Background: an optimization exercise with open tools, aiming at small area and a short achievable clock period. Do not read the settings as production practice.
At most, simulation tests tie the RTL to the original design; equivalence was not proved.
Not every run is shown, and edits may drop behaviour that the tests do not exercise.
The RTL of runs 2 to 6 was laid out without a check of its function.

--- design/flow/design.v ---
module ex2_1 (
	      input 		 clk, rst, validi,
	      input [31:0] 	 data_in,
	      output logic 	 valido, 
	      output logic [31:0] data_out
	      );
   enum 			 {S0, S1, S2} state, next;
   logic [31:0]  		 a1, a2, a3;
   logic [31:0]			 counter;
   always_ff @(posedge clk or posedge rst) begin
      if (rst) begin
	 data_out <= 32'b0;
	 valido <= 1'b0;
	 state = S0;
	 counter = 0;
	 a1 = 0;
	 a2 = 0;
	 a3 = 0;
      end
      else begin
	 case (state)
	   S0: begin
	      if (validi) 
		  	begin
		  		a1 = data_in;
		  		a2 += data_in;
		  		a3 *= data_in;
		  		data_out <= a2;
		 		if(counter > 2 && (counter % 3 == 0)) 
					begin
	 	 				valido <= 1'b1;
		 			end
		 		next = S1;
		 		counter += 1;
		  	end
		  else 
		  	begin
		 		next = S0;
		 		counter = 0;
				valido <= 1'b0;
	      	end
	   end
	   S1: begin
	      if (validi) 
		  	begin
		 		a1 *= data_in;
		 		a2 = data_in;
		 		a3 += data_in;
		 		data_out <= a3;
		 		if(counter > 2 && (counter % 3 == 1)) 
					begin
	 	 				valido <= 1'b1;
		 			end
		 		next = S2;
		 		counter += 1;
			end	      
		  else 
		  	begin
				next = S0;
				counter = 0;
				valido <= 1'b0;
		  	end
	   end
	   S2: begin
	      if (validi) 
		  	begin
		 		a1 += data_in;
		 		a2 *= data_in;
		 		a3 = data_in;
		 		data_out <= a1;
		 		if(counter % 3 == 2) 
					begin
		 				valido <= 1'b1;
		  			end
	      		next = S0;
		  		counter += 1;
			end
		  else 
		  	begin
				next = S0;
		 		counter = 0;
				valido <= 1'b0;
			end
	   end
	 endcase
	 state = next;
      end
   end
endmodule
--- design/flow/run.sh ---
#!/bin/bash
# synth_recipe.tcl (not shown) runs the flow's synth.tcl, then flattens the netlist and writes it again
# the make line also repeats each setting of config.mk as NAME=value (left out here)
make -C /OpenROAD-flow-scripts/flow DESIGN_CONFIG=/design/flow/config.mk WORK_HOME=/design/flow/orfs CLKGATE_MAP_FILE= SYNTH_SCRIPT=/design/flow/synth_recipe.tcl finish
--- design/flow/config.mk ---
export PLATFORM = sky130hd
export DESIGN_NAME = ex2_1
export DESIGN_NICKNAME = ex2_1
export VERILOG_FILES = /design/flow/design.v
export SDC_FILE = /design/flow/constraint.sdc
export NUM_CORES = 4
export LEC_CHECK = 0
export CAP_MARGIN = 20
export CORE_MARGIN = 2
export CORE_UTILIZATION = 40
export SLEW_MARGIN = 20
--- design/flow/constraint.sdc ---
create_clock -name core_clock -period 10.0 [get_ports {clk}]
set_input_delay 2.0000 -clock core_clock [delete_from_list [all_inputs] [get_ports {clk}]]
set_output_delay 2.0000 -clock core_clock [all_outputs]
set_load 0.01 [all_outputs]
==> run_results.csv, run 1 <==
group,metric,value,unit
logic_synthesis,synthCells,7328,
global_route,globalRoute.totalOverflow,0,
sta,rsz0062_at_grt,"yes",
placed_design,dp_slack,-0.9193,ns
final_layout,nNetsFinal,9090,
detailed_routing,dr_total_vias,50420,
job,drv_cap,0,
logic_synthesis,synth-seq-area-share,0.09288,
setup_path,crit_required,10.49,ns
final_layout,multi_input_area,49310,um2
setup_path,critical_path_class,"input port to register",
cts,root_buffer,"clkbuf_16",
detailed_routing,drt_iter0_markers,4211,
cts,cts_sinks,225,
setup_path,cpPeakStageDelay,0.56,ns
logic_synthesis,syn_area,62340,um2
global_route,grt_pass1_vias,53070,
sta,hold_ws,0.4686,ns
sta,setup_viol,0,
sta,clock_skew,0.01988,ns
detailed_routing,antenna_left,0,
floorplanning,start_util,0.4038,
logic_synthesis,avgSynthCellArea,8.508,um2
setup_path,crit_fanout,5,
logic_synthesis,yosysTopAreaCellShare,0.3940,
setup_path,cpMostUsedCell,"a21boi_2",
logic_synthesis,yosysUniqueCellTypes,99,
floorplanning,design.die.area,159000,um2
floorplanning,io_pins,68,
setup_path,endpoint_kind,"register",
floorplanning,placementRows,144,
min_path,worstHoldStart,"next[10]",
final_layout,instances_no_fill,9436,
cts,h-tree-depth,1,
detailed_routing,first_pass_iters,6,
cts,cts_inserted_buffers,30,
logic_synthesis,synth_top_cell_by_area,"fa_1",
placed_design,finalWeightedCongestion,0.9726,
global_route,grt_max_degree,107,
run_status,status,"no timing/DRC/antenna violations",
floorplanning,die_x,398.8,um
-- run 1: flip-flops by register name (all words and copies together) (netlist names) --
signal	cells
a2	32
data_out	32
state	32
valido	1
counter	32
a3	32
a1	32
next	32
-- run 1: final cells by class --
| type | count | area share |
|---|---|---|
| Multi-Input combinational cell | 5113 | 0.7213 |
| Inverter | 1557 | 0.08560 |
| Antenna cell | 7 | 0.0002562 |
| Timing Repair Buffer | 434 | 0.05427 |
| Tap cell | 2044 | 0.03741 |
| Clock buffer | 38 | 0.01230 |
| Sequential cell | 225 | 0.08471 |
| Clock inverter | 18 | 0.004155 |
-- run 1: metrics by stage --
| step | utilization | area (um2) |
|---|---|---|
| floorplan | - | 62390 |
| finish | 0.4427 | 68360 |
| global placement | 0.4322 | 66740 |
| detailed placement | 0.4322 | 66740 |
| global route | 0.4426 | 68350 |
| CTS | 0.4399 | 67930 |
-- run 1: final timing paths --
kind                             endpoint  slack [ns]  depth (start not counted)
worst min-delay path            state[10]        0.47                          1
max in group asynchronous          a1[14]        6.66                          3
worst max register to register     valido        0.72                         32
worst min register to register  state[10]        0.47                          1
min in group asynchronous        state[5]        1.89                          2
worst max-delay path               a2[31]        0.31                         39
-- run 1: repair_timing --
item | 4_1_cts | 5_1_grt
setup buffers | 2 | 15
endpoints found under the setup margin | 9 | 20
pin swaps | 7 | 60
hold buffers | 0 | 0
resized for setup | 22 | 96
cloned | 0 | 0
-- run 1: worst max-delay path, delay by kind of cell --
kind	cells	cell delay (ns)
adders and majority gates	10	3.90
buffers and inverters	6	0.49
AOI/OAI and AO/OA	22	3.43
and+or+nand+nor	1	0.35
-- run 1: metal layers --
| metal | vias to the layer above | wire length, um | GRT usage | part of all wire |
|---|---|---|---|---|
| met3 | 446 | 20030 | 0.06265 | 0.096 |
| met4 | 18 | 8242 | 0.09191 | 0.039 |
| met2 | 2147 | 95780 | 0.4286 | 0.46 |
| li1 | 22170 | - | - | - |
| met1 | 25640 | 84740 | 0.3538 | 0.41 |
| met5 | - | 118 | 0 | 0.00056 |
-- run 1: cell usage in the layout, fill, tap and decap left out, types with 14 or more instances in the layout --
cell type | Yosys | final
buf_4 | 5 | 340
o21ai_1 | 5 | 23
clkdlybuf4s50_1 | 0 | 43
a21oi_2 | 1 | 27
a22o_1 | 14 | 14
mux2i_1 | 16 | 16
nor4_1 | 19 | 19
a221oi_1 | 21 | 20
nor2_1 | 259 | 255
buf_2 | 4 | 14
edfxtp_1 | 32 | 32
nor3_1 | 47 | 46
fa_1 | 1227 | 1225
ha_1 | 467 | 465
and3_1 | 16 | 16
o31a_1 | 22 | 22
a22oi_1 | 45 | 45
nand2b_1 | 18 | 17
a31oi_1 | 86 | 86
a21oi_1 | 205 | 179
and2_1 | 425 | 424
a21o_1 | 28 | 28
xor2_1 | 53 | 53
o21bai_1 | 36 | 35
nand4_1 | 18 | 18
inv_1 | 1557 | 1555
dfrtp_1 | 193 | 193
nand2_1 | 1332 | 1330
xnor2_1 | 288 | 288
clkbuf_16 | 0 | 30
nand3_1 | 51 | 51
a21boi_0 | 33 | 14
buf_12 | 0 | 27
o21ai_0 | 161 | 137
-- run 1: logic make-up after synthesis --
family,count (synthesis)
AOI/OAI and AO/OA,781
DFF,225
xor gates and xnor gates,341
and+or+nand+nor,2274
buffers and inverters,1990
adders and majority gates,1694
muxes,23
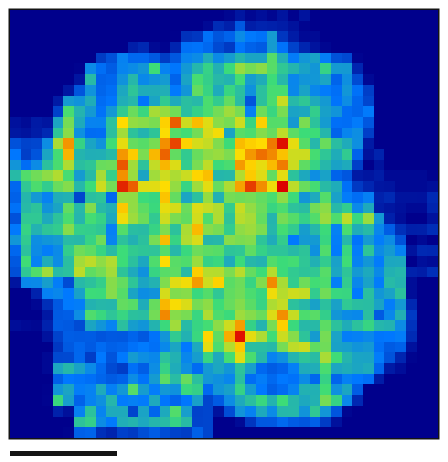
**Above:** run 1 (wiring heat map).
The bar under the picture is 100 um long. 40 x 40 tiles, from dark blue (low) to red (high), scaled to the fullest tile. Values are wire area over tile area, all layers added.
fullest tile: 0.72
nearly empty tiles: 23%
tiles over half the peak: 23%
densest ninth of the die: middle
mean over tiles: 0.22

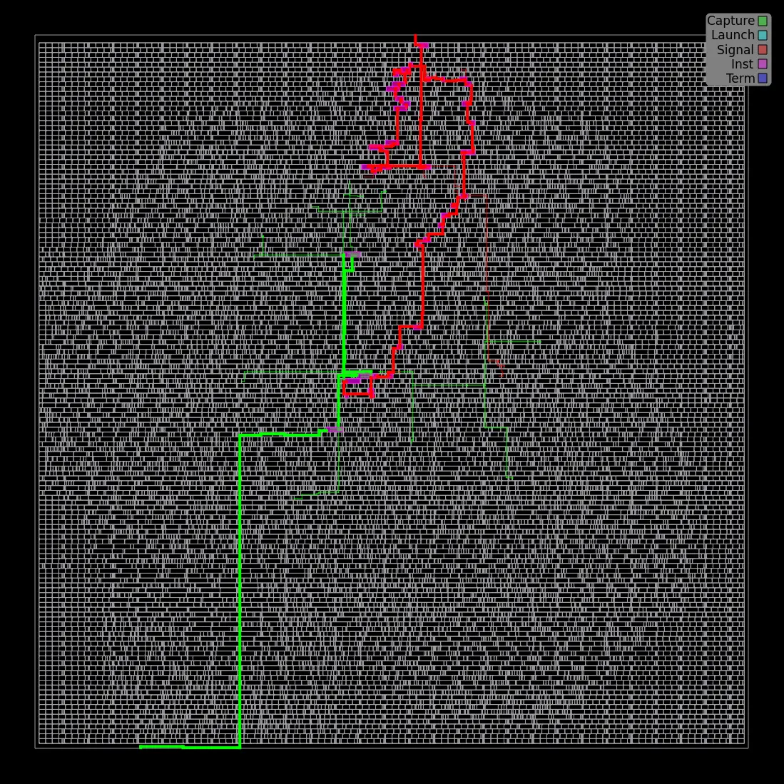
**Above:** run 1 (worst path highlighted).
worst setup margin: 0.3118 ns
fin crit period: 9.688 ns
TNS Setup: 0 ns

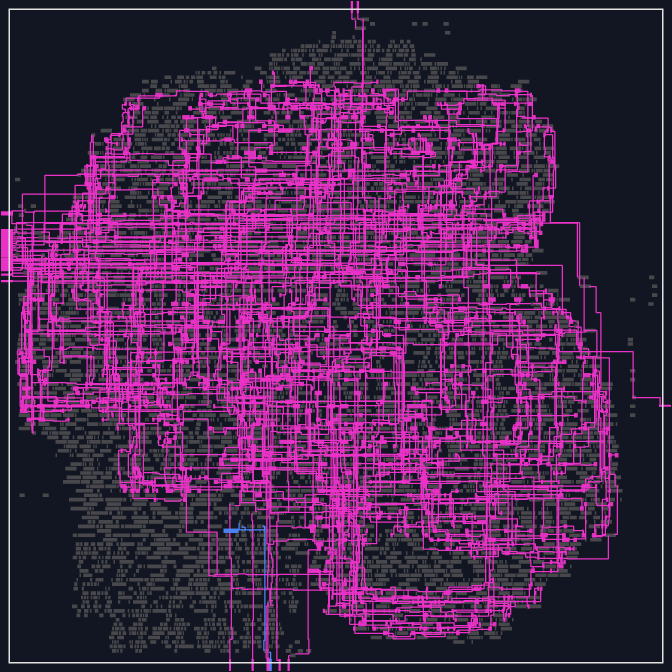
**Above:** run 1 (wires at chosen ports, followed through buffers).
| port | color | bits | direction | end cells | buffers | wire |
|---|---|---|---|---|---|---|
| `valido` | blue | 1 | output | 1 | 1 | 111 um |
| `data_in` | magenta | 32 | input | 1731 | 187 | 51.0 mm |

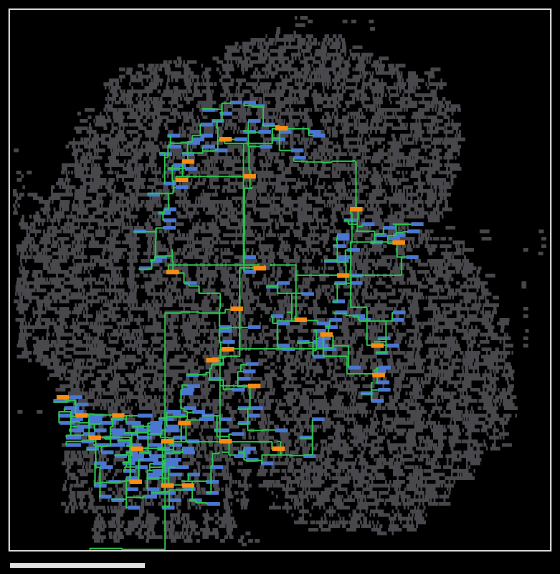
**Above:** run 1 (clock distribution).
The bar under the picture is 100 um long.
[flip-flops] blue | count: 225
[clock wires] green | length: 4350 um
[clock drivers] orange | count: 30
routed clock nets: 31

## Run 2: files that changed since run 1, shown whole
==> design/flow/design.v <==
module ex2_1 (
  input               clk, rst, validi,
  input        [31:0] data_in,
  output logic        valido,
  output logic [31:0] data_out
);
  logic        h1, h2;
  always_ff @(posedge clk or posedge rst) begin
    if (rst) begin
      h1     <= 1'b0;
      h2     <= 1'b0;
      valido <= 1'b0;
    end else begin
      h1     <= validi;
      h2     <= h1;
      valido <= validi & h1 & h2;
    end
  end
  logic [31:0] xa;
  logic [31:0] xa3;
  logic [10:0] one, two, thr, fou, neg;
  wire  [34:0] be = {2'b00, xa, 1'b0};
  logic [31:0] sum_r, car_r;
  always_ff @(posedge clk) begin
    xa <= data_in;
    xa3 <= data_in + {data_in[30:0], 1'b0};
    for (int i = 0; i < 11; i++) begin
      case (be[3*i+3 -: 4])
        4'b0000, 4'b1111: begin one[i] <= 0; two[i] <= 0; thr[i] <= 0; fou[i] <= 0; neg[i] <= 0; end
        4'b0001, 4'b0010: begin one[i] <= 1; two[i] <= 0; thr[i] <= 0; fou[i] <= 0; neg[i] <= 0; end
        4'b0011, 4'b0100: begin one[i] <= 0; two[i] <= 1; thr[i] <= 0; fou[i] <= 0; neg[i] <= 0; end
        4'b0101, 4'b0110: begin one[i] <= 0; two[i] <= 0; thr[i] <= 1; fou[i] <= 0; neg[i] <= 0; end
        4'b0111:          begin one[i] <= 0; two[i] <= 0; thr[i] <= 0; fou[i] <= 1; neg[i] <= 0; end
        4'b1000:          begin one[i] <= 0; two[i] <= 0; thr[i] <= 0; fou[i] <= 1; neg[i] <= 1; end
        4'b1001, 4'b1010: begin one[i] <= 0; two[i] <= 0; thr[i] <= 1; fou[i] <= 0; neg[i] <= 1; end
        4'b1011, 4'b1100: begin one[i] <= 0; two[i] <= 1; thr[i] <= 0; fou[i] <= 0; neg[i] <= 1; end
        default:          begin one[i] <= 1; two[i] <= 0; thr[i] <= 0; fou[i] <= 0; neg[i] <= 1; end
      endcase
    end
  end
  wire pp1;
  assign pp1 = ((one[0] & xa[0]) | (thr[0] & xa3[0])) ^ neg[0];
  wire pp2;
  assign pp2 = ((one[0] & xa[1]) | (thr[0] & xa3[1]) | (two[0] & xa[0])) ^ neg[0];
  wire pp3;
  assign pp3 = ((one[0] & xa[2]) | (thr[0] & xa3[2]) | (two[0] & xa[1]) | (fou[0] & xa[0])) ^ neg[0];
  wire pp4;
  assign pp4 = ((one[0] & xa[3]) | (thr[0] & xa3[3]) | (two[0] & xa[2]) | (fou[0] & xa[1])) ^ neg[0];
  wire pp5;
  assign pp5 = ((one[0] & xa[4]) | (thr[0] & xa3[4]) | (two[0] & xa[3]) | (fou[0] & xa[2])) ^ neg[0];
  wire pp6;
  assign pp6 = ((one[0] & xa[5]) | (thr[0] & xa3[5]) | (two[0] & xa[4]) | (fou[0] & xa[3])) ^ neg[0];
  wire pp7;
  assign pp7 = ((one[0] & xa[6]) | (thr[0] & xa3[6]) | (two[0] & xa[5]) | (fou[0] & xa[4])) ^ neg[0];
  wire pp8;
  assign pp8 = ((one[0] & xa[7]) | (thr[0] & xa3[7]) | (two[0] & xa[6]) | (fou[0] & xa[5])) ^ neg[0];
  wire pp9;
  assign pp9 = ((one[0] & xa[8]) | (thr[0] & xa3[8]) | (two[0] & xa[7]) | (fou[0] & xa[6])) ^ neg[0];
  wire pp10;
  assign pp10 = ((one[0] & xa[9]) | (thr[0] & xa3[9]) | (two[0] & xa[8]) | (fou[0] & xa[7])) ^ neg[0];
  wire pp11;
  assign pp11 = ((one[0] & xa[10]) | (thr[0] & xa3[10]) | (two[0] & xa[9]) | (fou[0] & xa[8])) ^ neg[0];
  wire pp12;
  assign pp12 = ((one[0] & xa[11]) | (thr[0] & xa3[11]) | (two[0] & xa[10]) | (fou[0] & xa[9])) ^ neg[0];
  wire pp13;
  assign pp13 = ((one[0] & xa[12]) | (thr[0] & xa3[12]) | (two[0] & xa[11]) | (fou[0] & xa[10])) ^ neg[0];
  wire pp14;
  assign pp14 = ((one[0] & xa[13]) | (thr[0] & xa3[13]) | (two[0] & xa[12]) | (fou[0] & xa[11])) ^ neg[0];
  wire pp15;
  assign pp15 = ((one[0] & xa[14]) | (thr[0] & xa3[14]) | (two[0] & xa[13]) | (fou[0] & xa[12])) ^ neg[0];
  wire pp16;
  assign pp16 = ((one[0] & xa[15]) | (thr[0] & xa3[15]) | (two[0] & xa[14]) | (fou[0] & xa[13])) ^ neg[0];
  wire pp17;
  assign pp17 = ((one[0] & xa[16]) | (thr[0] & xa3[16]) | (two[0] & xa[15]) | (fou[0] & xa[14])) ^ neg[0];
  wire pp18;
  assign pp18 = ((one[0] & xa[17]) | (thr[0] & xa3[17]) | (two[0] & xa[16]) | (fou[0] & xa[15])) ^ neg[0];
  wire pp19;
  assign pp19 = ((one[0] & xa[18]) | (thr[0] & xa3[18]) | (two[0] & xa[17]) | (fou[0] & xa[16])) ^ neg[0];
  wire pp20;
  assign pp20 = ((one[0] & xa[19]) | (thr[0] & xa3[19]) | (two[0] & xa[18]) | (fou[0] & xa[17])) ^ neg[0];
  wire pp21;
  assign pp21 = ((one[0] & xa[20]) | (thr[0] & xa3[20]) | (two[0] & xa[19]) | (fou[0] & xa[18])) ^ neg[0];
  wire pp22;
  assign pp22 = ((one[0] & xa[21]) | (thr[0] & xa3[21]) | (two[0] & xa[20]) | (fou[0] & xa[19])) ^ neg[0];
  wire pp23;
  assign pp23 = ((one[0] & xa[22]) | (thr[0] & xa3[22]) | (two[0] & xa[21]) | (fou[0] & xa[20])) ^ neg[0];
  wire pp24;
  assign pp24 = ((one[0] & xa[23]) | (thr[0] & xa3[23]) | (two[0] & xa[22]) | (fou[0] & xa[21])) ^ neg[0];
  wire pp25;
  assign pp25 = ((one[0] & xa[24]) | (thr[0] & xa3[24]) | (two[0] & xa[23]) | (fou[0] & xa[22])) ^ neg[0];
  wire pp26;
  assign pp26 = ((one[0] & xa[25]) | (thr[0] & xa3[25]) | (two[0] & xa[24]) | (fou[0] & xa[23])) ^ neg[0];
  wire pp27;
  assign pp27 = ((one[0] & xa[26]) | (thr[0] & xa3[26]) | (two[0] & xa[25]) | (fou[0] & xa[24])) ^ neg[0];
  wire pp28;
  assign pp28 = ((one[0] & xa[27]) | (thr[0] & xa3[27]) | (two[0] & xa[26]) | (fou[0] & xa[25])) ^ neg[0];
  wire pp29;
  assign pp29 = ((one[0] & xa[28]) | (thr[0] & xa3[28]) | (two[0] & xa[27]) | (fou[0] & xa[26])) ^ neg[0];
  wire pp30;
  assign pp30 = ((one[0] & xa[29]) | (thr[0] & xa3[29]) | (two[0] & xa[28]) | (fou[0] & xa[27])) ^ neg[0];
  wire pp31;
  assign pp31 = ((one[0] & xa[30]) | (thr[0] & xa3[30]) | (two[0] & xa[29]) | (fou[0] & xa[28])) ^ neg[0];
  wire pp32;
  assign pp32 = ((one[0] & xa[31]) | (thr[0] & xa3[31]) | (two[0] & xa[30]) | (fou[0] & xa[29])) ^ neg[0];
  wire pp33;
  assign pp33 = ((one[1] & xa[0]) | (thr[1] & xa3[0])) ^ neg[1];
  wire pp34;
  assign pp34 = ((one[1] & xa[1]) | (thr[1] & xa3[1]) | (two[1] & xa[0])) ^ neg[1];
  wire pp35;
  assign pp35 = ((one[1] & xa[2]) | (thr[1] & xa3[2]) | (two[1] & xa[1]) | (fou[1] & xa[0])) ^ neg[1];
  wire pp36;
  assign pp36 = ((one[1] & xa[3]) | (thr[1] & xa3[3]) | (two[1] & xa[2]) | (fou[1] & xa[1])) ^ neg[1];
  wire pp37;
  assign pp37 = ((one[1] & xa[4]) | (thr[1] & xa3[4]) | (two[1] & xa[3]) | (fou[1] & xa[2])) ^ neg[1];
  wire pp38;
  assign pp38 = ((one[1] & xa[5]) | (thr[1] & xa3[5]) | (two[1] & xa[4]) | (fou[1] & xa[3])) ^ neg[1];
  wire pp39;
  assign pp39 = ((one[1] & xa[6]) | (thr[1] & xa3[6]) | (two[1] & xa[5]) | (fou[1] & xa[4])) ^ neg[1];
  wire pp40;
  assign pp40 = ((one[1] & xa[7]) | (thr[1] & xa3[7]) | (two[1] & xa[6]) | (fou[1] & xa[5])) ^ neg[1];
  wire pp41;
  assign pp41 = ((one[1] & xa[8]) | (thr[1] & xa3[8]) | (two[1] & xa[7]) | (fou[1] & xa[6])) ^ neg[1];
  wire pp42;
  assign pp42 = ((one[1] & xa[9]) | (thr[1] & xa3[9]) | (two[1] & xa[8]) | (fou[1] & xa[7])) ^ neg[1];
  wire pp43;
  assign pp43 = ((one[1] & xa[10]) | (thr[1] & xa3[10]) | (two[1] & xa[9]) | (fou[1] & xa[8])) ^ neg[1];
  wire pp44;
  assign pp44 = ((one[1] & xa[11]) | (thr[1] & xa3[11]) | (two[1] & xa[10]) | (fou[1] & xa[9])) ^ neg[1];
  wire pp45;
  assign pp45 = ((one[1] & xa[12]) | (thr[1] & xa3[12]) | (two[1] & xa[11]) | (fou[1] & xa[10])) ^ neg[1];
  wire pp46;
  assign pp46 = ((one[1] & xa[13]) | (thr[1] & xa3[13]) | (two[1] & xa[12]) | (fou[1] & xa[11])) ^ neg[1];
  wire pp47;
  assign pp47 = ((one[1] & xa[14]) | (thr[1] & xa3[14]) | (two[1] & xa[13]) | (fou[1] & xa[12])) ^ neg[1];
  wire pp48;
  assign pp48 = ((one[1] & xa[15]) | (thr[1] & xa3[15]) | (two[1] & xa[14]) | (fou[1] & xa[13])) ^ neg[1];
  wire pp49;
  assign pp49 = ((one[1] & xa[16]) | (thr[1] & xa3[16]) | (two[1] & xa[15]) | (fou[1] & xa[14])) ^ neg[1];
  wire pp50;
  assign pp50 = ((one[1] & xa[17]) | (thr[1] & xa3[17]) | (two[1] & xa[16]) | (fou[1] & xa[15])) ^ neg[1];
  wire pp51;
  assign pp51 = ((one[1] & xa[18]) | (thr[1] & xa3[18]) | (two[1] & xa[17]) | (fou[1] & xa[16])) ^ neg[1];
  wire pp52;
  assign pp52 = ((one[1] & xa[19]) | (thr[1] & xa3[19]) | (two[1] & xa[18]) | (fou[1] & xa[17])) ^ neg[1];
  wire pp53;
  assign pp53 = ((one[1] & xa[20]) | (thr[1] & xa3[20]) | (two[1] & xa[19]) | (fou[1] & xa[18])) ^ neg[1];
  wire pp54;
  assign pp54 = ((one[1] & xa[21]) | (thr[1] & xa3[21]) | (two[1] & xa[20]) | (fou[1] & xa[19])) ^ neg[1];
  wire pp55;
  assign pp55 = ((one[1] & xa[22]) | (thr[1] & xa3[22]) | (two[1] & xa[21]) | (fou[1] & xa[20])) ^ neg[1];
  wire pp56;
  assign pp56 = ((one[1] & xa[23]) | (thr[1] & xa3[23]) | (two[1] & xa[22]) | (fou[1] & xa[21])) ^ neg[1];
  wire pp57;
  assign pp57 = ((one[1] & xa[24]) | (thr[1] & xa3[24]) | (two[1] & xa[23]) | (fou[1] & xa[22])) ^ neg[1];
  wire pp58;
  assign pp58 = ((one[1] & xa[25]) | (thr[1] & xa3[25]) | (two[1] & xa[24]) | (fou[1] & xa[23])) ^ neg[1];
  wire pp59;
  assign pp59 = ((one[1] & xa[26]) | (thr[1] & xa3[26]) | (two[1] & xa[25]) | (fou[1] & xa[24])) ^ neg[1];
  wire pp60;
  assign pp60 = ((one[1] & xa[27]) | (thr[1] & xa3[27]) | (two[1] & xa[26]) | (fou[1] & xa[25])) ^ neg[1];
  wire pp61;
  assign pp61 = ((one[1] & xa[28]) | (thr[1] & xa3[28]) | (two[1] & xa[27]) | (fou[1] & xa[26])) ^ neg[1];
  wire pp62;
  assign pp62 = ((one[2] & xa[0]) | (thr[2] & xa3[0])) ^ neg[2];
  wire pp63;
  assign pp63 = ((one[2] & xa[1]) | (thr[2] & xa3[1]) | (two[2] & xa[0])) ^ neg[2];
  wire pp64;
  assign pp64 = ((one[2] & xa[2]) | (thr[2] & xa3[2]) | (two[2] & xa[1]) | (fou[2] & xa[0])) ^ neg[2];
  wire pp65;
  assign pp65 = ((one[2] & xa[3]) | (thr[2] & xa3[3]) | (two[2] & xa[2]) | (fou[2] & xa[1])) ^ neg[2];
  wire pp66;
  assign pp66 = ((one[2] & xa[4]) | (thr[2] & xa3[4]) | (two[2] & xa[3]) | (fou[2] & xa[2])) ^ neg[2];
  wire pp67;
  assign pp67 = ((one[2] & xa[5]) | (thr[2] & xa3[5]) | (two[2] & xa[4]) | (fou[2] & xa[3])) ^ neg[2];
  wire pp68;
  assign pp68 = ((one[2] & xa[6]) | (thr[2] & xa3[6]) | (two[2] & xa[5]) | (fou[2] & xa[4])) ^ neg[2];
  wire pp69;
  assign pp69 = ((one[2] & xa[7]) | (thr[2] & xa3[7]) | (two[2] & xa[6]) | (fou[2] & xa[5])) ^ neg[2];
  wire pp70;
  assign pp70 = ((one[2] & xa[8]) | (thr[2] & xa3[8]) | (two[2] & xa[7]) | (fou[2] & xa[6])) ^ neg[2];
  wire pp71;
  assign pp71 = ((one[2] & xa[9]) | (thr[2] & xa3[9]) | (two[2] & xa[8]) | (fou[2] & xa[7])) ^ neg[2];
  wire pp72;
  assign pp72 = ((one[2] & xa[10]) | (thr[2] & xa3[10]) | (two[2] & xa[9]) | (fou[2] & xa[8])) ^ neg[2];
  wire pp73;
  assign pp73 = ((one[2] & xa[11]) | (thr[2] & xa3[11]) | (two[2] & xa[10]) | (fou[2] & xa[9])) ^ neg[2];
  wire pp74;
  assign pp74 = ((one[2] & xa[12]) | (thr[2] & xa3[12]) | (two[2] & xa[11]) | (fou[2] & xa[10])) ^ neg[2];
  wire pp75;
  assign pp75 = ((one[2] & xa[13]) | (thr[2] & xa3[13]) | (two[2] & xa[12]) | (fou[2] & xa[11])) ^ neg[2];
  wire pp76;
  assign pp76 = ((one[2] & xa[14]) | (thr[2] & xa3[14]) | (two[2] & xa[13]) | (fou[2] & xa[12])) ^ neg[2];
  wire pp77;
  assign pp77 = ((one[2] & xa[15]) | (thr[2] & xa3[15]) | (two[2] & xa[14]) | (fou[2] & xa[13])) ^ neg[2];
  wire pp78;
  assign pp78 = ((one[2] & xa[16]) | (thr[2] & xa3[16]) | (two[2] & xa[15]) | (fou[2] & xa[14])) ^ neg[2];
  wire pp79;
  assign pp79 = ((one[2] & xa[17]) | (thr[2] & xa3[17]) | (two[2] & xa[16]) | (fou[2] & xa[15])) ^ neg[2];
  wire pp80;
  assign pp80 = ((one[2] & xa[18]) | (thr[2] & xa3[18]) | (two[2] & xa[17]) | (fou[2] & xa[16])) ^ neg[2];
  wire pp81;
  assign pp81 = ((one[2] & xa[19]) | (thr[2] & xa3[19]) | (two[2] & xa[18]) | (fou[2] & xa[17])) ^ neg[2];
  wire pp82;
  assign pp82 = ((one[2] & xa[20]) | (thr[2] & xa3[20]) | (two[2] & xa[19]) | (fou[2] & xa[18])) ^ neg[2];
  wire pp83;
  assign pp83 = ((one[2] & xa[21]) | (thr[2] & xa3[21]) | (two[2] & xa[20]) | (fou[2] & xa[19])) ^ neg[2];
  wire pp84;
  assign pp84 = ((one[2] & xa[22]) | (thr[2] & xa3[22]) | (two[2] & xa[21]) | (fou[2] & xa[20])) ^ neg[2];
  wire pp85;
  assign pp85 = ((one[2] & xa[23]) | (thr[2] & xa3[23]) | (two[2] & xa[22]) | (fou[2] & xa[21])) ^ neg[2];
  wire pp86;
  assign pp86 = ((one[2] & xa[24]) | (thr[2] & xa3[24]) | (two[2] & xa[23]) | (fou[2] & xa[22])) ^ neg[2];
  wire pp87;
  assign pp87 = ((one[2] & xa[25]) | (thr[2] & xa3[25]) | (two[2] & xa[24]) | (fou[2] & xa[23])) ^ neg[2];
  wire pp88;
  assign pp88 = ((one[3] & xa[0]) | (thr[3] & xa3[0])) ^ neg[3];
  wire pp89;
  assign pp89 = ((one[3] & xa[1]) | (thr[3] & xa3[1]) | (two[3] & xa[0])) ^ neg[3];
  wire pp90;
  assign pp90 = ((one[3] & xa[2]) | (thr[3] & xa3[2]) | (two[3] & xa[1]) | (fou[3] & xa[0])) ^ neg[3];
  wire pp91;
  assign pp91 = ((one[3] & xa[3]) | (thr[3] & xa3[3]) | (two[3] & xa[2]) | (fou[3] & xa[1])) ^ neg[3];
  wire pp92;
  assign pp92 = ((one[3] & xa[4]) | (thr[3] & xa3[4]) | (two[3] & xa[3]) | (fou[3] & xa[2])) ^ neg[3];
  wire pp93;
  assign pp93 = ((one[3] & xa[5]) | (thr[3] & xa3[5]) | (two[3] & xa[4]) | (fou[3] & xa[3])) ^ neg[3];
  wire pp94;
  assign pp94 = ((one[3] & xa[6]) | (thr[3] & xa3[6]) | (two[3] & xa[5]) | (fou[3] & xa[4])) ^ neg[3];
  wire pp95;
  assign pp95 = ((one[3] & xa[7]) | (thr[3] & xa3[7]) | (two[3] & xa[6]) | (fou[3] & xa[5])) ^ neg[3];
  wire pp96;
  assign pp96 = ((one[3] & xa[8]) | (thr[3] & xa3[8]) | (two[3] & xa[7]) | (fou[3] & xa[6])) ^ neg[3];
  wire pp97;
  assign pp97 = ((one[3] & xa[9]) | (thr[3] & xa3[9]) | (two[3] & xa[8]) | (fou[3] & xa[7])) ^ neg[3];
  wire pp98;
  assign pp98 = ((one[3] & xa[10]) | (thr[3] & xa3[10]) | (two[3] & xa[9]) | (fou[3] & xa[8])) ^ neg[3];
  wire pp99;
  assign pp99 = ((one[3] & xa[11]) | (thr[3] & xa3[11]) | (two[3] & xa[10]) | (fou[3] & xa[9])) ^ neg[3];
  wire pp100;
  assign pp100 = ((one[3] & xa[12]) | (thr[3] & xa3[12]) | (two[3] & xa[11]) | (fou[3] & xa[10])) ^ neg[3];
  wire pp101;
  assign pp101 = ((one[3] & xa[13]) | (thr[3] & xa3[13]) | (two[3] & xa[12]) | (fou[3] & xa[11])) ^ neg[3];
  wire pp102;
  assign pp102 = ((one[3] & xa[14]) | (thr[3] & xa3[14]) | (two[3] & xa[13]) | (fou[3] & xa[12])) ^ neg[3];
  wire pp103;
  assign pp103 = ((one[3] & xa[15]) | (thr[3] & xa3[15]) | (two[3] & xa[14]) | (fou[3] & xa[13])) ^ neg[3];
  wire pp104;
  assign pp104 = ((one[3] & xa[16]) | (thr[3] & xa3[16]) | (two[3] & xa[15]) | (fou[3] & xa[14])) ^ neg[3];
  wire pp105;
  assign pp105 = ((one[3] & xa[17]) | (thr[3] & xa3[17]) | (two[3] & xa[16]) | (fou[3] & xa[15])) ^ neg[3];
  wire pp106;
  assign pp106 = ((one[3] & xa[18]) | (thr[3] & xa3[18]) | (two[3] & xa[17]) | (fou[3] & xa[16])) ^ neg[3];
  wire pp107;
  assign pp107 = ((one[3] & xa[19]) | (thr[3] & xa3[19]) | (two[3] & xa[18]) | (fou[3] & xa[17])) ^ neg[3];
  wire pp108;
  assign pp108 = ((one[3] & xa[20]) | (thr[3] & xa3[20]) | (two[3] & xa[19]) | (fou[3] & xa[18])) ^ neg[3];
  wire pp109;
  assign pp109 = ((one[3] & xa[21]) | (thr[3] & xa3[21]) | (two[3] & xa[20]) | (fou[3] & xa[19])) ^ neg[3];
  wire pp110;
  assign pp110 = ((one[3] & xa[22]) | (thr[3] & xa3[22]) | (two[3] & xa[21]) | (fou[3] & xa[20])) ^ neg[3];
  wire pp111;
  assign pp111 = ((one[4] & xa[0]) | (thr[4] & xa3[0])) ^ neg[4];
  wire pp112;
  assign pp112 = ((one[4] & xa[1]) | (thr[4] & xa3[1]) | (two[4] & xa[0])) ^ neg[4];
  wire pp113;
  assign pp113 = ((one[4] & xa[2]) | (thr[4] & xa3[2]) | (two[4] & xa[1]) | (fou[4] & xa[0])) ^ neg[4];
  wire pp114;
  assign pp114 = ((one[4] & xa[3]) | (thr[4] & xa3[3]) | (two[4] & xa[2]) | (fou[4] & xa[1])) ^ neg[4];
  wire pp115;
  assign pp115 = ((one[4] & xa[4]) | (thr[4] & xa3[4]) | (two[4] & xa[3]) | (fou[4] & xa[2])) ^ neg[4];
  wire pp116;
  assign pp116 = ((one[4] & xa[5]) | (thr[4] & xa3[5]) | (two[4] & xa[4]) | (fou[4] & xa[3])) ^ neg[4];
  wire pp117;
  assign pp117 = ((one[4] & xa[6]) | (thr[4] & xa3[6]) | (two[4] & xa[5]) | (fou[4] & xa[4])) ^ neg[4];
  wire pp118;
  assign pp118 = ((one[4] & xa[7]) | (thr[4] & xa3[7]) | (two[4] & xa[6]) | (fou[4] & xa[5])) ^ neg[4];
  wire pp119;
  assign pp119 = ((one[4] & xa[8]) | (thr[4] & xa3[8]) | (two[4] & xa[7]) | (fou[4] & xa[6])) ^ neg[4];
  wire pp120;
  assign pp120 = ((one[4] & xa[9]) | (thr[4] & xa3[9]) | (two[4] & xa[8]) | (fou[4] & xa[7])) ^ neg[4];
  wire pp121;
  assign pp121 = ((one[4] & xa[10]) | (thr[4] & xa3[10]) | (two[4] & xa[9]) | (fou[4] & xa[8])) ^ neg[4];
  wire pp122;
  assign pp122 = ((one[4] & xa[11]) | (thr[4] & xa3[11]) | (two[4] & xa[10]) | (fou[4] & xa[9])) ^ neg[4];
  wire pp123;
  assign pp123 = ((one[4] & xa[12]) | (thr[4] & xa3[12]) | (two[4] & xa[11]) | (fou[4] & xa[10])) ^ neg[4];
  wire pp124;
  assign pp124 = ((one[4] & xa[13]) | (thr[4] & xa3[13]) | (two[4] & xa[12]) | (fou[4] & xa[11])) ^ neg[4];
  wire pp125;
  assign pp125 = ((one[4] & xa[14]) | (thr[4] & xa3[14]) | (two[4] & xa[13]) | (fou[4] & xa[12])) ^ neg[4];
  wire pp126;
  assign pp126 = ((one[4] & xa[15]) | (thr[4] & xa3[15]) | (two[4] & xa[14]) | (fou[4] & xa[13])) ^ neg[4];
  wire pp127;
  assign pp127 = ((one[4] & xa[16]) | (thr[4] & xa3[16]) | (two[4] & xa[15]) | (fou[4] & xa[14])) ^ neg[4];
  wire pp128;
  assign pp128 = ((one[4] & xa[17]) | (thr[4] & xa3[17]) | (two[4] & xa[16]) | (fou[4] & xa[15])) ^ neg[4];
  wire pp129;
  assign pp129 = ((one[4] & xa[18]) | (thr[4] & xa3[18]) | (two[4] & xa[17]) | (fou[4] & xa[16])) ^ neg[4];
  wire pp130;
  assign pp130 = ((one[4] & xa[19]) | (thr[4] & xa3[19]) | (two[4] & xa[18]) | (fou[4] & xa[17])) ^ neg[4];
  wire pp131;
  assign pp131 = ((one[5] & xa[0]) | (thr[5] & xa3[0])) ^ neg[5];
  wire pp132;
  assign pp132 = ((one[5] & xa[1]) | (thr[5] & xa3[1]) | (two[5] & xa[0])) ^ neg[5];
  wire pp133;
  assign pp133 = ((one[5] & xa[2]) | (thr[5] & xa3[2]) | (two[5] & xa[1]) | (fou[5] & xa[0])) ^ neg[5];
  wire pp134;
  assign pp134 = ((one[5] & xa[3]) | (thr[5] & xa3[3]) | (two[5] & xa[2]) | (fou[5] & xa[1])) ^ neg[5];
  wire pp135;
  assign pp135 = ((one[5] & xa[4]) | (thr[5] & xa3[4]) | (two[5] & xa[3]) | (fou[5] & xa[2])) ^ neg[5];
  wire pp136;
  assign pp136 = ((one[5] & xa[5]) | (thr[5] & xa3[5]) | (two[5] & xa[4]) | (fou[5] & xa[3])) ^ neg[5];
  wire pp137;
  assign pp137 = ((one[5] & xa[6]) | (thr[5] & xa3[6]) | (two[5] & xa[5]) | (fou[5] & xa[4])) ^ neg[5];
  wire pp138;
  assign pp138 = ((one[5] & xa[7]) | (thr[5] & xa3[7]) | (two[5] & xa[6]) | (fou[5] & xa[5])) ^ neg[5];
  wire pp139;
  assign pp139 = ((one[5] & xa[8]) | (thr[5] & xa3[8]) | (two[5] & xa[7]) | (fou[5] & xa[6])) ^ neg[5];
  wire pp140;
  assign pp140 = ((one[5] & xa[9]) | (thr[5] & xa3[9]) | (two[5] & xa[8]) | (fou[5] & xa[7])) ^ neg[5];
  wire pp141;
  assign pp141 = ((one[5] & xa[10]) | (thr[5] & xa3[10]) | (two[5] & xa[9]) | (fou[5] & xa[8])) ^ neg[5];
  wire pp142;
  assign pp142 = ((one[5] & xa[11]) | (thr[5] & xa3[11]) | (two[5] & xa[10]) | (fou[5] & xa[9])) ^ neg[5];
  wire pp143;
  assign pp143 = ((one[5] & xa[12]) | (thr[5] & xa3[12]) | (two[5] & xa[11]) | (fou[5] & xa[10])) ^ neg[5];
  wire pp144;
  assign pp144 = ((one[5] & xa[13]) | (thr[5] & xa3[13]) | (two[5] & xa[12]) | (fou[5] & xa[11])) ^ neg[5];
  wire pp145;
  assign pp145 = ((one[5] & xa[14]) | (thr[5] & xa3[14]) | (two[5] & xa[13]) | (fou[5] & xa[12])) ^ neg[5];
  wire pp146;
  assign pp146 = ((one[5] & xa[15]) | (thr[5] & xa3[15]) | (two[5] & xa[14]) | (fou[5] & xa[13])) ^ neg[5];
  wire pp147;
  assign pp147 = ((one[5] & xa[16]) | (thr[5] & xa3[16]) | (two[5] & xa[15]) | (fou[5] & xa[14])) ^ neg[5];
  wire pp148;
  assign pp148 = ((one[6] & xa[0]) | (thr[6] & xa3[0])) ^ neg[6];
  wire pp149;
  assign pp149 = ((one[6] & xa[1]) | (thr[6] & xa3[1]) | (two[6] & xa[0])) ^ neg[6];
  wire pp150;
  assign pp150 = ((one[6] & xa[2]) | (thr[6] & xa3[2]) | (two[6] & xa[1]) | (fou[6] & xa[0])) ^ neg[6];
  wire pp151;
  assign pp151 = ((one[6] & xa[3]) | (thr[6] & xa3[3]) | (two[6] & xa[2]) | (fou[6] & xa[1])) ^ neg[6];
  wire pp152;
  assign pp152 = ((one[6] & xa[4]) | (thr[6] & xa3[4]) | (two[6] & xa[3]) | (fou[6] & xa[2])) ^ neg[6];
  wire pp153;
  assign pp153 = ((one[6] & xa[5]) | (thr[6] & xa3[5]) | (two[6] & xa[4]) | (fou[6] & xa[3])) ^ neg[6];
  wire pp154;
  assign pp154 = ((one[6] & xa[6]) | (thr[6] & xa3[6]) | (two[6] & xa[5]) | (fou[6] & xa[4])) ^ neg[6];
  wire pp155;
  assign pp155 = ((one[6] & xa[7]) | (thr[6] & xa3[7]) | (two[6] & xa[6]) | (fou[6] & xa[5])) ^ neg[6];
  wire pp156;
  assign pp156 = ((one[6] & xa[8]) | (thr[6] & xa3[8]) | (two[6] & xa[7]) | (fou[6] & xa[6])) ^ neg[6];
  wire pp157;
  assign pp157 = ((one[6] & xa[9]) | (thr[6] & xa3[9]) | (two[6] & xa[8]) | (fou[6] & xa[7])) ^ neg[6];
  wire pp158;
  assign pp158 = ((one[6] & xa[10]) | (thr[6] & xa3[10]) | (two[6] & xa[9]) | (fou[6] & xa[8])) ^ neg[6];
  wire pp159;
  assign pp159 = ((one[6] & xa[11]) | (thr[6] & xa3[11]) | (two[6] & xa[10]) | (fou[6] & xa[9])) ^ neg[6];
  wire pp160;
  assign pp160 = ((one[6] & xa[12]) | (thr[6] & xa3[12]) | (two[6] & xa[11]) | (fou[6] & xa[10])) ^ neg[6];
  wire pp161;
  assign pp161 = ((one[6] & xa[13]) | (thr[6] & xa3[13]) | (two[6] & xa[12]) | (fou[6] & xa[11])) ^ neg[6];
  wire pp162;
  assign pp162 = ((one[7] & xa[0]) | (thr[7] & xa3[0])) ^ neg[7];
  wire pp163;
  assign pp163 = ((one[7] & xa[1]) | (thr[7] & xa3[1]) | (two[7] & xa[0])) ^ neg[7];
  wire pp164;
  assign pp164 = ((one[7] & xa[2]) | (thr[7] & xa3[2]) | (two[7] & xa[1]) | (fou[7] & xa[0])) ^ neg[7];
  wire pp165;
  assign pp165 = ((one[7] & xa[3]) | (thr[7] & xa3[3]) | (two[7] & xa[2]) | (fou[7] & xa[1])) ^ neg[7];
  wire pp166;
  assign pp166 = ((one[7] & xa[4]) | (thr[7] & xa3[4]) | (two[7] & xa[3]) | (fou[7] & xa[2])) ^ neg[7];
  wire pp167;
  assign pp167 = ((one[7] & xa[5]) | (thr[7] & xa3[5]) | (two[7] & xa[4]) | (fou[7] & xa[3])) ^ neg[7];
  wire pp168;
  assign pp168 = ((one[7] & xa[6]) | (thr[7] & xa3[6]) | (two[7] & xa[5]) | (fou[7] & xa[4])) ^ neg[7];
  wire pp169;
  assign pp169 = ((one[7] & xa[7]) | (thr[7] & xa3[7]) | (two[7] & xa[6]) | (fou[7] & xa[5])) ^ neg[7];
  wire pp170;
  assign pp170 = ((one[7] & xa[8]) | (thr[7] & xa3[8]) | (two[7] & xa[7]) | (fou[7] & xa[6])) ^ neg[7];
  wire pp171;
  assign pp171 = ((one[7] & xa[9]) | (thr[7] & xa3[9]) | (two[7] & xa[8]) | (fou[7] & xa[7])) ^ neg[7];
  wire pp172;
  assign pp172 = ((one[7] & xa[10]) | (thr[7] & xa3[10]) | (two[7] & xa[9]) | (fou[7] & xa[8])) ^ neg[7];
  wire pp173;
  assign pp173 = ((one[8] & xa[0]) | (thr[8] & xa3[0])) ^ neg[8];
  wire pp174;
  assign pp174 = ((one[8] & xa[1]) | (thr[8] & xa3[1]) | (two[8] & xa[0])) ^ neg[8];
  wire pp175;
  assign pp175 = ((one[8] & xa[2]) | (thr[8] & xa3[2]) | (two[8] & xa[1]) | (fou[8] & xa[0])) ^ neg[8];
  wire pp176;
  assign pp176 = ((one[8] & xa[3]) | (thr[8] & xa3[3]) | (two[8] & xa[2]) | (fou[8] & xa[1])) ^ neg[8];
  wire pp177;
  assign pp177 = ((one[8] & xa[4]) | (thr[8] & xa3[4]) | (two[8] & xa[3]) | (fou[8] & xa[2])) ^ neg[8];
  wire pp178;
  assign pp178 = ((one[8] & xa[5]) | (thr[8] & xa3[5]) | (two[8] & xa[4]) | (fou[8] & xa[3])) ^ neg[8];
  wire pp179;
  assign pp179 = ((one[8] & xa[6]) | (thr[8] & xa3[6]) | (two[8] & xa[5]) | (fou[8] & xa[4])) ^ neg[8];
  wire pp180;
  assign pp180 = ((one[8] & xa[7]) | (thr[8] & xa3[7]) | (two[8] & xa[6]) | (fou[8] & xa[5])) ^ neg[8];
  wire pp181;
  assign pp181 = ((one[9] & xa[0]) | (thr[9] & xa3[0])) ^ neg[9];
  wire pp182;
  assign pp182 = ((one[9] & xa[1]) | (thr[9] & xa3[1]) | (two[9] & xa[0])) ^ neg[9];
  wire pp183;
  assign pp183 = ((one[9] & xa[2]) | (thr[9] & xa3[2]) | (two[9] & xa[1]) | (fou[9] & xa[0])) ^ neg[9];
  wire pp184;
  assign pp184 = ((one[9] & xa[3]) | (thr[9] & xa3[3]) | (two[9] & xa[2]) | (fou[9] & xa[1])) ^ neg[9];
  wire pp185;
  assign pp185 = ((one[9] & xa[4]) | (thr[9] & xa3[4]) | (two[9] & xa[3]) | (fou[9] & xa[2])) ^ neg[9];
  wire pp186;
  assign pp186 = ((one[10] & xa[0]) | (thr[10] & xa3[0])) ^ neg[10];
  wire pp187;
  assign pp187 = ((one[10] & xa[1]) | (thr[10] & xa3[1]) | (two[10] & xa[0])) ^ neg[10];
  wire s188;
  wire c189;
  assign s188 = neg[0] ^ pp1;
  assign c189 = neg[0] & pp1;
  wire s190;
  wire c191;
  assign s190 = pp2 ^ c189;
  assign c191 = pp2 & c189;
  wire s192;
  wire c193;
  assign s192 = pp3 ^ c191;
  assign c193 = pp3 & c191;
  wire s194;
  wire c195;
  assign s194 = neg[1] ^ pp4 ^ pp33;
  assign c195 = (neg[1] & pp4) | (neg[1] & pp33) | (pp4 & pp33);
  wire s196;
  wire c197;
  assign s196 = s194 ^ c193;
  assign c197 = s194 & c193;
  wire s198;
  wire c199;
  assign s198 = pp5 ^ pp34 ^ c195;
  assign c199 = (pp5 & pp34) | (pp5 & c195) | (pp34 & c195);
  wire s200;
  wire c201;
  assign s200 = s198 ^ c197;
  assign c201 = s198 & c197;
  wire s202;
  wire c203;
  assign s202 = pp6 ^ pp35 ^ c199;
  assign c203 = (pp6 & pp35) | (pp6 & c199) | (pp35 & c199);
  wire s204;
  wire c205;
  assign s204 = data_in[5] ^ c201;
  assign c205 = data_in[5] & c201;
  wire s206;
  wire c207;
  assign s206 = neg[2] ^ pp7 ^ pp36;
  assign c207 = (neg[2] & pp7) | (neg[2] & pp36) | (pp7 & pp36);
  wire s208;
  wire c209;
  assign s208 = pp62 ^ s206 ^ data_in[6];
  assign c209 = (pp62 & s206) | (pp62 & data_in[6]) | (s206 & data_in[6]);
  wire s210;
  wire c211;
  assign s210 = c203 ^ c205;
  assign c211 = c203 & c205;
  wire s212;
  wire c213;
  assign s212 = pp8 ^ pp37 ^ pp63;
  assign c213 = (pp8 & pp37) | (pp8 & pp63) | (pp37 & pp63);
  wire s214;
  wire c215;
  assign s214 = c207 ^ s212 ^ data_in[7];
  assign c215 = (c207 & s212) | (c207 & data_in[7]) | (s212 & data_in[7]);
  wire s216;
  wire c217;
  assign s216 = c209 ^ s214;
  assign c217 = c209 & s214;
  wire s218;
  wire c219;
  assign s218 = pp9 ^ pp38 ^ pp64;
  assign c219 = (pp9 & pp38) | (pp9 & pp64) | (pp38 & pp64);
  wire s220;
  wire c221;
  assign s220 = c213 ^ s218 ^ data_in[8];
  assign c221 = (c213 & s218) | (c213 & data_in[8]) | (s218 & data_in[8]);
  wire s222;
  wire c223;
  assign s222 = c215 ^ s220;
  assign c223 = c215 & s220;
  wire s224;
  wire c225;
  assign s224 = neg[3] ^ pp10 ^ pp39;
  assign c225 = (neg[3] & pp10) | (neg[3] & pp39) | (pp10 & pp39);
  wire s226;
  wire c227;
  assign s226 = pp65 ^ pp88 ^ c219;
  assign c227 = (pp65 & pp88) | (pp65 & c219) | (pp88 & c219);
  wire s228;
  wire c229;
  assign s228 = s224 ^ s226 ^ data_in[9];
  assign c229 = (s224 & s226) | (s224 & data_in[9]) | (s226 & data_in[9]);
  wire s230;
  wire c231;
  assign s230 = c221 ^ s228;
  assign c231 = c221 & s228;
  wire s232;
  wire c233;
  assign s232 = pp11 ^ pp40 ^ pp66;
  assign c233 = (pp11 & pp40) | (pp11 & pp66) | (pp40 & pp66);
  wire s234;
  wire c235;
  assign s234 = pp89 ^ c225 ^ s232;
  assign c235 = (pp89 & c225) | (pp89 & s232) | (c225 & s232);
  wire s236;
  wire c237;
  assign s236 = c227 ^ s234 ^ data_in[10];
  assign c237 = (c227 & s234) | (c227 & data_in[10]) | (s234 & data_in[10]);
  wire s238;
  wire c239;
  assign s238 = c229 ^ s236;
  assign c239 = c229 & s236;
  wire s240;
  wire c241;
  assign s240 = pp12 ^ pp41 ^ pp67;
  assign c241 = (pp12 & pp41) | (pp12 & pp67) | (pp41 & pp67);
  wire s242;
  wire c243;
  assign s242 = pp90 ^ c233 ^ s240;
  assign c243 = (pp90 & c233) | (pp90 & s240) | (c233 & s240);
  wire s244;
  wire c245;
  assign s244 = c235 ^ s242 ^ data_in[11];
  assign c245 = (c235 & s242) | (c235 & data_in[11]) | (s242 & data_in[11]);
  wire s246;
  wire c247;
  assign s246 = c237 ^ s244;
  assign c247 = c237 & s244;
  wire s248;
  wire c249;
  assign s248 = neg[4] ^ pp13 ^ pp42;
  assign c249 = (neg[4] & pp13) | (neg[4] & pp42) | (pp13 & pp42);
  wire s250;
  wire c251;
  assign s250 = pp68 ^ pp91 ^ pp111;
  assign c251 = (pp68 & pp91) | (pp68 & pp111) | (pp91 & pp111);
  wire s252;
  wire c253;
  assign s252 = c241 ^ s248 ^ s250;
  assign c253 = (c241 & s248) | (c241 & s250) | (s248 & s250);
  wire s254;
  wire c255;
  assign s254 = c243 ^ s252 ^ data_in[12];
  assign c255 = (c243 & s252) | (c243 & data_in[12]) | (s252 & data_in[12]);
  wire s256;
  wire c257;
  assign s256 = c245 ^ s254;
  assign c257 = c245 & s254;
  wire s258;
  wire c259;
  assign s258 = pp14 ^ pp43 ^ pp69;
  assign c259 = (pp14 & pp43) | (pp14 & pp69) | (pp43 & pp69);
  wire s260;
  wire c261;
  assign s260 = pp92 ^ pp112 ^ c249;
  assign c261 = (pp92 & pp112) | (pp92 & c249) | (pp112 & c249);
  wire s262;
  wire c263;
  assign s262 = c251 ^ s258 ^ c253;
  assign c263 = (c251 & s258) | (c251 & c253) | (s258 & c253);
  wire s264;
  wire c265;
  assign s264 = s260 ^ data_in[13] ^ s262;
  assign c265 = (s260 & data_in[13]) | (s260 & s262) | (data_in[13] & s262);
  wire s266;
  wire c267;
  assign s266 = c255 ^ c257;
  assign c267 = c255 & c257;
  wire s268;
  wire c269;
  assign s268 = pp15 ^ pp44 ^ pp70;
  assign c269 = (pp15 & pp44) | (pp15 & pp70) | (pp44 & pp70);
  wire s270;
  wire c271;
  assign s270 = pp93 ^ pp113 ^ c259;
  assign c271 = (pp93 & pp113) | (pp93 & c259) | (pp113 & c259);
  wire s272;
  wire c273;
  assign s272 = s268 ^ c261 ^ s270;
  assign c273 = (s268 & c261) | (s268 & s270) | (c261 & s270);
  wire s274;
  wire c275;
  assign s274 = data_in[14] ^ c263 ^ s272;
  assign c275 = (data_in[14] & c263) | (data_in[14] & s272) | (c263 & s272);
  wire s276;
  wire c277;
  assign s276 = c265 ^ s274;
  assign c277 = c265 & s274;
  wire s278;
  wire c279;
  assign s278 = neg[5] ^ pp16 ^ pp45;
  assign c279 = (neg[5] & pp16) | (neg[5] & pp45) | (pp16 & pp45);
  wire s280;
  wire c281;
  assign s280 = pp71 ^ pp94 ^ pp114;
  assign c281 = (pp71 & pp94) | (pp71 & pp114) | (pp94 & pp114);
  wire s282;
  wire c283;
  assign s282 = pp131 ^ c269 ^ s278;
  assign c283 = (pp131 & c269) | (pp131 & s278) | (c269 & s278);
  wire s284;
  wire c285;
  assign s284 = s280 ^ c271 ^ s282;
  assign c285 = (s280 & c271) | (s280 & s282) | (c271 & s282);
  wire s286;
  wire c287;
  assign s286 = data_in[15] ^ c273 ^ s284;
  assign c287 = (data_in[15] & c273) | (data_in[15] & s284) | (c273 & s284);
  wire s288;
  wire c289;
  assign s288 = c275 ^ s286;
  assign c289 = c275 & s286;
  wire s290;
  wire c291;
  assign s290 = pp17 ^ pp46 ^ pp72;
  assign c291 = (pp17 & pp46) | (pp17 & pp72) | (pp46 & pp72);
  wire s292;
  wire c293;
  assign s292 = pp95 ^ pp115 ^ pp132;
  assign c293 = (pp95 & pp115) | (pp95 & pp132) | (pp115 & pp132);
  wire s294;
  wire c295;
  assign s294 = c279 ^ c281 ^ s290;
  assign c295 = (c279 & c281) | (c279 & s290) | (c281 & s290);
  wire s296;
  wire c297;
  assign s296 = s292 ^ c283 ^ s294;
  assign c297 = (s292 & c283) | (s292 & s294) | (c283 & s294);
  wire s298;
  wire c299;
  assign s298 = data_in[16] ^ c285 ^ s296;
  assign c299 = (data_in[16] & c285) | (data_in[16] & s296) | (c285 & s296);
  wire s300;
  wire c301;
  assign s300 = c287 ^ s298;
  assign c301 = c287 & s298;
  wire s302;
  wire c303;
  assign s302 = pp18 ^ pp47 ^ pp73;
  assign c303 = (pp18 & pp47) | (pp18 & pp73) | (pp47 & pp73);
  wire s304;
  wire c305;
  assign s304 = pp96 ^ pp116 ^ pp133;
  assign c305 = (pp96 & pp116) | (pp96 & pp133) | (pp116 & pp133);
  wire s306;
  wire c307;
  assign s306 = c291 ^ c293 ^ s302;
  assign c307 = (c291 & c293) | (c291 & s302) | (c293 & s302);
  wire s308;
  wire c309;
  assign s308 = s304 ^ c295 ^ s306;
  assign c309 = (s304 & c295) | (s304 & s306) | (c295 & s306);
  wire s310;
  wire c311;
  assign s310 = data_in[17] ^ c297 ^ s308;
  assign c311 = (data_in[17] & c297) | (data_in[17] & s308) | (c297 & s308);
  wire s312;
  wire c313;
  assign s312 = c299 ^ s310;
  assign c313 = c299 & s310;
  wire s314;
  wire c315;
  assign s314 = neg[6] ^ pp19 ^ pp48;
  assign c315 = (neg[6] & pp19) | (neg[6] & pp48) | (pp19 & pp48);
  wire s316;
  wire c317;
  assign s316 = pp74 ^ pp97 ^ pp117;
  assign c317 = (pp74 & pp97) | (pp74 & pp117) | (pp97 & pp117);
  wire s318;
  wire c319;
  assign s318 = pp134 ^ pp148 ^ c303;
  assign c319 = (pp134 & pp148) | (pp134 & c303) | (pp148 & c303);
  wire s320;
  wire c321;
  assign s320 = c305 ^ s314 ^ s316;
  assign c321 = (c305 & s314) | (c305 & s316) | (s314 & s316);
  wire s322;
  wire c323;
  assign s322 = c307 ^ s318 ^ s320;
  assign c323 = (c307 & s318) | (c307 & s320) | (s318 & s320);
  wire s324;
  wire c325;
  assign s324 = data_in[18] ^ c309 ^ s322;
  assign c325 = (data_in[18] & c309) | (data_in[18] & s322) | (c309 & s322);
  wire s326;
  wire c327;
  assign s326 = c311 ^ s324;
  assign c327 = c311 & s324;
  wire s328;
  wire c329;
  assign s328 = pp20 ^ pp49 ^ pp75;
  assign c329 = (pp20 & pp49) | (pp20 & pp75) | (pp49 & pp75);
  wire s330;
  wire c331;
  assign s330 = pp98 ^ pp118 ^ pp135;
  assign c331 = (pp98 & pp118) | (pp98 & pp135) | (pp118 & pp135);
  wire s332;
  wire c333;
  assign s332 = pp149 ^ c315 ^ c317;
  assign c333 = (pp149 & c315) | (pp149 & c317) | (c315 & c317);
  wire s334;
  wire c335;
  assign s334 = s328 ^ s330 ^ c319;
  assign c335 = (s328 & s330) | (s328 & c319) | (s330 & c319);
  wire s336;
  wire c337;
  assign s336 = c321 ^ s332 ^ data_in[19];
  assign c337 = (c321 & s332) | (c321 & data_in[19]) | (s332 & data_in[19]);
  wire s338;
  wire c339;
  assign s338 = s334 ^ c323 ^ s336;
  assign c339 = (s334 & c323) | (s334 & s336) | (c323 & s336);
  wire s340;
  wire c341;
  assign s340 = c325 ^ s338;
  assign c341 = c325 & s338;
  wire s342;
  wire c343;
  assign s342 = pp21 ^ pp50 ^ pp76;
  assign c343 = (pp21 & pp50) | (pp21 & pp76) | (pp50 & pp76);
  wire s344;
  wire c345;
  assign s344 = pp99 ^ pp119 ^ pp136;
  assign c345 = (pp99 & pp119) | (pp99 & pp136) | (pp119 & pp136);
  wire s346;
  wire c347;
  assign s346 = pp150 ^ c329 ^ c331;
  assign c347 = (pp150 & c329) | (pp150 & c331) | (c329 & c331);
  wire s348;
  wire c349;
  assign s348 = s342 ^ s344 ^ c333;
  assign c349 = (s342 & s344) | (s342 & c333) | (s344 & c333);
  wire s350;
  wire c351;
  assign s350 = s346 ^ data_in[20] ^ c335;
  assign c351 = (s346 & data_in[20]) | (s346 & c335) | (data_in[20] & c335);
  wire s352;
  wire c353;
  assign s352 = s348 ^ c337 ^ s350;
  assign c353 = (s348 & c337) | (s348 & s350) | (c337 & s350);
  wire s354;
  wire c355;
  assign s354 = c339 ^ s352;
  assign c355 = c339 & s352;
  wire s356;
  wire c357;
  assign s356 = neg[7] ^ pp22 ^ pp51;
  assign c357 = (neg[7] & pp22) | (neg[7] & pp51) | (pp22 & pp51);
  wire s358;
  wire c359;
  assign s358 = pp77 ^ pp100 ^ pp120;
  assign c359 = (pp77 & pp100) | (pp77 & pp120) | (pp100 & pp120);
  wire s360;
  wire c361;
  assign s360 = pp137 ^ pp151 ^ pp162;
  assign c361 = (pp137 & pp151) | (pp137 & pp162) | (pp151 & pp162);
  wire s362;
  wire c363;
  assign s362 = c343 ^ c345 ^ s356;
  assign c363 = (c343 & c345) | (c343 & s356) | (c345 & s356);
  wire s364;
  wire c365;
  assign s364 = s358 ^ s360 ^ c347;
  assign c365 = (s358 & s360) | (s358 & c347) | (s360 & c347);
  wire s366;
  wire c367;
  assign s366 = s362 ^ data_in[21] ^ c349;
  assign c367 = (s362 & data_in[21]) | (s362 & c349) | (data_in[21] & c349);
  wire s368;
  wire c369;
  assign s368 = s364 ^ c351 ^ s366;
  assign c369 = (s364 & c351) | (s364 & s366) | (c351 & s366);
  wire s370;
  wire c371;
  assign s370 = c353 ^ s368;
  assign c371 = c353 & s368;
  wire s372;
  wire c373;
  assign s372 = pp23 ^ pp52 ^ pp78;
  assign c373 = (pp23 & pp52) | (pp23 & pp78) | (pp52 & pp78);
  wire s374;
  wire c375;
  assign s374 = pp101 ^ pp121 ^ pp138;
  assign c375 = (pp101 & pp121) | (pp101 & pp138) | (pp121 & pp138);
  wire s376;
  wire c377;
  assign s376 = pp152 ^ pp163 ^ c357;
  assign c377 = (pp152 & pp163) | (pp152 & c357) | (pp163 & c357);
  wire s378;
  wire c379;
  assign s378 = c359 ^ c361 ^ s372;
  assign c379 = (c359 & c361) | (c359 & s372) | (c361 & s372);
  wire s380;
  wire c381;
  assign s380 = s374 ^ c363 ^ s376;
  assign c381 = (s374 & c363) | (s374 & s376) | (c363 & s376);
  wire s382;
  wire c383;
  assign s382 = s378 ^ data_in[22] ^ c365;
  assign c383 = (s378 & data_in[22]) | (s378 & c365) | (data_in[22] & c365);
  wire s384;
  wire c385;
  assign s384 = s380 ^ c367 ^ s382;
  assign c385 = (s380 & c367) | (s380 & s382) | (c367 & s382);
  wire s386;
  wire c387;
  assign s386 = c369 ^ s384;
  assign c387 = c369 & s384;
  wire s388;
  wire c389;
  assign s388 = pp24 ^ pp53 ^ pp79;
  assign c389 = (pp24 & pp53) | (pp24 & pp79) | (pp53 & pp79);
  wire s390;
  wire c391;
  assign s390 = pp102 ^ pp122 ^ pp139;
  assign c391 = (pp102 & pp122) | (pp102 & pp139) | (pp122 & pp139);
  wire s392;
  wire c393;
  assign s392 = pp153 ^ pp164 ^ c373;
  assign c393 = (pp153 & pp164) | (pp153 & c373) | (pp164 & c373);
  wire s394;
  wire c395;
  assign s394 = c375 ^ s388 ^ s390;
  assign c395 = (c375 & s388) | (c375 & s390) | (s388 & s390);
  wire s396;
  wire c397;
  assign s396 = c377 ^ c379 ^ s392;
  assign c397 = (c377 & c379) | (c377 & s392) | (c379 & s392);
  wire s398;
  wire c399;
  assign s398 = s394 ^ data_in[23] ^ c381;
  assign c399 = (s394 & data_in[23]) | (s394 & c381) | (data_in[23] & c381);
  wire s400;
  wire c401;
  assign s400 = s396 ^ c383 ^ s398;
  assign c401 = (s396 & c383) | (s396 & s398) | (c383 & s398);
  wire s402;
  wire c403;
  assign s402 = c385 ^ s400;
  assign c403 = c385 & s400;
  wire s404;
  wire c405;
  assign s404 = neg[8] ^ pp25 ^ pp54;
  assign c405 = (neg[8] & pp25) | (neg[8] & pp54) | (pp25 & pp54);
  wire s406;
  wire c407;
  assign s406 = pp80 ^ pp103 ^ pp123;
  assign c407 = (pp80 & pp103) | (pp80 & pp123) | (pp103 & pp123);
  wire s408;
  wire c409;
  assign s408 = pp140 ^ pp154 ^ pp165;
  assign c409 = (pp140 & pp154) | (pp140 & pp165) | (pp154 & pp165);
  wire s410;
  wire c411;
  assign s410 = pp173 ^ c389 ^ c391;
  assign c411 = (pp173 & c389) | (pp173 & c391) | (c389 & c391);
  wire s412;
  wire c413;
  assign s412 = s404 ^ s406 ^ s408;
  assign c413 = (s404 & s406) | (s404 & s408) | (s406 & s408);
  wire s414;
  wire c415;
  assign s414 = c393 ^ c395 ^ s410;
  assign c415 = (c393 & c395) | (c393 & s410) | (c395 & s410);
  wire s416;
  wire c417;
  assign s416 = s412 ^ data_in[24] ^ c397;
  assign c417 = (s412 & data_in[24]) | (s412 & c397) | (data_in[24] & c397);
  wire s418;
  wire c419;
  assign s418 = s414 ^ c399 ^ s416;
  assign c419 = (s414 & c399) | (s414 & s416) | (c399 & s416);
  wire s420;
  wire c421;
  assign s420 = c401 ^ s418;
  assign c421 = c401 & s418;
  wire s422;
  wire c423;
  assign s422 = pp26 ^ pp55 ^ pp81;
  assign c423 = (pp26 & pp55) | (pp26 & pp81) | (pp55 & pp81);
  wire s424;
  wire c425;
  assign s424 = pp104 ^ pp124 ^ pp141;
  assign c425 = (pp104 & pp124) | (pp104 & pp141) | (pp124 & pp141);
  wire s426;
  wire c427;
  assign s426 = pp155 ^ pp166 ^ pp174;
  assign c427 = (pp155 & pp166) | (pp155 & pp174) | (pp166 & pp174);
  wire s428;
  wire c429;
  assign s428 = c405 ^ c407 ^ c409;
  assign c429 = (c405 & c407) | (c405 & c409) | (c407 & c409);
  wire s430;
  wire c431;
  assign s430 = s422 ^ s424 ^ s426;
  assign c431 = (s422 & s424) | (s422 & s426) | (s424 & s426);
  wire s432;
  wire c433;
  assign s432 = c411 ^ c413 ^ s428;
  assign c433 = (c411 & c413) | (c411 & s428) | (c413 & s428);
  wire s434;
  wire c435;
  assign s434 = s430 ^ data_in[25] ^ c415;
  assign c435 = (s430 & data_in[25]) | (s430 & c415) | (data_in[25] & c415);
  wire s436;
  wire c437;
  assign s436 = s432 ^ c417 ^ s434;
  assign c437 = (s432 & c417) | (s432 & s434) | (c417 & s434);
  wire s438;
  wire c439;
  assign s438 = c419 ^ s436;
  assign c439 = c419 & s436;
  wire s440;
  wire c441;
  assign s440 = pp27 ^ pp56 ^ pp82;
  assign c441 = (pp27 & pp56) | (pp27 & pp82) | (pp56 & pp82);
  wire s442;
  wire c443;
  assign s442 = pp105 ^ pp125 ^ pp142;
  assign c443 = (pp105 & pp125) | (pp105 & pp142) | (pp125 & pp142);
  wire s444;
  wire c445;
  assign s444 = pp156 ^ pp167 ^ pp175;
  assign c445 = (pp156 & pp167) | (pp156 & pp175) | (pp167 & pp175);
  wire s446;
  wire c447;
  assign s446 = c423 ^ c425 ^ c427;
  assign c447 = (c423 & c425) | (c423 & c427) | (c425 & c427);
  wire s448;
  wire c449;
  assign s448 = s440 ^ s442 ^ s444;
  assign c449 = (s440 & s442) | (s440 & s444) | (s442 & s444);
  wire s450;
  wire c451;
  assign s450 = c429 ^ c431 ^ s446;
  assign c451 = (c429 & c431) | (c429 & s446) | (c431 & s446);
  wire s452;
  wire c453;
  assign s452 = s448 ^ data_in[26] ^ c433;
  assign c453 = (s448 & data_in[26]) | (s448 & c433) | (data_in[26] & c433);
  wire s454;
  wire c455;
  assign s454 = s450 ^ c435 ^ s452;
  assign c455 = (s450 & c435) | (s450 & s452) | (c435 & s452);
  wire s456;
  wire c457;
  assign s456 = c437 ^ s454;
  assign c457 = c437 & s454;
  wire s458;
  wire c459;
  assign s458 = neg[9] ^ pp28 ^ pp57;
  assign c459 = (neg[9] & pp28) | (neg[9] & pp57) | (pp28 & pp57);
  wire s460;
  wire c461;
  assign s460 = pp83 ^ pp106 ^ pp126;
  assign c461 = (pp83 & pp106) | (pp83 & pp126) | (pp106 & pp126);
  wire s462;
  wire c463;
  assign s462 = pp143 ^ pp157 ^ pp168;
  assign c463 = (pp143 & pp157) | (pp143 & pp168) | (pp157 & pp168);
  wire s464;
  wire c465;
  assign s464 = pp176 ^ pp181 ^ c441;
  assign c465 = (pp176 & pp181) | (pp176 & c441) | (pp181 & c441);
  wire s466;
  wire c467;
  assign s466 = c443 ^ c445 ^ s458;
  assign c467 = (c443 & c445) | (c443 & s458) | (c445 & s458);
  wire s468;
  wire c469;
  assign s468 = s460 ^ s462 ^ c447;
  assign c469 = (s460 & s462) | (s460 & c447) | (s462 & c447);
  wire s470;
  wire c471;
  assign s470 = c449 ^ s464 ^ s466;
  assign c471 = (c449 & s464) | (c449 & s466) | (s464 & s466);
  wire s472;
  wire c473;
  assign s472 = data_in[27] ^ s468 ^ c451;
  assign c473 = (data_in[27] & s468) | (data_in[27] & c451) | (s468 & c451);
  wire s474;
  wire c475;
  assign s474 = s470 ^ c453 ^ s472;
  assign c475 = (s470 & c453) | (s470 & s472) | (c453 & s472);
  wire s476;
  wire c477;
  assign s476 = c455 ^ s474;
  assign c477 = c455 & s474;
  wire s478;
  wire c479;
  assign s478 = pp29 ^ pp58 ^ pp84;
  assign c479 = (pp29 & pp58) | (pp29 & pp84) | (pp58 & pp84);
  wire s480;
  wire c481;
  assign s480 = pp107 ^ pp127 ^ pp144;
  assign c481 = (pp107 & pp127) | (pp107 & pp144) | (pp127 & pp144);
  wire s482;
  wire c483;
  assign s482 = pp158 ^ pp169 ^ pp177;
  assign c483 = (pp158 & pp169) | (pp158 & pp177) | (pp169 & pp177);
  wire s484;
  wire c485;
  assign s484 = pp182 ^ c459 ^ c461;
  assign c485 = (pp182 & c459) | (pp182 & c461) | (c459 & c461);
  wire s486;
  wire c487;
  assign s486 = c463 ^ s478 ^ s480;
  assign c487 = (c463 & s478) | (c463 & s480) | (s478 & s480);
  wire s488;
  wire c489;
  assign s488 = s482 ^ c465 ^ c467;
  assign c489 = (s482 & c465) | (s482 & c467) | (c465 & c467);
  wire s490;
  wire c491;
  assign s490 = s484 ^ s486 ^ data_in[28];
  assign c491 = (s484 & s486) | (s484 & data_in[28]) | (s486 & data_in[28]);
  wire s492;
  wire c493;
  assign s492 = c469 ^ c471 ^ s488;
  assign c493 = (c469 & c471) | (c469 & s488) | (c471 & s488);
  wire s494;
  wire c495;
  assign s494 = s490 ^ c473 ^ s492;
  assign c495 = (s490 & c473) | (s490 & s492) | (c473 & s492);
  wire s496;
  wire c497;
  assign s496 = c475 ^ s494;
  assign c497 = c475 & s494;
  wire s498;
  wire c499;
  assign s498 = pp30 ^ pp59 ^ pp85;
  assign c499 = (pp30 & pp59) | (pp30 & pp85) | (pp59 & pp85);
  wire s500;
  wire c501;
  assign s500 = pp108 ^ pp128 ^ pp145;
  assign c501 = (pp108 & pp128) | (pp108 & pp145) | (pp128 & pp145);
  wire s502;
  wire c503;
  assign s502 = pp159 ^ pp170 ^ pp178;
  assign c503 = (pp159 & pp170) | (pp159 & pp178) | (pp170 & pp178);
  wire s504;
  wire c505;
  assign s504 = pp183 ^ c479 ^ c481;
  assign c505 = (pp183 & c479) | (pp183 & c481) | (c479 & c481);
  wire s506;
  wire c507;
  assign s506 = c483 ^ s498 ^ s500;
  assign c507 = (c483 & s498) | (c483 & s500) | (s498 & s500);
  wire s508;
  wire c509;
  assign s508 = s502 ^ c485 ^ c487;
  assign c509 = (s502 & c485) | (s502 & c487) | (c485 & c487);
  wire s510;
  wire c511;
  assign s510 = s504 ^ s506 ^ data_in[29];
  assign c511 = (s504 & s506) | (s504 & data_in[29]) | (s506 & data_in[29]);
  wire s512;
  wire c513;
  assign s512 = c489 ^ s508 ^ c491;
  assign c513 = (c489 & s508) | (c489 & c491) | (s508 & c491);
  wire s514;
  wire c515;
  assign s514 = s510 ^ c493 ^ s512;
  assign c515 = (s510 & c493) | (s510 & s512) | (c493 & s512);
  wire s516;
  wire c517;
  assign s516 = c495 ^ s514;
  assign c517 = c495 & s514;
  wire s518;
  wire c519;
  assign s518 = neg[10] ^ pp31 ^ pp60;
  assign c519 = (neg[10] & pp31) | (neg[10] & pp60) | (pp31 & pp60);
  wire s520;
  wire c521;
  assign s520 = pp86 ^ pp109 ^ pp129;
  assign c521 = (pp86 & pp109) | (pp86 & pp129) | (pp109 & pp129);
  wire s522;
  wire c523;
  assign s522 = pp146 ^ pp160 ^ pp171;
  assign c523 = (pp146 & pp160) | (pp146 & pp171) | (pp160 & pp171);
  wire s524;
  wire c525;
  assign s524 = pp179 ^ pp184 ^ pp186;
  assign c525 = (pp179 & pp184) | (pp179 & pp186) | (pp184 & pp186);
  wire s526;
  wire c527;
  assign s526 = c499 ^ c501 ^ c503;
  assign c527 = (c499 & c501) | (c499 & c503) | (c501 & c503);
  wire s528;
  wire c529;
  assign s528 = s518 ^ s520 ^ s522;
  assign c529 = (s518 & s520) | (s518 & s522) | (s520 & s522);
  wire s530;
  wire c531;
  assign s530 = s524 ^ c505 ^ c507;
  assign c531 = (s524 & c505) | (s524 & c507) | (c505 & c507);
  wire s532;
  wire c533;
  assign s532 = s526 ^ s528 ^ data_in[30];
  assign c533 = (s526 & s528) | (s526 & data_in[30]) | (s528 & data_in[30]);
  wire s534;
  wire c535;
  assign s534 = c509 ^ s530 ^ c511;
  assign c535 = (c509 & s530) | (c509 & c511) | (s530 & c511);
  wire s536;
  wire c537;
  assign s536 = s532 ^ c513 ^ s534;
  assign c537 = (s532 & c513) | (s532 & s534) | (c513 & s534);
  wire s538;
  wire c539;
  assign s538 = c515 ^ s536;
  assign c539 = c515 & s536;
  wire x540;
  assign x540 = pp32 ^ pp61;
  wire x541;
  assign x541 = pp87 ^ pp110;
  wire x542;
  assign x542 = pp130 ^ pp147;
  wire x543;
  assign x543 = pp161 ^ pp172;
  wire x544;
  assign x544 = pp180 ^ pp185;
  wire x545;
  assign x545 = pp187 ^ x540;
  wire x546;
  assign x546 = x541 ^ x542;
  wire x547;
  assign x547 = x543 ^ x544;
  wire x548;
  assign x548 = x545 ^ x546;
  wire x549;
  assign x549 = x547 ^ c519;
  wire x550;
  assign x550 = c521 ^ c523;
  wire x551;
  assign x551 = c525 ^ x548;
  wire x552;
  assign x552 = x549 ^ x550;
  wire x553;
  assign x553 = x551 ^ c527;
  wire x554;
  assign x554 = x552 ^ c529;
  wire x555;
  assign x555 = x553 ^ data_in[31];
  wire x556;
  assign x556 = x554 ^ x555;
  wire x557;
  assign x557 = c531 ^ c533;
  wire x558;
  assign x558 = x556 ^ x557;
  wire x559;
  assign x559 = c535 ^ x558;
  wire x560;
  assign x560 = x559 ^ c537;
  always_ff @(posedge clk) begin
    sum_r <= {c539, c517, c497, c477, c457, c439, c421, c403, c387, c371, c355, c341, c327, c313, c301, c289, c277, c267, s264, c247, c239, c231, c223, c217, c211, s208, s202, data_in[4], data_in[3], data_in[2], data_in[1], data_in[0]};
    car_r <= {x560, s538, s516, s496, s476, s456, s438, s420, s402, s386, s370, s354, s340, s326, s312, s300, s288, s276, s266, s256, s246, s238, s230, s222, s216, s210, s204, s200, s196, s192, s190, s188};
  end
  assign data_out = sum_r + car_r;
endmodule
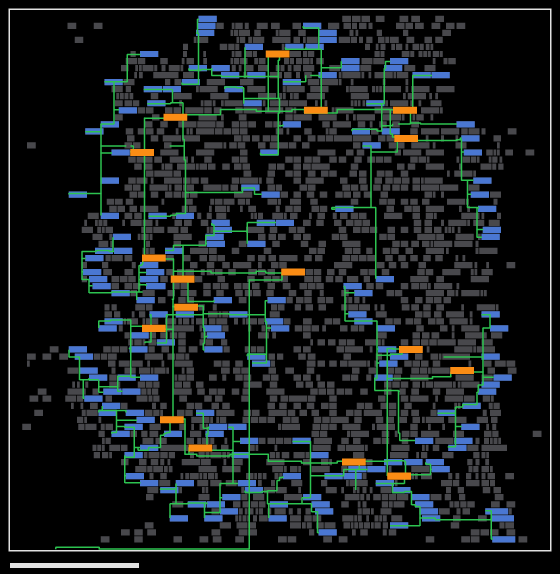
**Above:** run 2 (clock distribution).
The bar under the picture is 50 um long.
[clock wires] green | length: 2620 um
[clock drivers] orange | count: 17
[flip-flops] blue | count: 178
flops lie: spread over the die

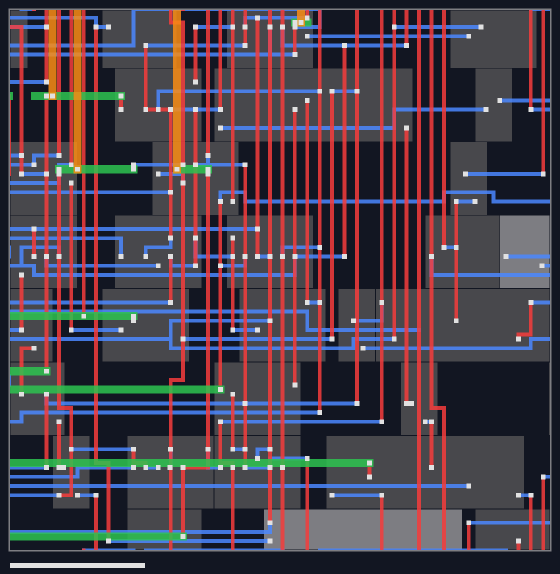
**Above:** run 2 (zoomed window).
The bar under the picture is 5 um long. Region (147, 42) to (167, 62) um. Cells in gray, sequential cells in the stronger gray; small squares are vias.
| layer | color |
|---|---|
| metal 4 | orange |
| metal 2 | red |
| metal 1 | blue |
| metal 3 | green |
netlist names of flops here include: `xa` (1)
cells with their middle in the window: 25
most frequent: inv_1 (5), a221oi_1 (5)
sequential cells in the window: 1

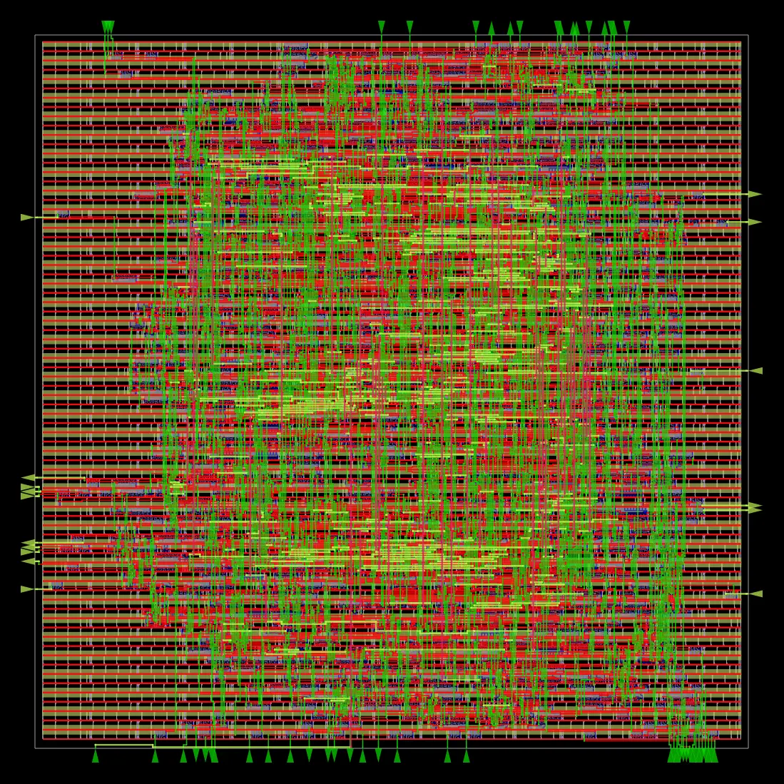
**Above:** run 2 (routing view).
global router's overall resource usage: 0.2444
routed wire length: 52.67 mm
Max Used Layer: met4
wire length on met2: 24.64 mm

==> run 2 against run 1 <==
Against the previous run: final cell count decreased by 76%; flip-flop and latch count fell by 47; global-route usage down 2.3 points; largest cell class unchanged; first-iteration DRC count is 68% lower; sequential share of layout area rose by 11 points; worst setup slack gained 2.9 ns; maximum frequency is 42% higher; via count is 73% lower; critical path type is now register to output pin.
==> run_results.csv, run 2 <==
group,metric,value,unit
floorplanning,design.die.area,43580,um2
cts,cts_resized,0,
final_layout,nNetsFinal,2015,
cts,cts_setup_buffers,0,
logic_synthesis,syn_area,16770,um2
setup_path,cp.depth,15,
sta,fin_ws,3.163,ns
setup_path,cpPeakStageDelay,0.55,ns
setup_path,critical_path_class,"register to output pin",
logic_synthesis,synth-seq-area-share,0.2134,
setup_path,crit_required,8.00,ns
sta,rsz0062_at_grt,"no",
min_path,worstHoldStart,"h1",
setup_path,crit_fanout,37,
final_layout,instances_no_fill,2274,
setup_path,r2r_setup_slack,5.04,ns
detailed_routing,dr_total_vias,13730,
min_path,holdPathEnd,"h2",
run_status,status,"no timing/DRC/antenna violations",
cts,cts_sinks,178,
global_route,grt_pass1_vias,13590,
global_route,grt_max_degree,38,
global_route,globalRoute.totalOverflow,0,
final_layout,diodes,0,
setup_path,cp_num_buf_inv,4,
final_layout,final_common_cell,"inv_1",
final_layout,fin_area,18400,um2
sta,setup_tns,0,ns
logic_synthesis,synthCells,1764,
detailed_routing,first_pass_iters,8,
detailed_routing,antenna_left,0,
final_layout,largest_registers,"car_r x32, xa3 x32, xa x31",
final_layout,most-common-layout-cells,"196 x inv_1, 174 x dfxtp_1, 166 x a221oi_1",
logic_synthesis,synth_top_cell_by_area,"dfxtp_1",
sta,hold_ws,0.3855,ns
sta,setup_viol,0,
cts,cts_inserted_buffers,17,
final_layout,final_util,0.4417,
placed_design,dp_slack,3.663,ns
job,drv_cap,0,
cts,h-tree-depth,4,
min_path,hold_depth,0,
run 2: cell count changes after synthesis, moves of 151 or more:
| cell | previous run | this run |
|---|---|---|
| a22o_1 | 14 | 165 |
| and2_1 | 425 | 13 |
| clkbuf_1 | 390 | 135 |
| dfrtp_1 | 193 | 3 |
| dfxtp_1 | 0 | 175 |
| fa_1 | 1227 | 145 |
| ha_1 | 467 | 113 |
| inv_1 | 1557 | 196 |
| nand2_1 | 1332 | 32 |
| nor2_1 | 259 | 40 |
run 2: worst reg2reg max path, stage by stage (launching register included):
cell,delay [ns]
dfxtp_1,0.88
a221oi_1,0.24
xor2_1,0.29
fa_1,0.54
fa_1,0.48
fa_1,0.58
fa_1,0.46
fa_1,0.48
xnor2_1,0.15
xnor2_1,0.19
xnor2_1,0.15
xnor2_1,0.10
xnor2_1,0.28
run 2: how the worst max path moves through the flow:
stage / to / start / slack [ns]
final: data_out[30] / xa3[0] / 3.16
after global routing: data_out[30] / xa3[0] / 2.90
after CTS: data_out[30] / xa3[0] / 3.12
after detailed placement: data_out[30] / xa3[0] / 3.66
after global placement: data_out[30] / xa3[0] / 3.74
after floorplan: data_out[30] / xa[1] / 4.89
run 2: logic make-up after synthesis:
family                     count (synthesis)
AOI/OAI and AO/OA                        516
xor gates and xnor gates                 269
adders and majority gates                258
buffers and inverters                    364
DFF                                      178
muxes                                     11
and+or+nand+nor                          168
run 2: final cells by class:
| class | instances | area (um2) |
|---|---|---|
| clock buffers | 22 | 464.2 |
| clock inverters | 10 | 148.9 |
| fillers | 4000 | 23260 |
| inverters | 196 | 735.7 |
| multi-input cells | 1222 | 11830 |
| flip-flops and latches | 178 | 3580 |
| well taps | 539 | 674.4 |
| repair buffers | 107 | 970.9 |
run 2: layer usage:
metal,track usage,vias up,wire [um]
li1,-,6178,-
met1,0.3192,6790,22230
met2,0.3968,621,24640
met3,0.04448,136,3498
met4,0.1057,0,2295
met5,0,-,0
## Run 3: what changed since run 2
--- a/design/flow/config.mk
+++ b/design/flow/config.mk
@@ -9,3 +9,4 @@
 export CORE_MARGIN = 2
 export CORE_UTILIZATION = 40
+export SETUP_SLACK_MARGIN = 5
 export SLEW_MARGIN = 20
==> run 3 against run 2 <==
Against the previous run: still clean; highest routed layer unchanged; largest cell class unchanged; non-clock buffer count increased by 39; area after synthesis unchanged; worst setup slack improved by 1.4 ns; maximum frequency grew 26%; register-to-register slack better by 0.07 ns; hold slack got worse by 0.0056 ns; sequential share of layout area fell by 0.72 points; clock skew is 0.0027 ns lower.
==> run_results.csv, run 3 <==
group,metric,value,unit
run_status,status,"no timing/DRC/antenna violations",
sta,setup_viol,0,
logic_synthesis,synth.ff_latch_count,178,
global_route,globalRoute.totalOverflow,0,
detailed_routing,drcViolationCount,0,
global_route,grt_pass1_vias,13840,
detailed_routing,drt_wl_total,54.21,mm
floorplanning,design.die.area,43580,um2
final_layout,register_area,3607,um2
logic_synthesis,avgSynthCellArea,9.508,um2
floorplanning,die_x,208.8,um
logic_synthesis,synthTopCellsByCount,"196 x inv_1, 175 x dfxtp_1, 166 x a221oi_1, 165 x a22o_1, 145 x fa_1",
sta,rsz0062_at_grt,"yes",
job,drv_cap,0,
setup_path,crit_chain,"buf_12, ha_4, inv_2, fa_2, nor2b_4, o31ai_4, a2111oi_2, buf_4, o21ai_4, a21oi_2, buf_6, o2111ai_4, a211oi_2, nor3_2, xnor2_1, buf_2",
logic_synthesis,syn_area,16770,um2
cts,cts_sinks,178,
logic_synthesis,synthCells,1764,
cts,root_buffer,"clkbuf_16",
final_layout,multi_input_area,12220,um2
sta,setup_tns,0,ns
logic_synthesis,synth_edf_count,0,
logic_synthesis,yosysUniqueCellTypes,61,
final_layout,nNetsFinal,2054,
cts,cts_inserted_buffers,17,
placed_design,placed_cell_area,17790,um2
global_route,grt_max_degree,33,
sta,fmax,184.7,MHz
final_layout,fin_area,19250,um2
detailed_routing,antenna_left,0,
logic_synthesis,synth-seq-area-share,0.2134,
detailed_routing,first_pass_iters,6,
final_layout,fillers,3911,
floorplanning,coreArea,41670,um2
setup_path,cp_num_buf_inv,5,
final_layout,most-common-layout-cells,"195 x inv_1, 165 x a22o_1, 164 x a221oi_1",
logic_synthesis,ys.flop_type,"dfxtp_1",
detailed_routing,dr_total_vias,13960,
logic_synthesis,synth-async-reset-ratio,0.01685,
detailed_routing,wl_per_cell,23.44,um
cts,h-tree-depth,4,
detailed_routing,drt_iter0_markers,1219,
placed_design,dp_slack,3.630,ns
final_layout,diodes,0,
final_layout,largest_registers,"car_r x32, xa3 x32, xa x31",
setup_path,critical_path_class,"register to output pin",
logic_synthesis,synth_top_cell_by_area,"dfxtp_1",
global_route,gr-usage-all-layers,0.2502,
setup_path,crit_required,8.00,ns
setup_path,crit_fanout,3,
sta,hold_ws,0.3799,ns
setup_path,cpPeakStageDelay,0.37,ns
final_layout,final_common_cell,"inv_1",
[run 3: cell types whose count changed in the layout (fill, tap and decap cells not counted), moves of 5 or more]
cell and delta:
buf_2 +12, bufbuf_16 +5, dfxtp_2 +10, ha_4 +8, clkdlybuf4s50_1 -23, buf_4 +25
buf_12 +5, dfxtp_1 -14, a21oi_1 -9, a21oi_2 +8, ha_1 -8
[run 3: area by class of cell]
cell class	instances	share of cell area
clock buffers	18	0.02229
clock inverters	14	0.009814
inverters	196	0.03822
multi-input cells	1222	0.6350
flip-flops and latches	178	0.1874
well taps	539	0.03503
repair buffers	146	0.07227
[run 3: final timing paths]
path | cells after the start | startpoint | to | slack, ns
setup / recovery | 16 | xa3[0] | data_out[30] | 4.59
min in group asynchronous | 2 | rst | h1 | 1.70
hold reg to reg | 0 | h1 | h2 | 0.38
hold / removal | 0 | h1 | h2 | 0.38
setup reg to reg | 14 | two[3] | car_r[31] | 5.11
max in group asynchronous | 2 | rst | h2 | 8.18
[run 3: worst reg2reg max path, cell delays in order, from the launching register on]
cell	delay [ns]
dfxtp_1	0.38
buf_4	0.24
a22o_1	0.27
a221oi_1	0.26
xor2_1	0.24
fa_2	0.52
fa_1	0.48
fa_1	0.57
fa_1	0.46
fa_1	0.49
xnor2_2	0.16
xnor2_1	0.18
xnor2_1	0.15
xnor2_1	0.10
xnor2_1	0.27
[run 3: timing repair]
action | in CTS | in global routing
buffers inserted | 27 | 7
hold endpoints to repair | 0 | 0
resized for setup | 132 | 38
pin swaps | 31 | 27
cloned | 5 | 0
setup endpoints to repair | 30 | 23
[run 3: cell families after synthesis]
logic type      share of synthesized area
compound gates                     0.2492
buf+inv                           0.08146
xor+xnor                           0.1405
fa+ha+maj                          0.2574
flops                              0.2134
simple gates                      0.05080
mux                              0.007311
[run 3: metrics by stage]
stage | cells | utilization
floorplan | 1764 | -
global placement | 2242 | 0.4269
detailed placement | 2242 | 0.4269
CTS | 2306 | 0.4574
global route | 2313 | 0.4620
finish | 2313 | 0.4620
[run 3: metal layers]
layer  vias up  part of all wire  global-route usage
met2       644              0.47              0.4107
met4         0             0.043              0.1091
li1       6254                 -                   -
met3       136             0.072             0.03802
met5         -                 0                   0
met1      6923              0.41              0.3277
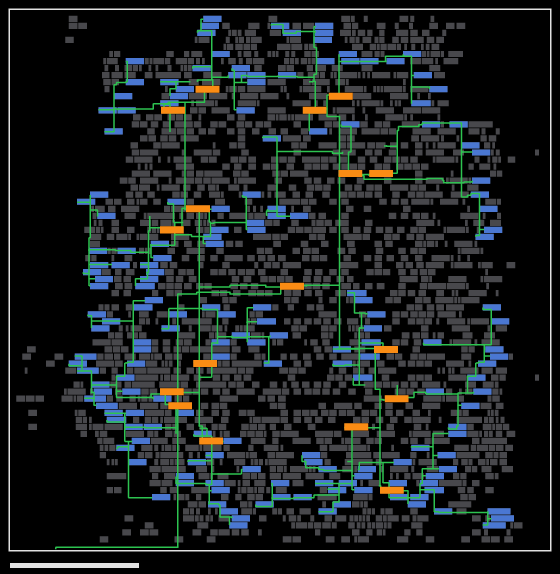
**Above:** run 3 (clock distribution).
The bar under the picture is 50 um long.
[flip-flops] blue | count: 178
[clock drivers] orange | count: 17
[clock wires] green | length: 2490 um
flops lie: spread over the die

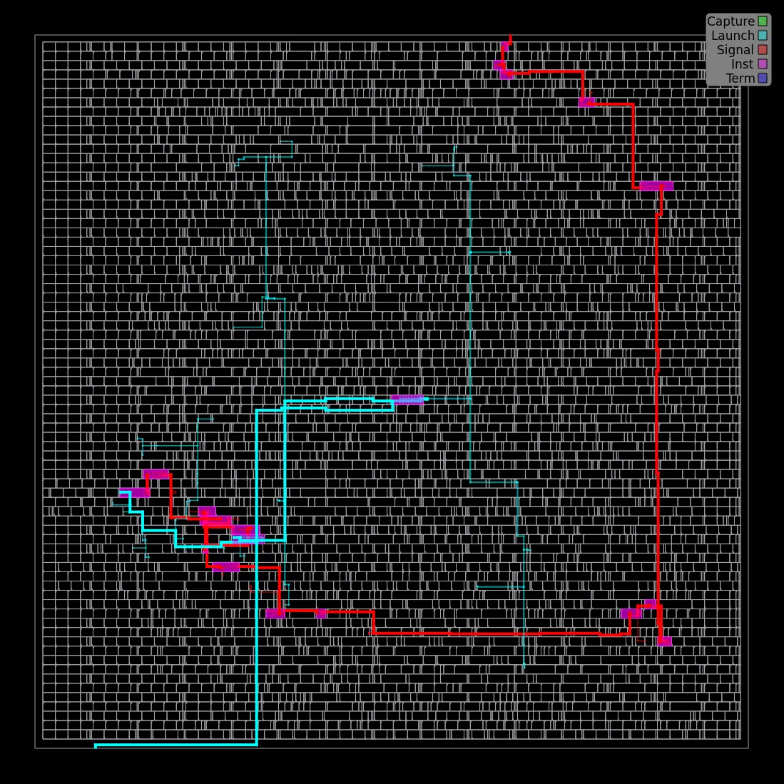
**Above:** run 3 (worst path highlighted).
worst setup margin: 4.586 ns
fin crit period: 5.414 ns
Non-Filler Instances: 2313

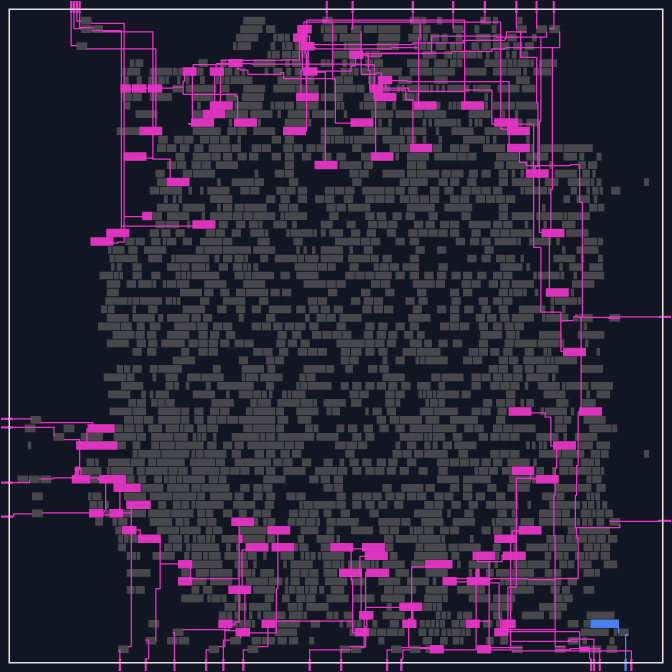
**Above:** run 3 (wires at chosen ports, followed through buffers).
Ports: 68
number of port buffers: 67

==> run 4: too many edits to list; what changed since run 3 <==
design/flow/design.v: 1166 -> 1507 lines; modules unchanged: 0
  ex2_1: edited, 1166 -> 52 lines
  ex2_1_add: new, 7 lines
  ex2_1_tree: new, 1448 lines
==> module ex2_1_add as of run 4 <==
module ex2_1_add #(parameter N = 32) (
  input  [N-1:0] a, b,
  input          ci,
  output [N:0]   s
);
  assign s = {1'b0, a} + {1'b0, b} + {{N{1'b0}}, ci};
endmodule
==> module ex2_1 as of run 4 <==
module ex2_1 (
  input               clk, rst, validi,
  input        [31:0] data_in,
  output logic        valido,
  output logic [31:0] data_out
);
  logic        h1, h2;
  always_ff @(posedge clk or posedge rst) begin
    if (rst) begin
      h1     <= 1'b0;
      h2     <= 1'b0;
      valido <= 1'b0;
    end else begin
      h1     <= validi;
      h2     <= h1;
      valido <= validi & h1 & h2;
    end
  end
  logic [31:0] xa;
  logic [31:0] xa3;
  wire  [32:0] x3_d;
  ex2_1_add #(32) u_x3 (.a(data_in), .b({data_in[30:0], 1'b0}), .ci(1'b0), .s(x3_d));
  logic [10:0] one, two, thr, fou, neg;
  wire  [34:0] be = {2'b00, xa, 1'b0};
  always_ff @(posedge clk) begin
    xa <= data_in;
    xa3 <= x3_d[31:0];
    for (int i = 0; i < 11; i++) begin
      case (be[3*i+3 -: 4])
        4'b0000, 4'b1111: begin one[i] <= 0; two[i] <= 0; thr[i] <= 0; fou[i] <= 0; neg[i] <= 0; end
        4'b0001, 4'b0010: begin one[i] <= 1; two[i] <= 0; thr[i] <= 0; fou[i] <= 0; neg[i] <= 0; end
        4'b0011, 4'b0100: begin one[i] <= 0; two[i] <= 1; thr[i] <= 0; fou[i] <= 0; neg[i] <= 0; end
        4'b0101, 4'b0110: begin one[i] <= 0; two[i] <= 0; thr[i] <= 1; fou[i] <= 0; neg[i] <= 0; end
        4'b0111:          begin one[i] <= 0; two[i] <= 0; thr[i] <= 0; fou[i] <= 1; neg[i] <= 0; end
        4'b1000:          begin one[i] <= 0; two[i] <= 0; thr[i] <= 0; fou[i] <= 1; neg[i] <= 1; end
        4'b1001, 4'b1010: begin one[i] <= 0; two[i] <= 0; thr[i] <= 1; fou[i] <= 0; neg[i] <= 1; end
        4'b1011, 4'b1100: begin one[i] <= 0; two[i] <= 1; thr[i] <= 0; fou[i] <= 0; neg[i] <= 1; end
        default:          begin one[i] <= 1; two[i] <= 0; thr[i] <= 0; fou[i] <= 0; neg[i] <= 1; end
      endcase
    end
  end
  logic [31:0] hi0_r, hi1_r;
  wire  [31:0] hi0_d, hi1_d;
  ex2_1_tree u_tree (.xa(xa), .xa3(xa3), .one(one), .two(two), .thr(thr), .fou(fou), .neg(neg), .data_in(data_in), .hi0(hi0_d), .hi1(hi1_d));
  always_ff @(posedge clk) begin
    hi0_r <= hi0_d;
    hi1_r <= hi1_d;
  end
  wire [32:0] hi_sum;
  ex2_1_add #(32) u_hi (.a(hi0_r), .b(hi1_r), .ci(1'b0), .s(hi_sum));
  assign data_out = hi_sum[31:0];
endmodule
--- a/design/flow/config.mk
+++ b/design/flow/config.mk
@@ -11,2 +11,3 @@
 export SETUP_SLACK_MARGIN = 5
 export SLEW_MARGIN = 20
+export SYNTH_HIERARCHICAL = 1
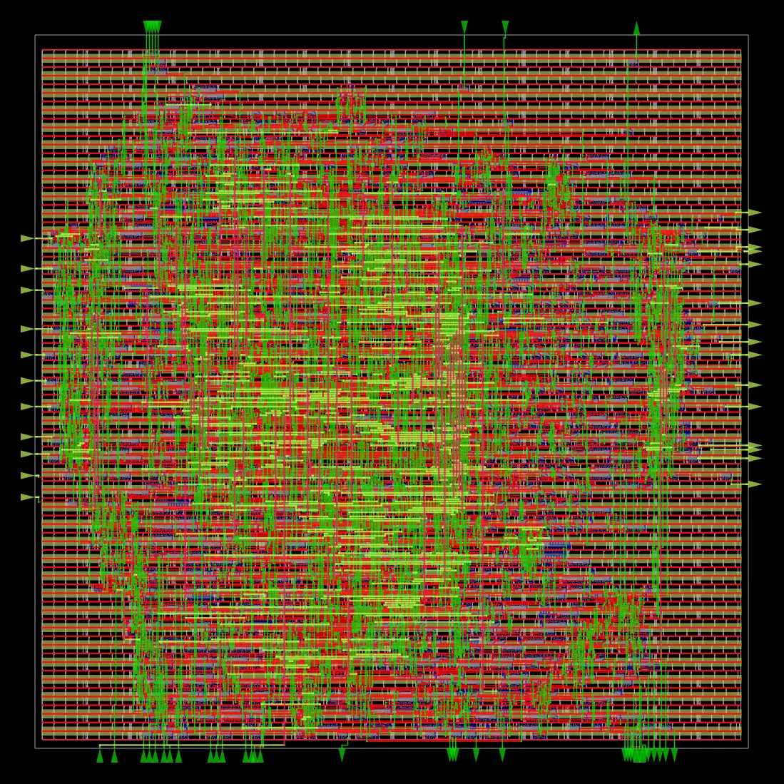
**Above:** run 4 (routing view).
global router's overall resource usage: 0.2330
WL/cell: 21.13 um
met3 routed WL: 5.213 mm
Vias: 16920

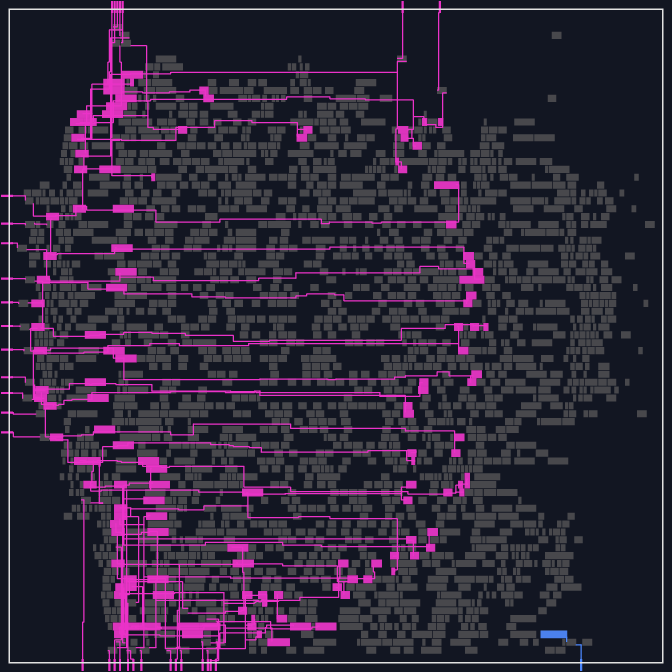
**Above:** run 4 (wires at chosen ports, followed through buffers).
| port | color | bits | direction | end cells | buffers | wire |
|---|---|---|---|---|---|---|
| `valido` | blue | 1 | output | 1 | 1 | 9.20 um |
| `data_in` | magenta | 32 | input | 132 | 33 | 4870 um |

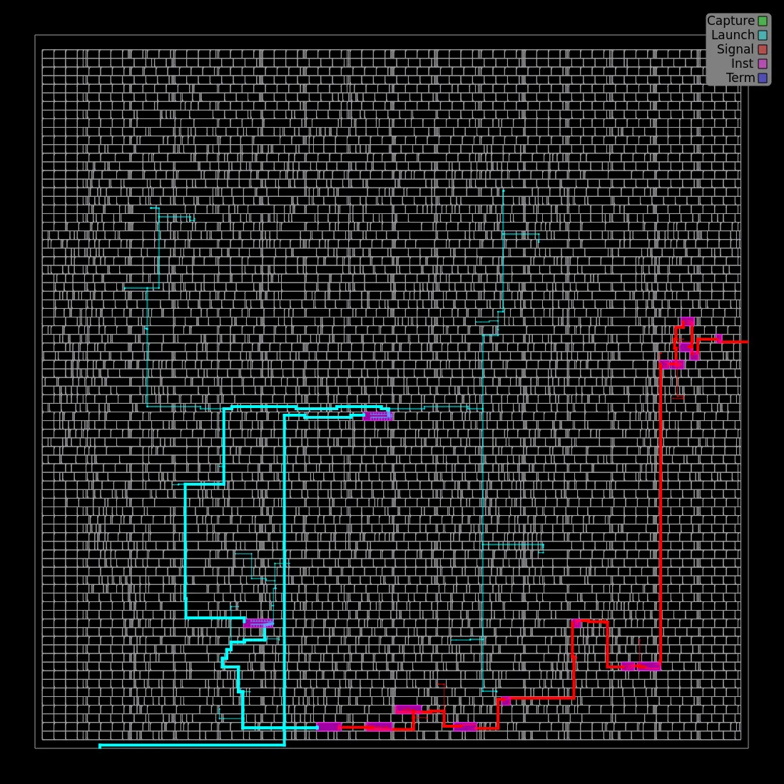
**Above:** run 4 (worst path highlighted).
Non-Filler Instances: 2795
Core Util, Final: 0.4367
fin crit period: 5.390 ns
worst setup margin: 4.610 ns

==> run 4 against run 3 <==
Against the previous run: still clean on timing, DRC and antenna; non-clock buffer count decreased by 27; clock-buffer cell count increased by 1; register-to-register slack improved by 0.22 ns; wire length increased by 8.9%; worst setup slack improved by 0.024 ns; global-route usage decreased by 1.7 points; core utilization decreased by 2.5 points; clock skew increased by 0.0084 ns; critical endpoint is now data_out[24]; largest cell class unchanged.
==> run_results.csv, run 4 <==
group,metric,value,unit
final_layout,nNetsFinal,2310,
floorplanning,coreArea,47950,um2
final_layout,fin_area,20940,um2
global_route,grt_pass1_vias,16120,
detailed_routing,drt_wl_total,59.05,mm
final_layout,final_common_cell,"xnor2_1",
cts,root_buffer,"clkbuf_16",
cts,cts_sinks,184,
floorplanning,design.die.area,50620,um2
detailed_routing,first_pass_iters,6,
placed_design,dp_cells,2749,
detailed_routing,drcViolationCount,0,
run_status,status,"no timing/DRC/antenna violations",
setup_path,crit_chain,"fa_2, fa_2, a211oi_4, o211ai_1, buf_4, buf_6, a211oi_4, or2_4, buf_6, buf_6, o221a_1, o211ai_1, buf_2",
final_layout,multi_input_area,14580,um2
setup_path,crit_required,8.00,ns
final_layout,diodes,0,
sta,rsz0062_at_grt,"yes",
cts,cts_inserted_buffers,17,
sta,setup_tns,0,ns
detailed_routing,drt_iter0_markers,1758,
final_layout,register_area,3701,um2
[run 4: changes by cell type in the layout (fill, tap and decap cells not counted), moves of 26 or more]
cell     before  now
maj3_1        0   99
nand2_1      32  120
xnor2_1     140  420
nor2_1       38   83
o21ai_0      32   67
fa_1        143    7
a22oi_1       0   26
a21oi_1      47  108
inv_1       195   67
[run 4: repair_timing]
action,CTS,global route
hold endpoints to repair,0,0
endpoints found under the setup margin,24,22
setup buffers,11,3
gates resized for setup,61,6
pin swaps,18,13
[run 4: final cells by class]
type                       instances  share of cell area
multi-input combinational       1778              0.6964
sequential                       184              0.1767
timing repair buffer             119             0.04971
tap                              615             0.03675
clock buffer                      19             0.02067
inverter                          67             0.01201
clock inverter                    13            0.007708
[run 4: metrics by stage]
stage / setup WS (ns) / hold slack, ns
final: 4.610 / 0.3815
after global routing: 4.476 / 0.4014
after CTS: 4.523 / 0.3834
after detailed placement: 3.789 / 0.3681
after global placement: 3.796 / 0.3571
after floorplan: 5.331 / 0.3461
[run 4: final timing paths]
kind,startpoint,end,slack [ns],cells after the start
setup / recovery,hi1_r[0],data_out[24],4.61,13
hold / removal,h1,h2,0.38,0
setup reg to reg,xa[17],hi1_r[24],5.33,15
hold reg to reg,h1,h2,0.38,0
max in group asynchronous,rst,h1,8.16,2
min in group asynchronous,rst,valido,1.71,2
[run 4: worst reg2reg max path, cell delays in order (launching register included)]
cell and delay, ns:
dfxtp_1 0.86, a22o_1 0.28, a221oi_2 0.07, xnor2_1 0.44, xnor2_1 0.17, xnor2_1 0.18
maj3_1 0.38, ha_1 0.34, a21oi_1 0.27, xnor2_1 0.14, xnor2_1 0.14, ha_1 0.23
maj3_1 0.39, maj3_1 0.35, ha_1 0.20, o21bai_1 0.14
[run 4: per-layer routing]
metal / share of wire / GRT usage / vias up / wire length [um]
met2: 0.43 / 0.3618 / 759 / 25660
met5: 0 / 0 / - / 0
met1: 0.44 / 0.3181 / 8073 / 25860
met4: 0.039 / 0.09742 / 0 / 2314
met3: 0.088 / 0.04016 / 155 / 5213
li1: - / - / 7937 / -
## Run 5: what changed since run 4
--- a/design/flow/design.v
+++ b/design/flow/design.v
@@ -56,5 +56,6 @@
   output [N:0]   s
 );
-  assign s = {1'b0, a} + {1'b0, b} + {{N{1'b0}}, ci};
+  wire [N+1:0] t = {1'b0, a, ci} + {1'b0, b, ci};
+  assign s = t[N+1:1];
 endmodule
 module ex2_1_tree (
==> design/flow/flow/run.sh (new file) <==
#!/bin/bash
# The standard layout (standard.sh), with repair_timing asked for a larger setup margin.
export SETUP_SLACK_MARGIN=6
bash standard.sh > standard.log 2>&1
==> design/flow/standard.sh (new file) <==
#!/bin/bash
# synth_recipe.tcl (not shown) runs the flow's synth.tcl, then flattens the netlist and writes it again
# the make line also repeats each setting of config.mk as NAME=value (left out here)
make -C /OpenROAD-flow-scripts/flow DESIGN_CONFIG=/design/flow/config.mk WORK_HOME=/design/flow/orfs CLKGATE_MAP_FILE= SYNTH_SCRIPT=/design/flow/synth_recipe.tcl "${@:-finish}"
--- a/design/flow/config.mk
+++ b/design/flow/config.mk
@@ -9,5 +9,4 @@
 export CORE_MARGIN = 2
 export CORE_UTILIZATION = 40
-export SETUP_SLACK_MARGIN = 5
 export SLEW_MARGIN = 20
 export SYNTH_HIERARCHICAL = 1
removed: design/flow/run.sh
==> run 5 against run 4 <==
Against the previous run: global-route usage up 1.9 points; flip-flop and latch count is the same; non-clock buffer count grew 101; via count is 5.5% higher; hold slack is essentially flat; cell area is 15% higher; area after synthesis is 1.2% higher; final cell count up 6.4%.
==> run_results.csv, run 5 <==
group,metric,value,unit
final_layout,register_area,3816,um2
logic_synthesis,avgSynthCellArea,8.676,um2
detailed_routing,drt_iter0_markers,1675,
detailed_routing,first_pass_iters,9,
final_layout,nNetsFinal,2442,
cts,cts_sinks,184,
cts,cts_inserted_buffers,17,
floorplanning,coreArea,48850,um2
min_path,worstHoldStart,"h1",
run_status,status,"no timing/DRC/antenna violations",
final_layout,fin_area,24110,um2
setup_path,crit_end,"data_out[29]",
setup_path,crit_start,"hi1_r[6]",
setup_path,rr_endpoint,"hi1_r[30]",
final_layout,final_util,0.4935,
final_layout,multi_input_area,16660,um2
final_layout,final_layout_size_suffix_gt1_frac,0.2687,
min_path,hold_depth,0,
final_layout,final_common_cell,"xnor2_1",
floorplanning,design.die.area,51200,um2
setup_path,r2r_setup_slack,5.90,ns
global_route,globalRoute.totalOverflow,0,
setup_path,crit_chain,"ha_4, a21oi_1, nand2_1, a31oi_4, buf_6, buf_6, a2bb2oi_4, mux2i_1, nand2_1, buf_2",
sta,rsz0062_at_grt,"yes",
detailed_routing,drt_wl_total,67.15,mm
detailed_routing,drcViolationCount,0,
setup_path,cp_data_arrival_time,2.78,ns
global_route,grt_pass1_vias,17300,
sta,setup_tns,0,ns
setup_path,crit_required,8.00,ns
final_layout,diodes,0,
sta,finalCriticalPeriod,4.778,ns
detailed_routing,viasPerCell,5.999,
[run 5: changes by cell type in the layout (fill, tap and decap cells not counted), moves of 47 or more]
cell and delta:
clkdlybuf4s50_1 -49, xnor2_2 +49, ha_1 -47, dfxtp_1 -64, buf_4 +60, dfxtp_2 +50, xnor2_1 -48
[run 5: worst min path at each step]
| stage | end | slack [ns] |
|---|---|---|
| final | h2 | 0.38 |
| after global routing | h2 | 0.41 |
| after CTS | h2 | 0.38 |
| after detailed placement | h2 | 0.36 |
| after global placement | h2 | 0.36 |
| after floorplan | h2 | 0.35 |
[run 5: stage by stage]
stage | cells | hold slack, ns | setup WS [ns]
floorplan | 2305 | 0.3461 | 5.692
global placement | 2829 | 0.3578 | 4.884
detailed placement | 2829 | 0.3593 | 4.814
CTS | 2915 | 0.3829 | 5.297
global route | 2975 | 0.4108 | 5.139
finish | 2975 | 0.3815 | 5.222
[run 5: what timing repair did]
item                       4_1_cts  5_1_grt
setup endpoints to repair       63       47
setup buffers                   55       54
resized for setup              429      236
pin swaps                       89      109
hold buffers                     0        0
gates cloned                     0        6
[run 5: cell type report]
type                    instances  area share
multi-input cells            1813      0.6910
flip-flops and latches        184      0.1583
repair buffers                220     0.08217
well taps                     664     0.03446
clock buffers                  18     0.01869
inverters                      63    0.009914
clock inverters                13    0.005450
[run 5: layer usage]
metal / track usage / share of wire / vias to the layer above
li1: - / - / 8243
met1: 0.3221 / 0.41 / 8596
met2: 0.4021 / 0.46 / 799
met3: 0.05805 / 0.082 / 207
met4: 0.1195 / 0.048 / 2
met5: 0 / 0.0016 / -
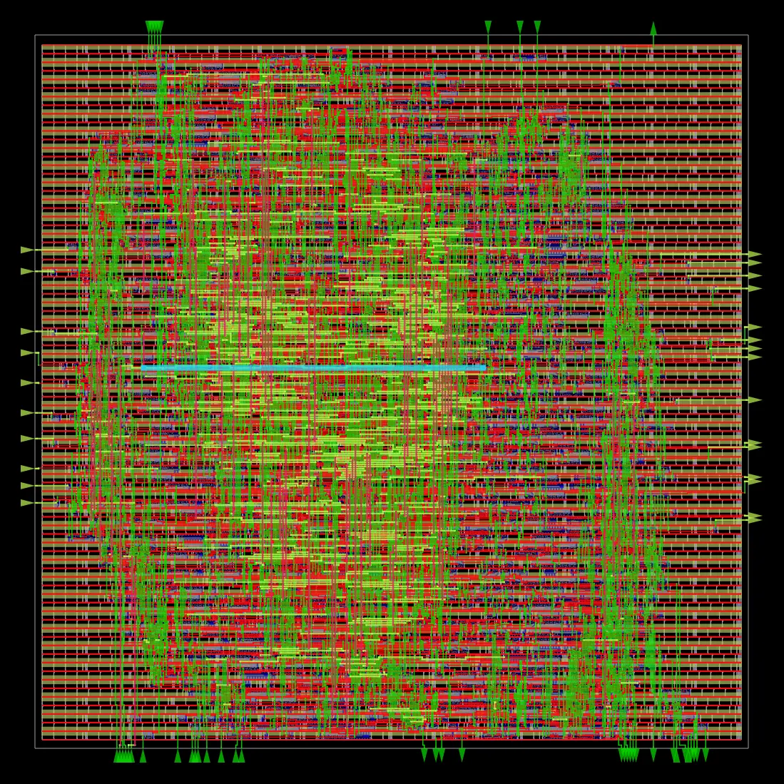
**Above:** run 5 (routing view).
WL/cell: 22.57 um
wire length on met2: 30.74 mm
global router's overall resource usage: 0.2524
Vias: 17850
met3 routed WL: 5.482 mm

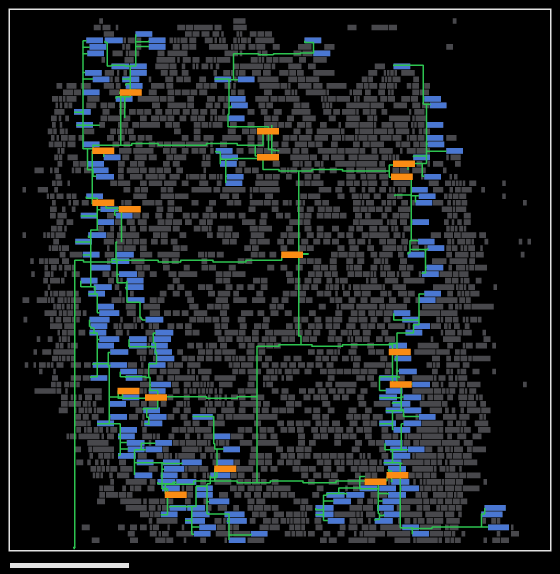
**Above:** run 5 (clock distribution).
The bar under the picture is 50 um long.
[flip-flops] blue | count: 184
[clock drivers] orange | count: 17
[clock wires] green | length: 2300 um
routed clock nets: 18

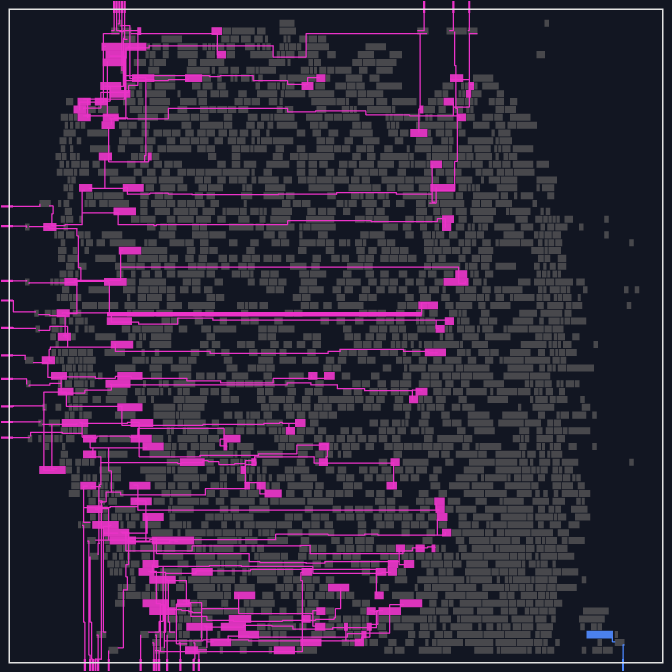
**Above:** run 5 (wires at chosen ports, followed through buffers).

**Run 5: zoomed window**

The bar under the picture is 5 um long. Region (160, 47) to (180, 67) um. Cells in gray, sequential cells in the stronger gray; small squares are vias.
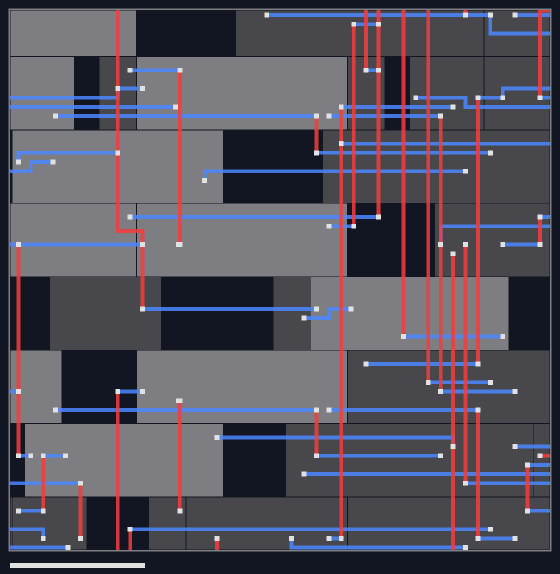

--- run 6: outline of the changes from run 5 ---
design/flow/design.v: 1508 -> 2165 lines; modules unchanged: 0
  ex2_1: edited, 52 -> 40 lines
  ex2_1_add: edited, 8 -> 7 lines
  ex2_1_tree: edited, 1448 -> 2118 lines
==> module ex2_1_add as of run 6 <==
module ex2_1_add #(parameter N = 32) (
  input  [N-1:0] a, b,
  input          ci,
  output [N:0]   s
);
  assign s = {1'b0, a} + {1'b0, b} + {{N{1'b0}}, ci};
endmodule
==> module ex2_1 as of run 6 <==
module ex2_1 (
  input               clk, rst, validi,
  input        [31:0] data_in,
  output logic        valido,
  output logic [31:0] data_out
);
  logic        h1, h2;
  always_ff @(posedge clk or posedge rst) begin
    if (rst) begin
      h1     <= 1'b0;
      h2     <= 1'b0;
      valido <= 1'b0;
    end else begin
      h1     <= validi;
      h2     <= h1;
      valido <= validi & h1 & h2;
    end
  end
  logic [31:0] xa;
  logic [15:0] one, two, neg;
  wire  [32:0] be = {xa, 1'b0};
  always_ff @(posedge clk) begin
    xa <= data_in;
    for (int i = 0; i < 16; i++) begin
      one[i] <= be[2*i+1] ^ be[2*i];
      two[i] <= (be[2*i+2] & ~be[2*i+1] & ~be[2*i]) | (~be[2*i+2] & be[2*i+1] & be[2*i]);
      neg[i] <= be[2*i+2] & ~(be[2*i+1] & be[2*i]);
    end
  end
  logic [31:0] hi0_r, hi1_r;
  wire  [31:0] hi0_d, hi1_d;
  ex2_1_tree u_tree (.xa(xa), .one(one), .two(two), .neg(neg), .data_in(data_in), .hi0(hi0_d), .hi1(hi1_d));
  always_ff @(posedge clk) begin
    hi0_r <= hi0_d;
    hi1_r <= hi1_d;
  end
  wire [32:0] hi_sum;
  ex2_1_add #(32) u_hi (.a(hi0_r), .b(hi1_r), .ci(1'b0), .s(hi_sum));
  assign data_out = hi_sum[31:0];
endmodule
==> design/flow/run.sh (new file) <==
#!/bin/bash
# synth_recipe.tcl (not shown) runs the flow's synth.tcl, then flattens the netlist and writes it again
# the make line also repeats each setting of config.mk as NAME=value (left out here)
make -C /OpenROAD-flow-scripts/flow DESIGN_CONFIG=/design/flow/config.mk WORK_HOME=/design/flow/orfs CLKGATE_MAP_FILE= SYNTH_SCRIPT=/design/flow/synth_recipe.tcl finish
--- a/design/flow/config.mk
+++ b/design/flow/config.mk
@@ -9,4 +9,5 @@
 export CORE_MARGIN = 2
 export CORE_UTILIZATION = 40
+export SETUP_SLACK_MARGIN = 5
 export SLEW_MARGIN = 20
 export SYNTH_HIERARCHICAL = 1
removed: design/flow/flow/run.sh
removed: design/flow/standard.sh
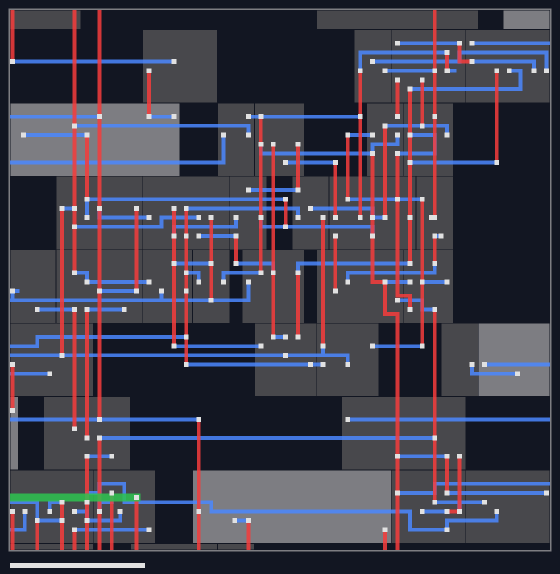
**Above:** run 6 (zoomed window).
The bar under the picture is 5 um long. Region (157, 46) to (177, 66) um. Cells in gray, sequential cells in the stronger gray; small squares are vias.

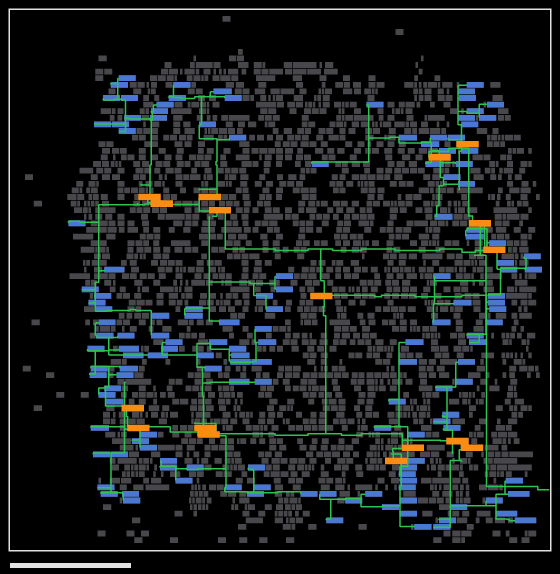
**Above:** run 6 (clock distribution).
The bar under the picture is 50 um long.
[clock drivers] orange | count: 17
[flip-flops] blue | count: 147
[clock wires] green | length: 2400 um
flops lie: spread over the die

==> run 6 against run 5 <==
Against the previous run: sequential share of layout area shrank 1.3 points; wire length is 19% lower; largest cell class unchanged; still clean on timing, DRC and antenna; core utilization down 5.8 points; via count fell by 13%; highest routed layer is now met4; cell area decreased by 14%.
==> run_results.csv, run 6 <==
group,metric,value,unit
run_status,status,"no timing/DRC/antenna violations",
detailed_routing,drt_wl_total,54.62,mm
detailed_routing,drcViolationCount,0,
sta,rsz0062_at_grt,"yes",
min_path,holdPathEnd,"h2",
setup_path,r2r_setup_slack,5.26,ns
min_path,worstHoldStart,"h1",
final_layout,diodes,0,
sta,finalCriticalPeriod,5.221,ns
cts,cts_sinks,147,
floorplanning,coreArea,47450,um2
detailed_routing,dr_total_vias,15580,
detailed_routing,viasPerCell,5.513,
final_layout,nNetsFinal,2311,
detailed_routing,wl_per_cell,19.33,um
detailed_routing,first_pass_iters,6,
logic_synthesis,avgSynthCellArea,8.525,um2
final_layout,final_util,0.4359,
global_route,globalRoute.totalOverflow,0,
cts,cts_inserted_buffers,17,
setup_path,rr_endpoint,"hi1_r[20]",
final_layout,final_common_cell,"xnor2_1",
sta,setup_tns,0,ns
global_route,grt_pass1_vias,15540,
cts,hold_buffers,0,
setup_path,crit_required,8.00,ns
final_layout,final_layout_size_suffix_gt1_frac,0.1005,
min_path,hold_depth,0,
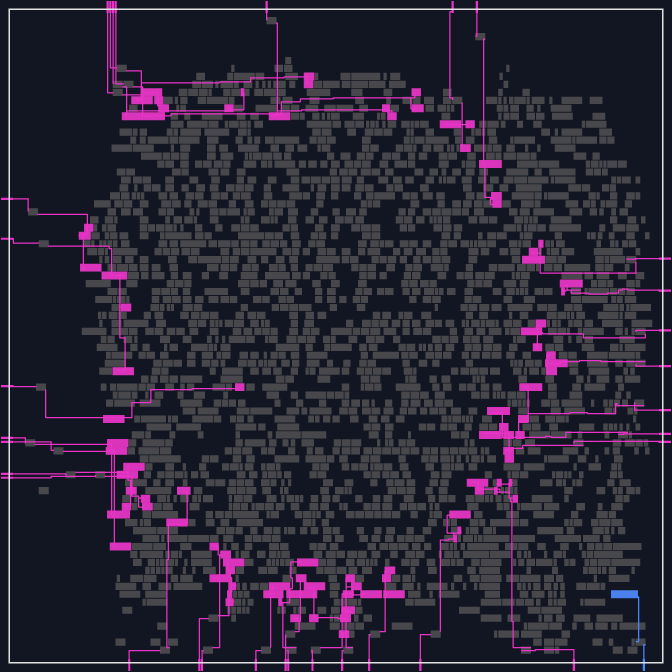
**Above:** run 6 (wires at chosen ports, followed through buffers).
| port | color | bits | direction | end cells | buffers | wire |
|---|---|---|---|---|---|---|
| `valido` | blue | 1 | output | 1 | 1 | 22.8 um |
| `data_in` | magenta | 32 | input | 105 | 32 | 2080 um |

[run 6: timing repair]
item | CTS | global route
endpoints found under the setup margin | 28 | 28
hold endpoints to repair | 0 | 0
resized for setup | 98 | 58
gates cloned | 0 | 0
buffers inserted | 14 | 2
pin swaps | 21 | 19
[run 6: stage by stage]
step                setup slack [ns]  cells  hold WS, ns
floorplan                      5.243   2263       0.3461
global placement               4.382   2777       0.3577
detailed placement             4.366   2777       0.3620
CTS                            4.734   2823       0.3698
global route                   4.589   2825       0.3948
finish                         4.779   2825       0.3706
[run 6: worst max-delay path: stages, from the launching register on]
cell and delay, ns:
dfxtp_2 0.34, fa_2 0.24, fa_2 0.24, a21oi_4 0.07, o32ai_4 0.45, o211ai_4 0.13, buf_6 0.15, a2111oi_4 0.41
o21bai_2 0.10, buf_4 0.15, o21bai_1 0.16, xor2_1 0.16, buf_2 0.15
[run 6: layout make-up]
class / instances / area [um2] / area share
inverters: 50 / 187.7 / 0.009074
multi-input cells: 1861 / 15060 / 0.7281
well taps: 615 / 769.5 / 0.03720
repair buffers: 120 / 1049 / 0.05069
flip-flops and latches: 147 / 3012 / 0.1456
clock buffers: 18 / 429.2 / 0.02075
clock inverters: 14 / 177.7 / 0.008590
[run 6: per-layer routing]
layer  track usage  vias to the layer above  routed length [um]
li1              -                     7543                   -
met5             0                        -                   0
met2        0.3737                      485               26260
met3       0.03861                       93                3241
met1        0.2768                     7454               23870
met4       0.07556                        0                1239
[run 6: worst max path at each step]
stage	end	slack (ns)	depth (start not counted)
finish	data_out[18]	4.78	12
global route	data_out[20]	4.59	12
CTS	data_out[28]	4.73	10
detailed placement	data_out[28]	4.37	10
global placement	data_out[28]	4.38	10
floorplan	hi0_r[27]	5.24	22
**Run 6: sequential cells colored by netlist name**

The bar under the picture is 50 um long. Other sequential cells in the stronger gray, the rest of the logic in the fainter gray.
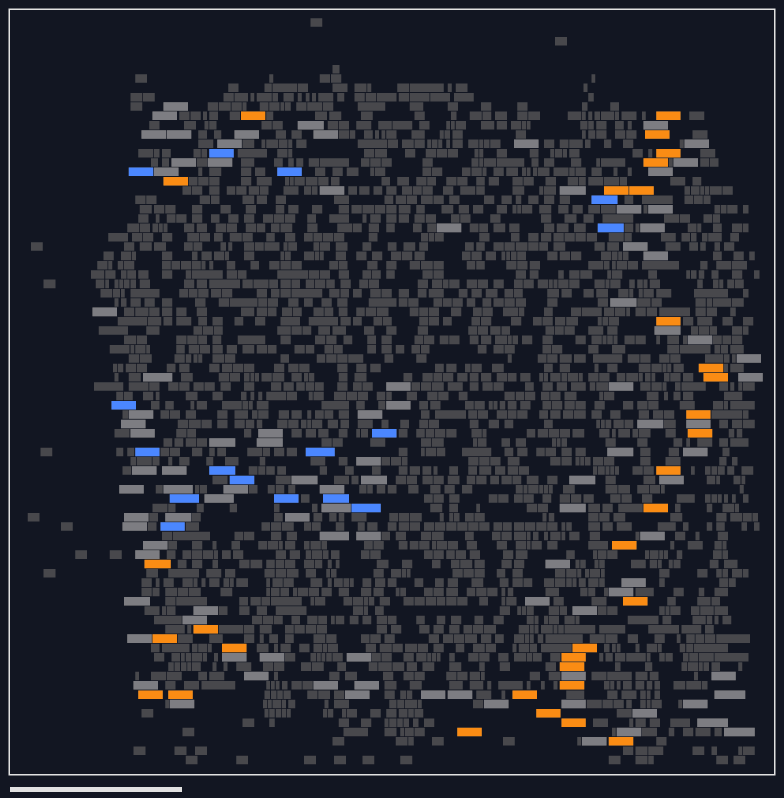

--- run 7: outline of the changes from run 6 ---
design/flow/design.v: 2165 -> 1666 lines; modules unchanged: 0
  ex2_1: edited, 40 -> 1666 lines
  removed: ex2_1_add, ex2_1_tree
--- a/design/flow/config.mk
+++ b/design/flow/config.mk
@@ -9,5 +9,3 @@
 export CORE_MARGIN = 2
 export CORE_UTILIZATION = 40
-export SETUP_SLACK_MARGIN = 5
 export SLEW_MARGIN = 20
-export SYNTH_HIERARCHICAL = 1
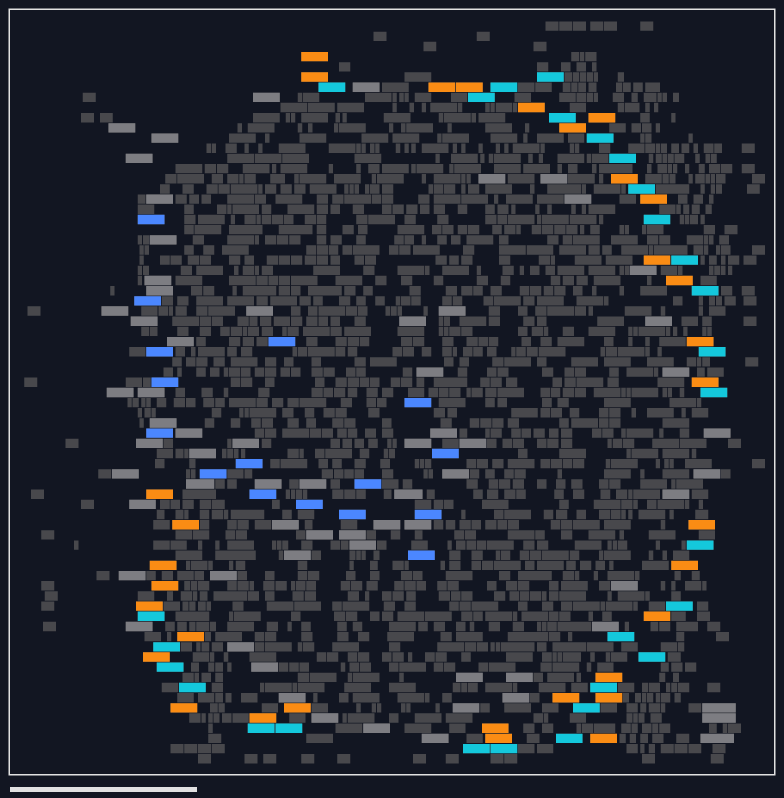
**Above:** run 7 (sequential cells colored by netlist name).
The bar under the picture is 50 um long. Other sequential cells in the stronger gray, the rest of the logic in the fainter gray.
| signal | color | placed flops |
|---|---|---|
| `sum_r` | cyan | 28 |
| `car_r` | orange | 32 |
| `one` | blue | 16 |

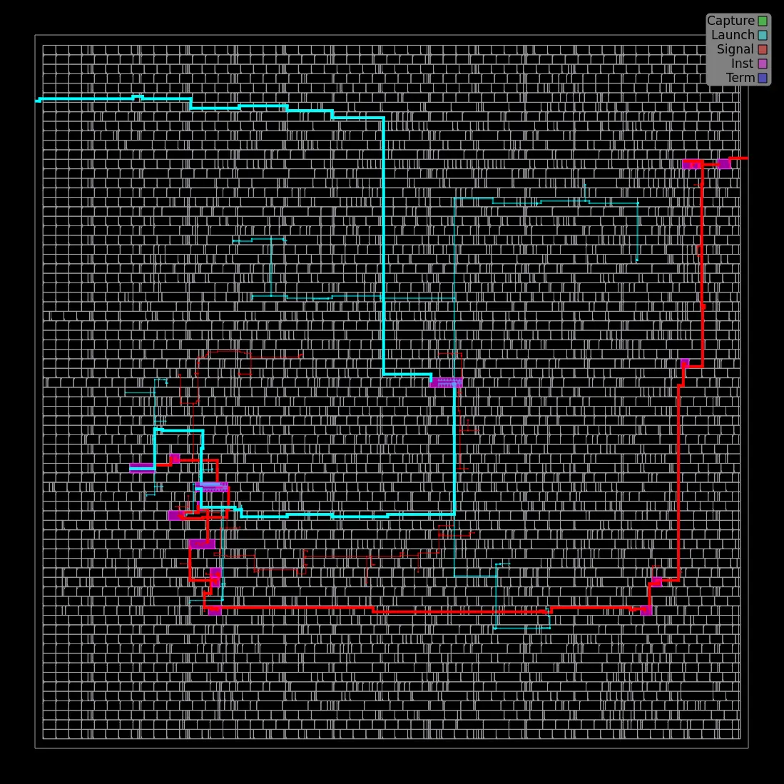
**Above:** run 7 (worst path highlighted).
Core Util, Final: 0.4468
worst setup margin: 3.537 ns

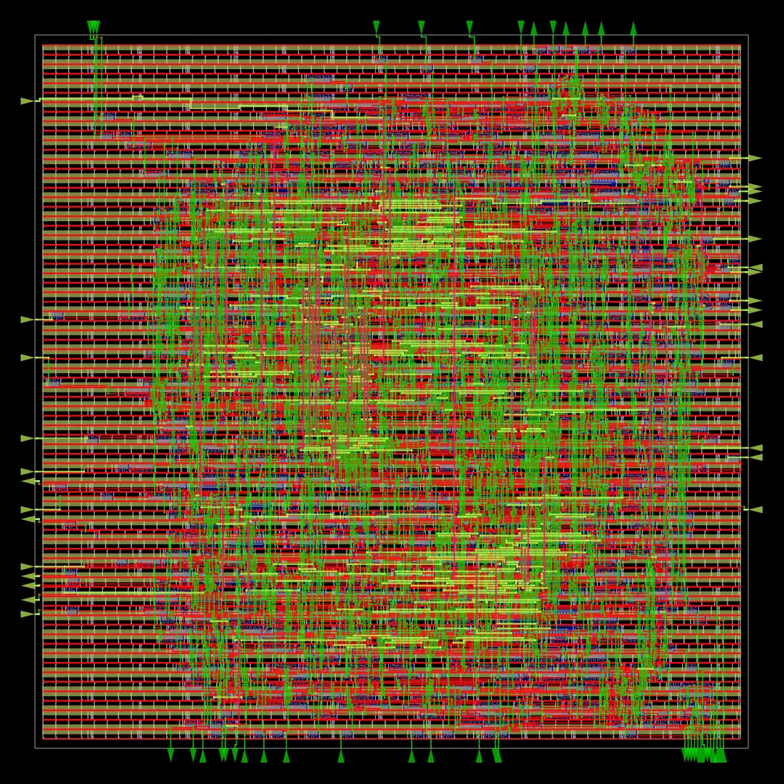
**Above:** run 7 (routing view).
WL/cell: 20.35 um
routed wire length: 44.84 mm

==> run 7 against run 6 <==
Against the previous run: first-iteration DRC count grew 24%; largest cell class unchanged; critical endpoint is now data_out[26]; still clean; sequential share of layout area grew 1.7 points.
==> run_results.csv, run 7 <==
group,metric,value,unit
placed_design,dp_slack,3.999,ns
detailed_routing,dr_total_vias,12130,
sta,setup_tns,0,ns
global_route,met1_usage,0.2961,
setup_path,crit_chain,"buf_4, ha_1, inv_1, fa_1, nor2b_1, o31a_1, o21ba_2, o21ai_2, a21boi_0, o22ai_1, or4_1, nand4_1, clkdlybuf4s50_1",
detailed_routing,met1_length,18.84,mm
logic_synthesis,avgSynthCellArea,9.512,um2
global_route,busiest_layer,"met2",
detailed_routing,first_pass_iters,8,
setup_path,crit_required,8.00,ns
cts,cts_inserted_buffers,17,
min_path,hold_depth,0,
min_path,holdPathEnd,"h2",
cts,cts_setup_buffers,0,
run_status,status,"no timing/DRC/antenna violations",
setup_path,rr_endpoint,"car_r[31]",
global_route,grt_pass1_vias,12660,
final_layout,instances_no_fill,2203,
final_layout,final_layout_size_suffix_gt1_frac,0.05423,
setup_path,critPathSlowestCell,"or4_1",
cts,cts_sinks,143,
detailed_routing,drcViolationCount,0,
detailed_routing,viasPerCell,5.507,
min_path,worstHoldStart,"h1",
placed_design,dp_cells,2172,
cts,cts_resized,0,
sta,hold_ws,0.3744,ns
detailed_routing,wl_met2,21.31,mm
==> run 7: worst max-delay path by stage <==
stage	startpoint	to	slack, ns	depth (start not counted)
after floorplan	neg[1]	car_r[31]	4.67	17
after global placement	xa[0]	data_out[26]	4.08	13
after detailed placement	xa[0]	data_out[26]	4.00	13
after CTS	xa[0]	data_out[26]	3.50	13
after global routing	xa[0]	data_out[26]	3.30	13
final	xa[0]	data_out[26]	3.54	13
==> run 7: cells by family (layout without fill, tap and decap cells) <==
family,after synthesis,after routing,synth area share
AOI/OAI and AO/OA,360,360,0.1621
xor gates and xnor gates,323,323,0.1764
adders and majority gates,301,301,0.3401
buffers and inverters,384,376,0.09050
DFF,143,143,0.1794
muxes,2,2,0.001326
and+or+nand+nor,173,173,0.05009
==> run 7: layout make-up <==
cell class / instances / area (um2)
repair buffers: 110 / 993.5
well taps: 525 / 656.9
flip-flops and latches: 143 / 2880
inverters: 235 / 882.1
clock buffers: 18 / 439.2
fillers: 3816 / 21930
clock inverters: 13 / 151.4
multi-input cells: 1159 / 11710
==> run 7: worst max-delay path, delay by kind of cell, from the launching register on <==
family,cells,cell delay (ns)
AND/OR/NAND/NOR,3,0.82
AO/OA/AOI/OAI,5,1.27
flip-flops,1,0.31
buffers and inverters,3,0.95
adder cells (fa/ha/maj),2,0.66

==> what the ideal ports hide <==
How much do the figures lean on ideal ports? The routed layouts below were timed once more, with nothing changed but the port constraints. Step 1: set_driving_cell puts a clkbuf_16 on clk and a buf_2 on each other input, an assumption about the parent block. Step 2, shift: input delay + t, output delay - t, t = (earliest + latest rising clock arrival at the registers) / 2. This alone moves slack from input paths to output paths. Three values: no drivers, after step 1, after step 2; two values: the first two.
run	t, ns	setup WS [ns]	worst setup path at the end	slew at the worst register clock pin (ns)	worst slew at a driven data input, ns
run 1	0.679	0.312 / 0.184 / -0.495	input to register	0.07 / 0.07	0.23
run 2	0.515	3.163 / 3.112 / 3.627	register to output	0.08 / 0.08	0.05
run 3	0.512	4.586 / 4.531 / 4.645	input to register	0.08 / 0.08	0.05
run 4	0.516	4.610 / 4.558 / 4.636	input to register	0.09 / 0.09	0.05
run 5	0.534	5.222 / 5.159 / 5.405	input to register	0.08 / 0.08	0.07
run 6	0.508	4.779 / 4.723 / 4.826	input to register	0.07 / 0.07	0.05
run 7	0.496	3.537 / 3.483 / 3.979	register to output	0.07 / 0.07	0.05
With both steps, setup timing fails in run 1, where it was met with ideal ports. The setup slack of run 1, which loses most, moves by -0.128 ns with the drivers and by -0.807 ns with both steps.
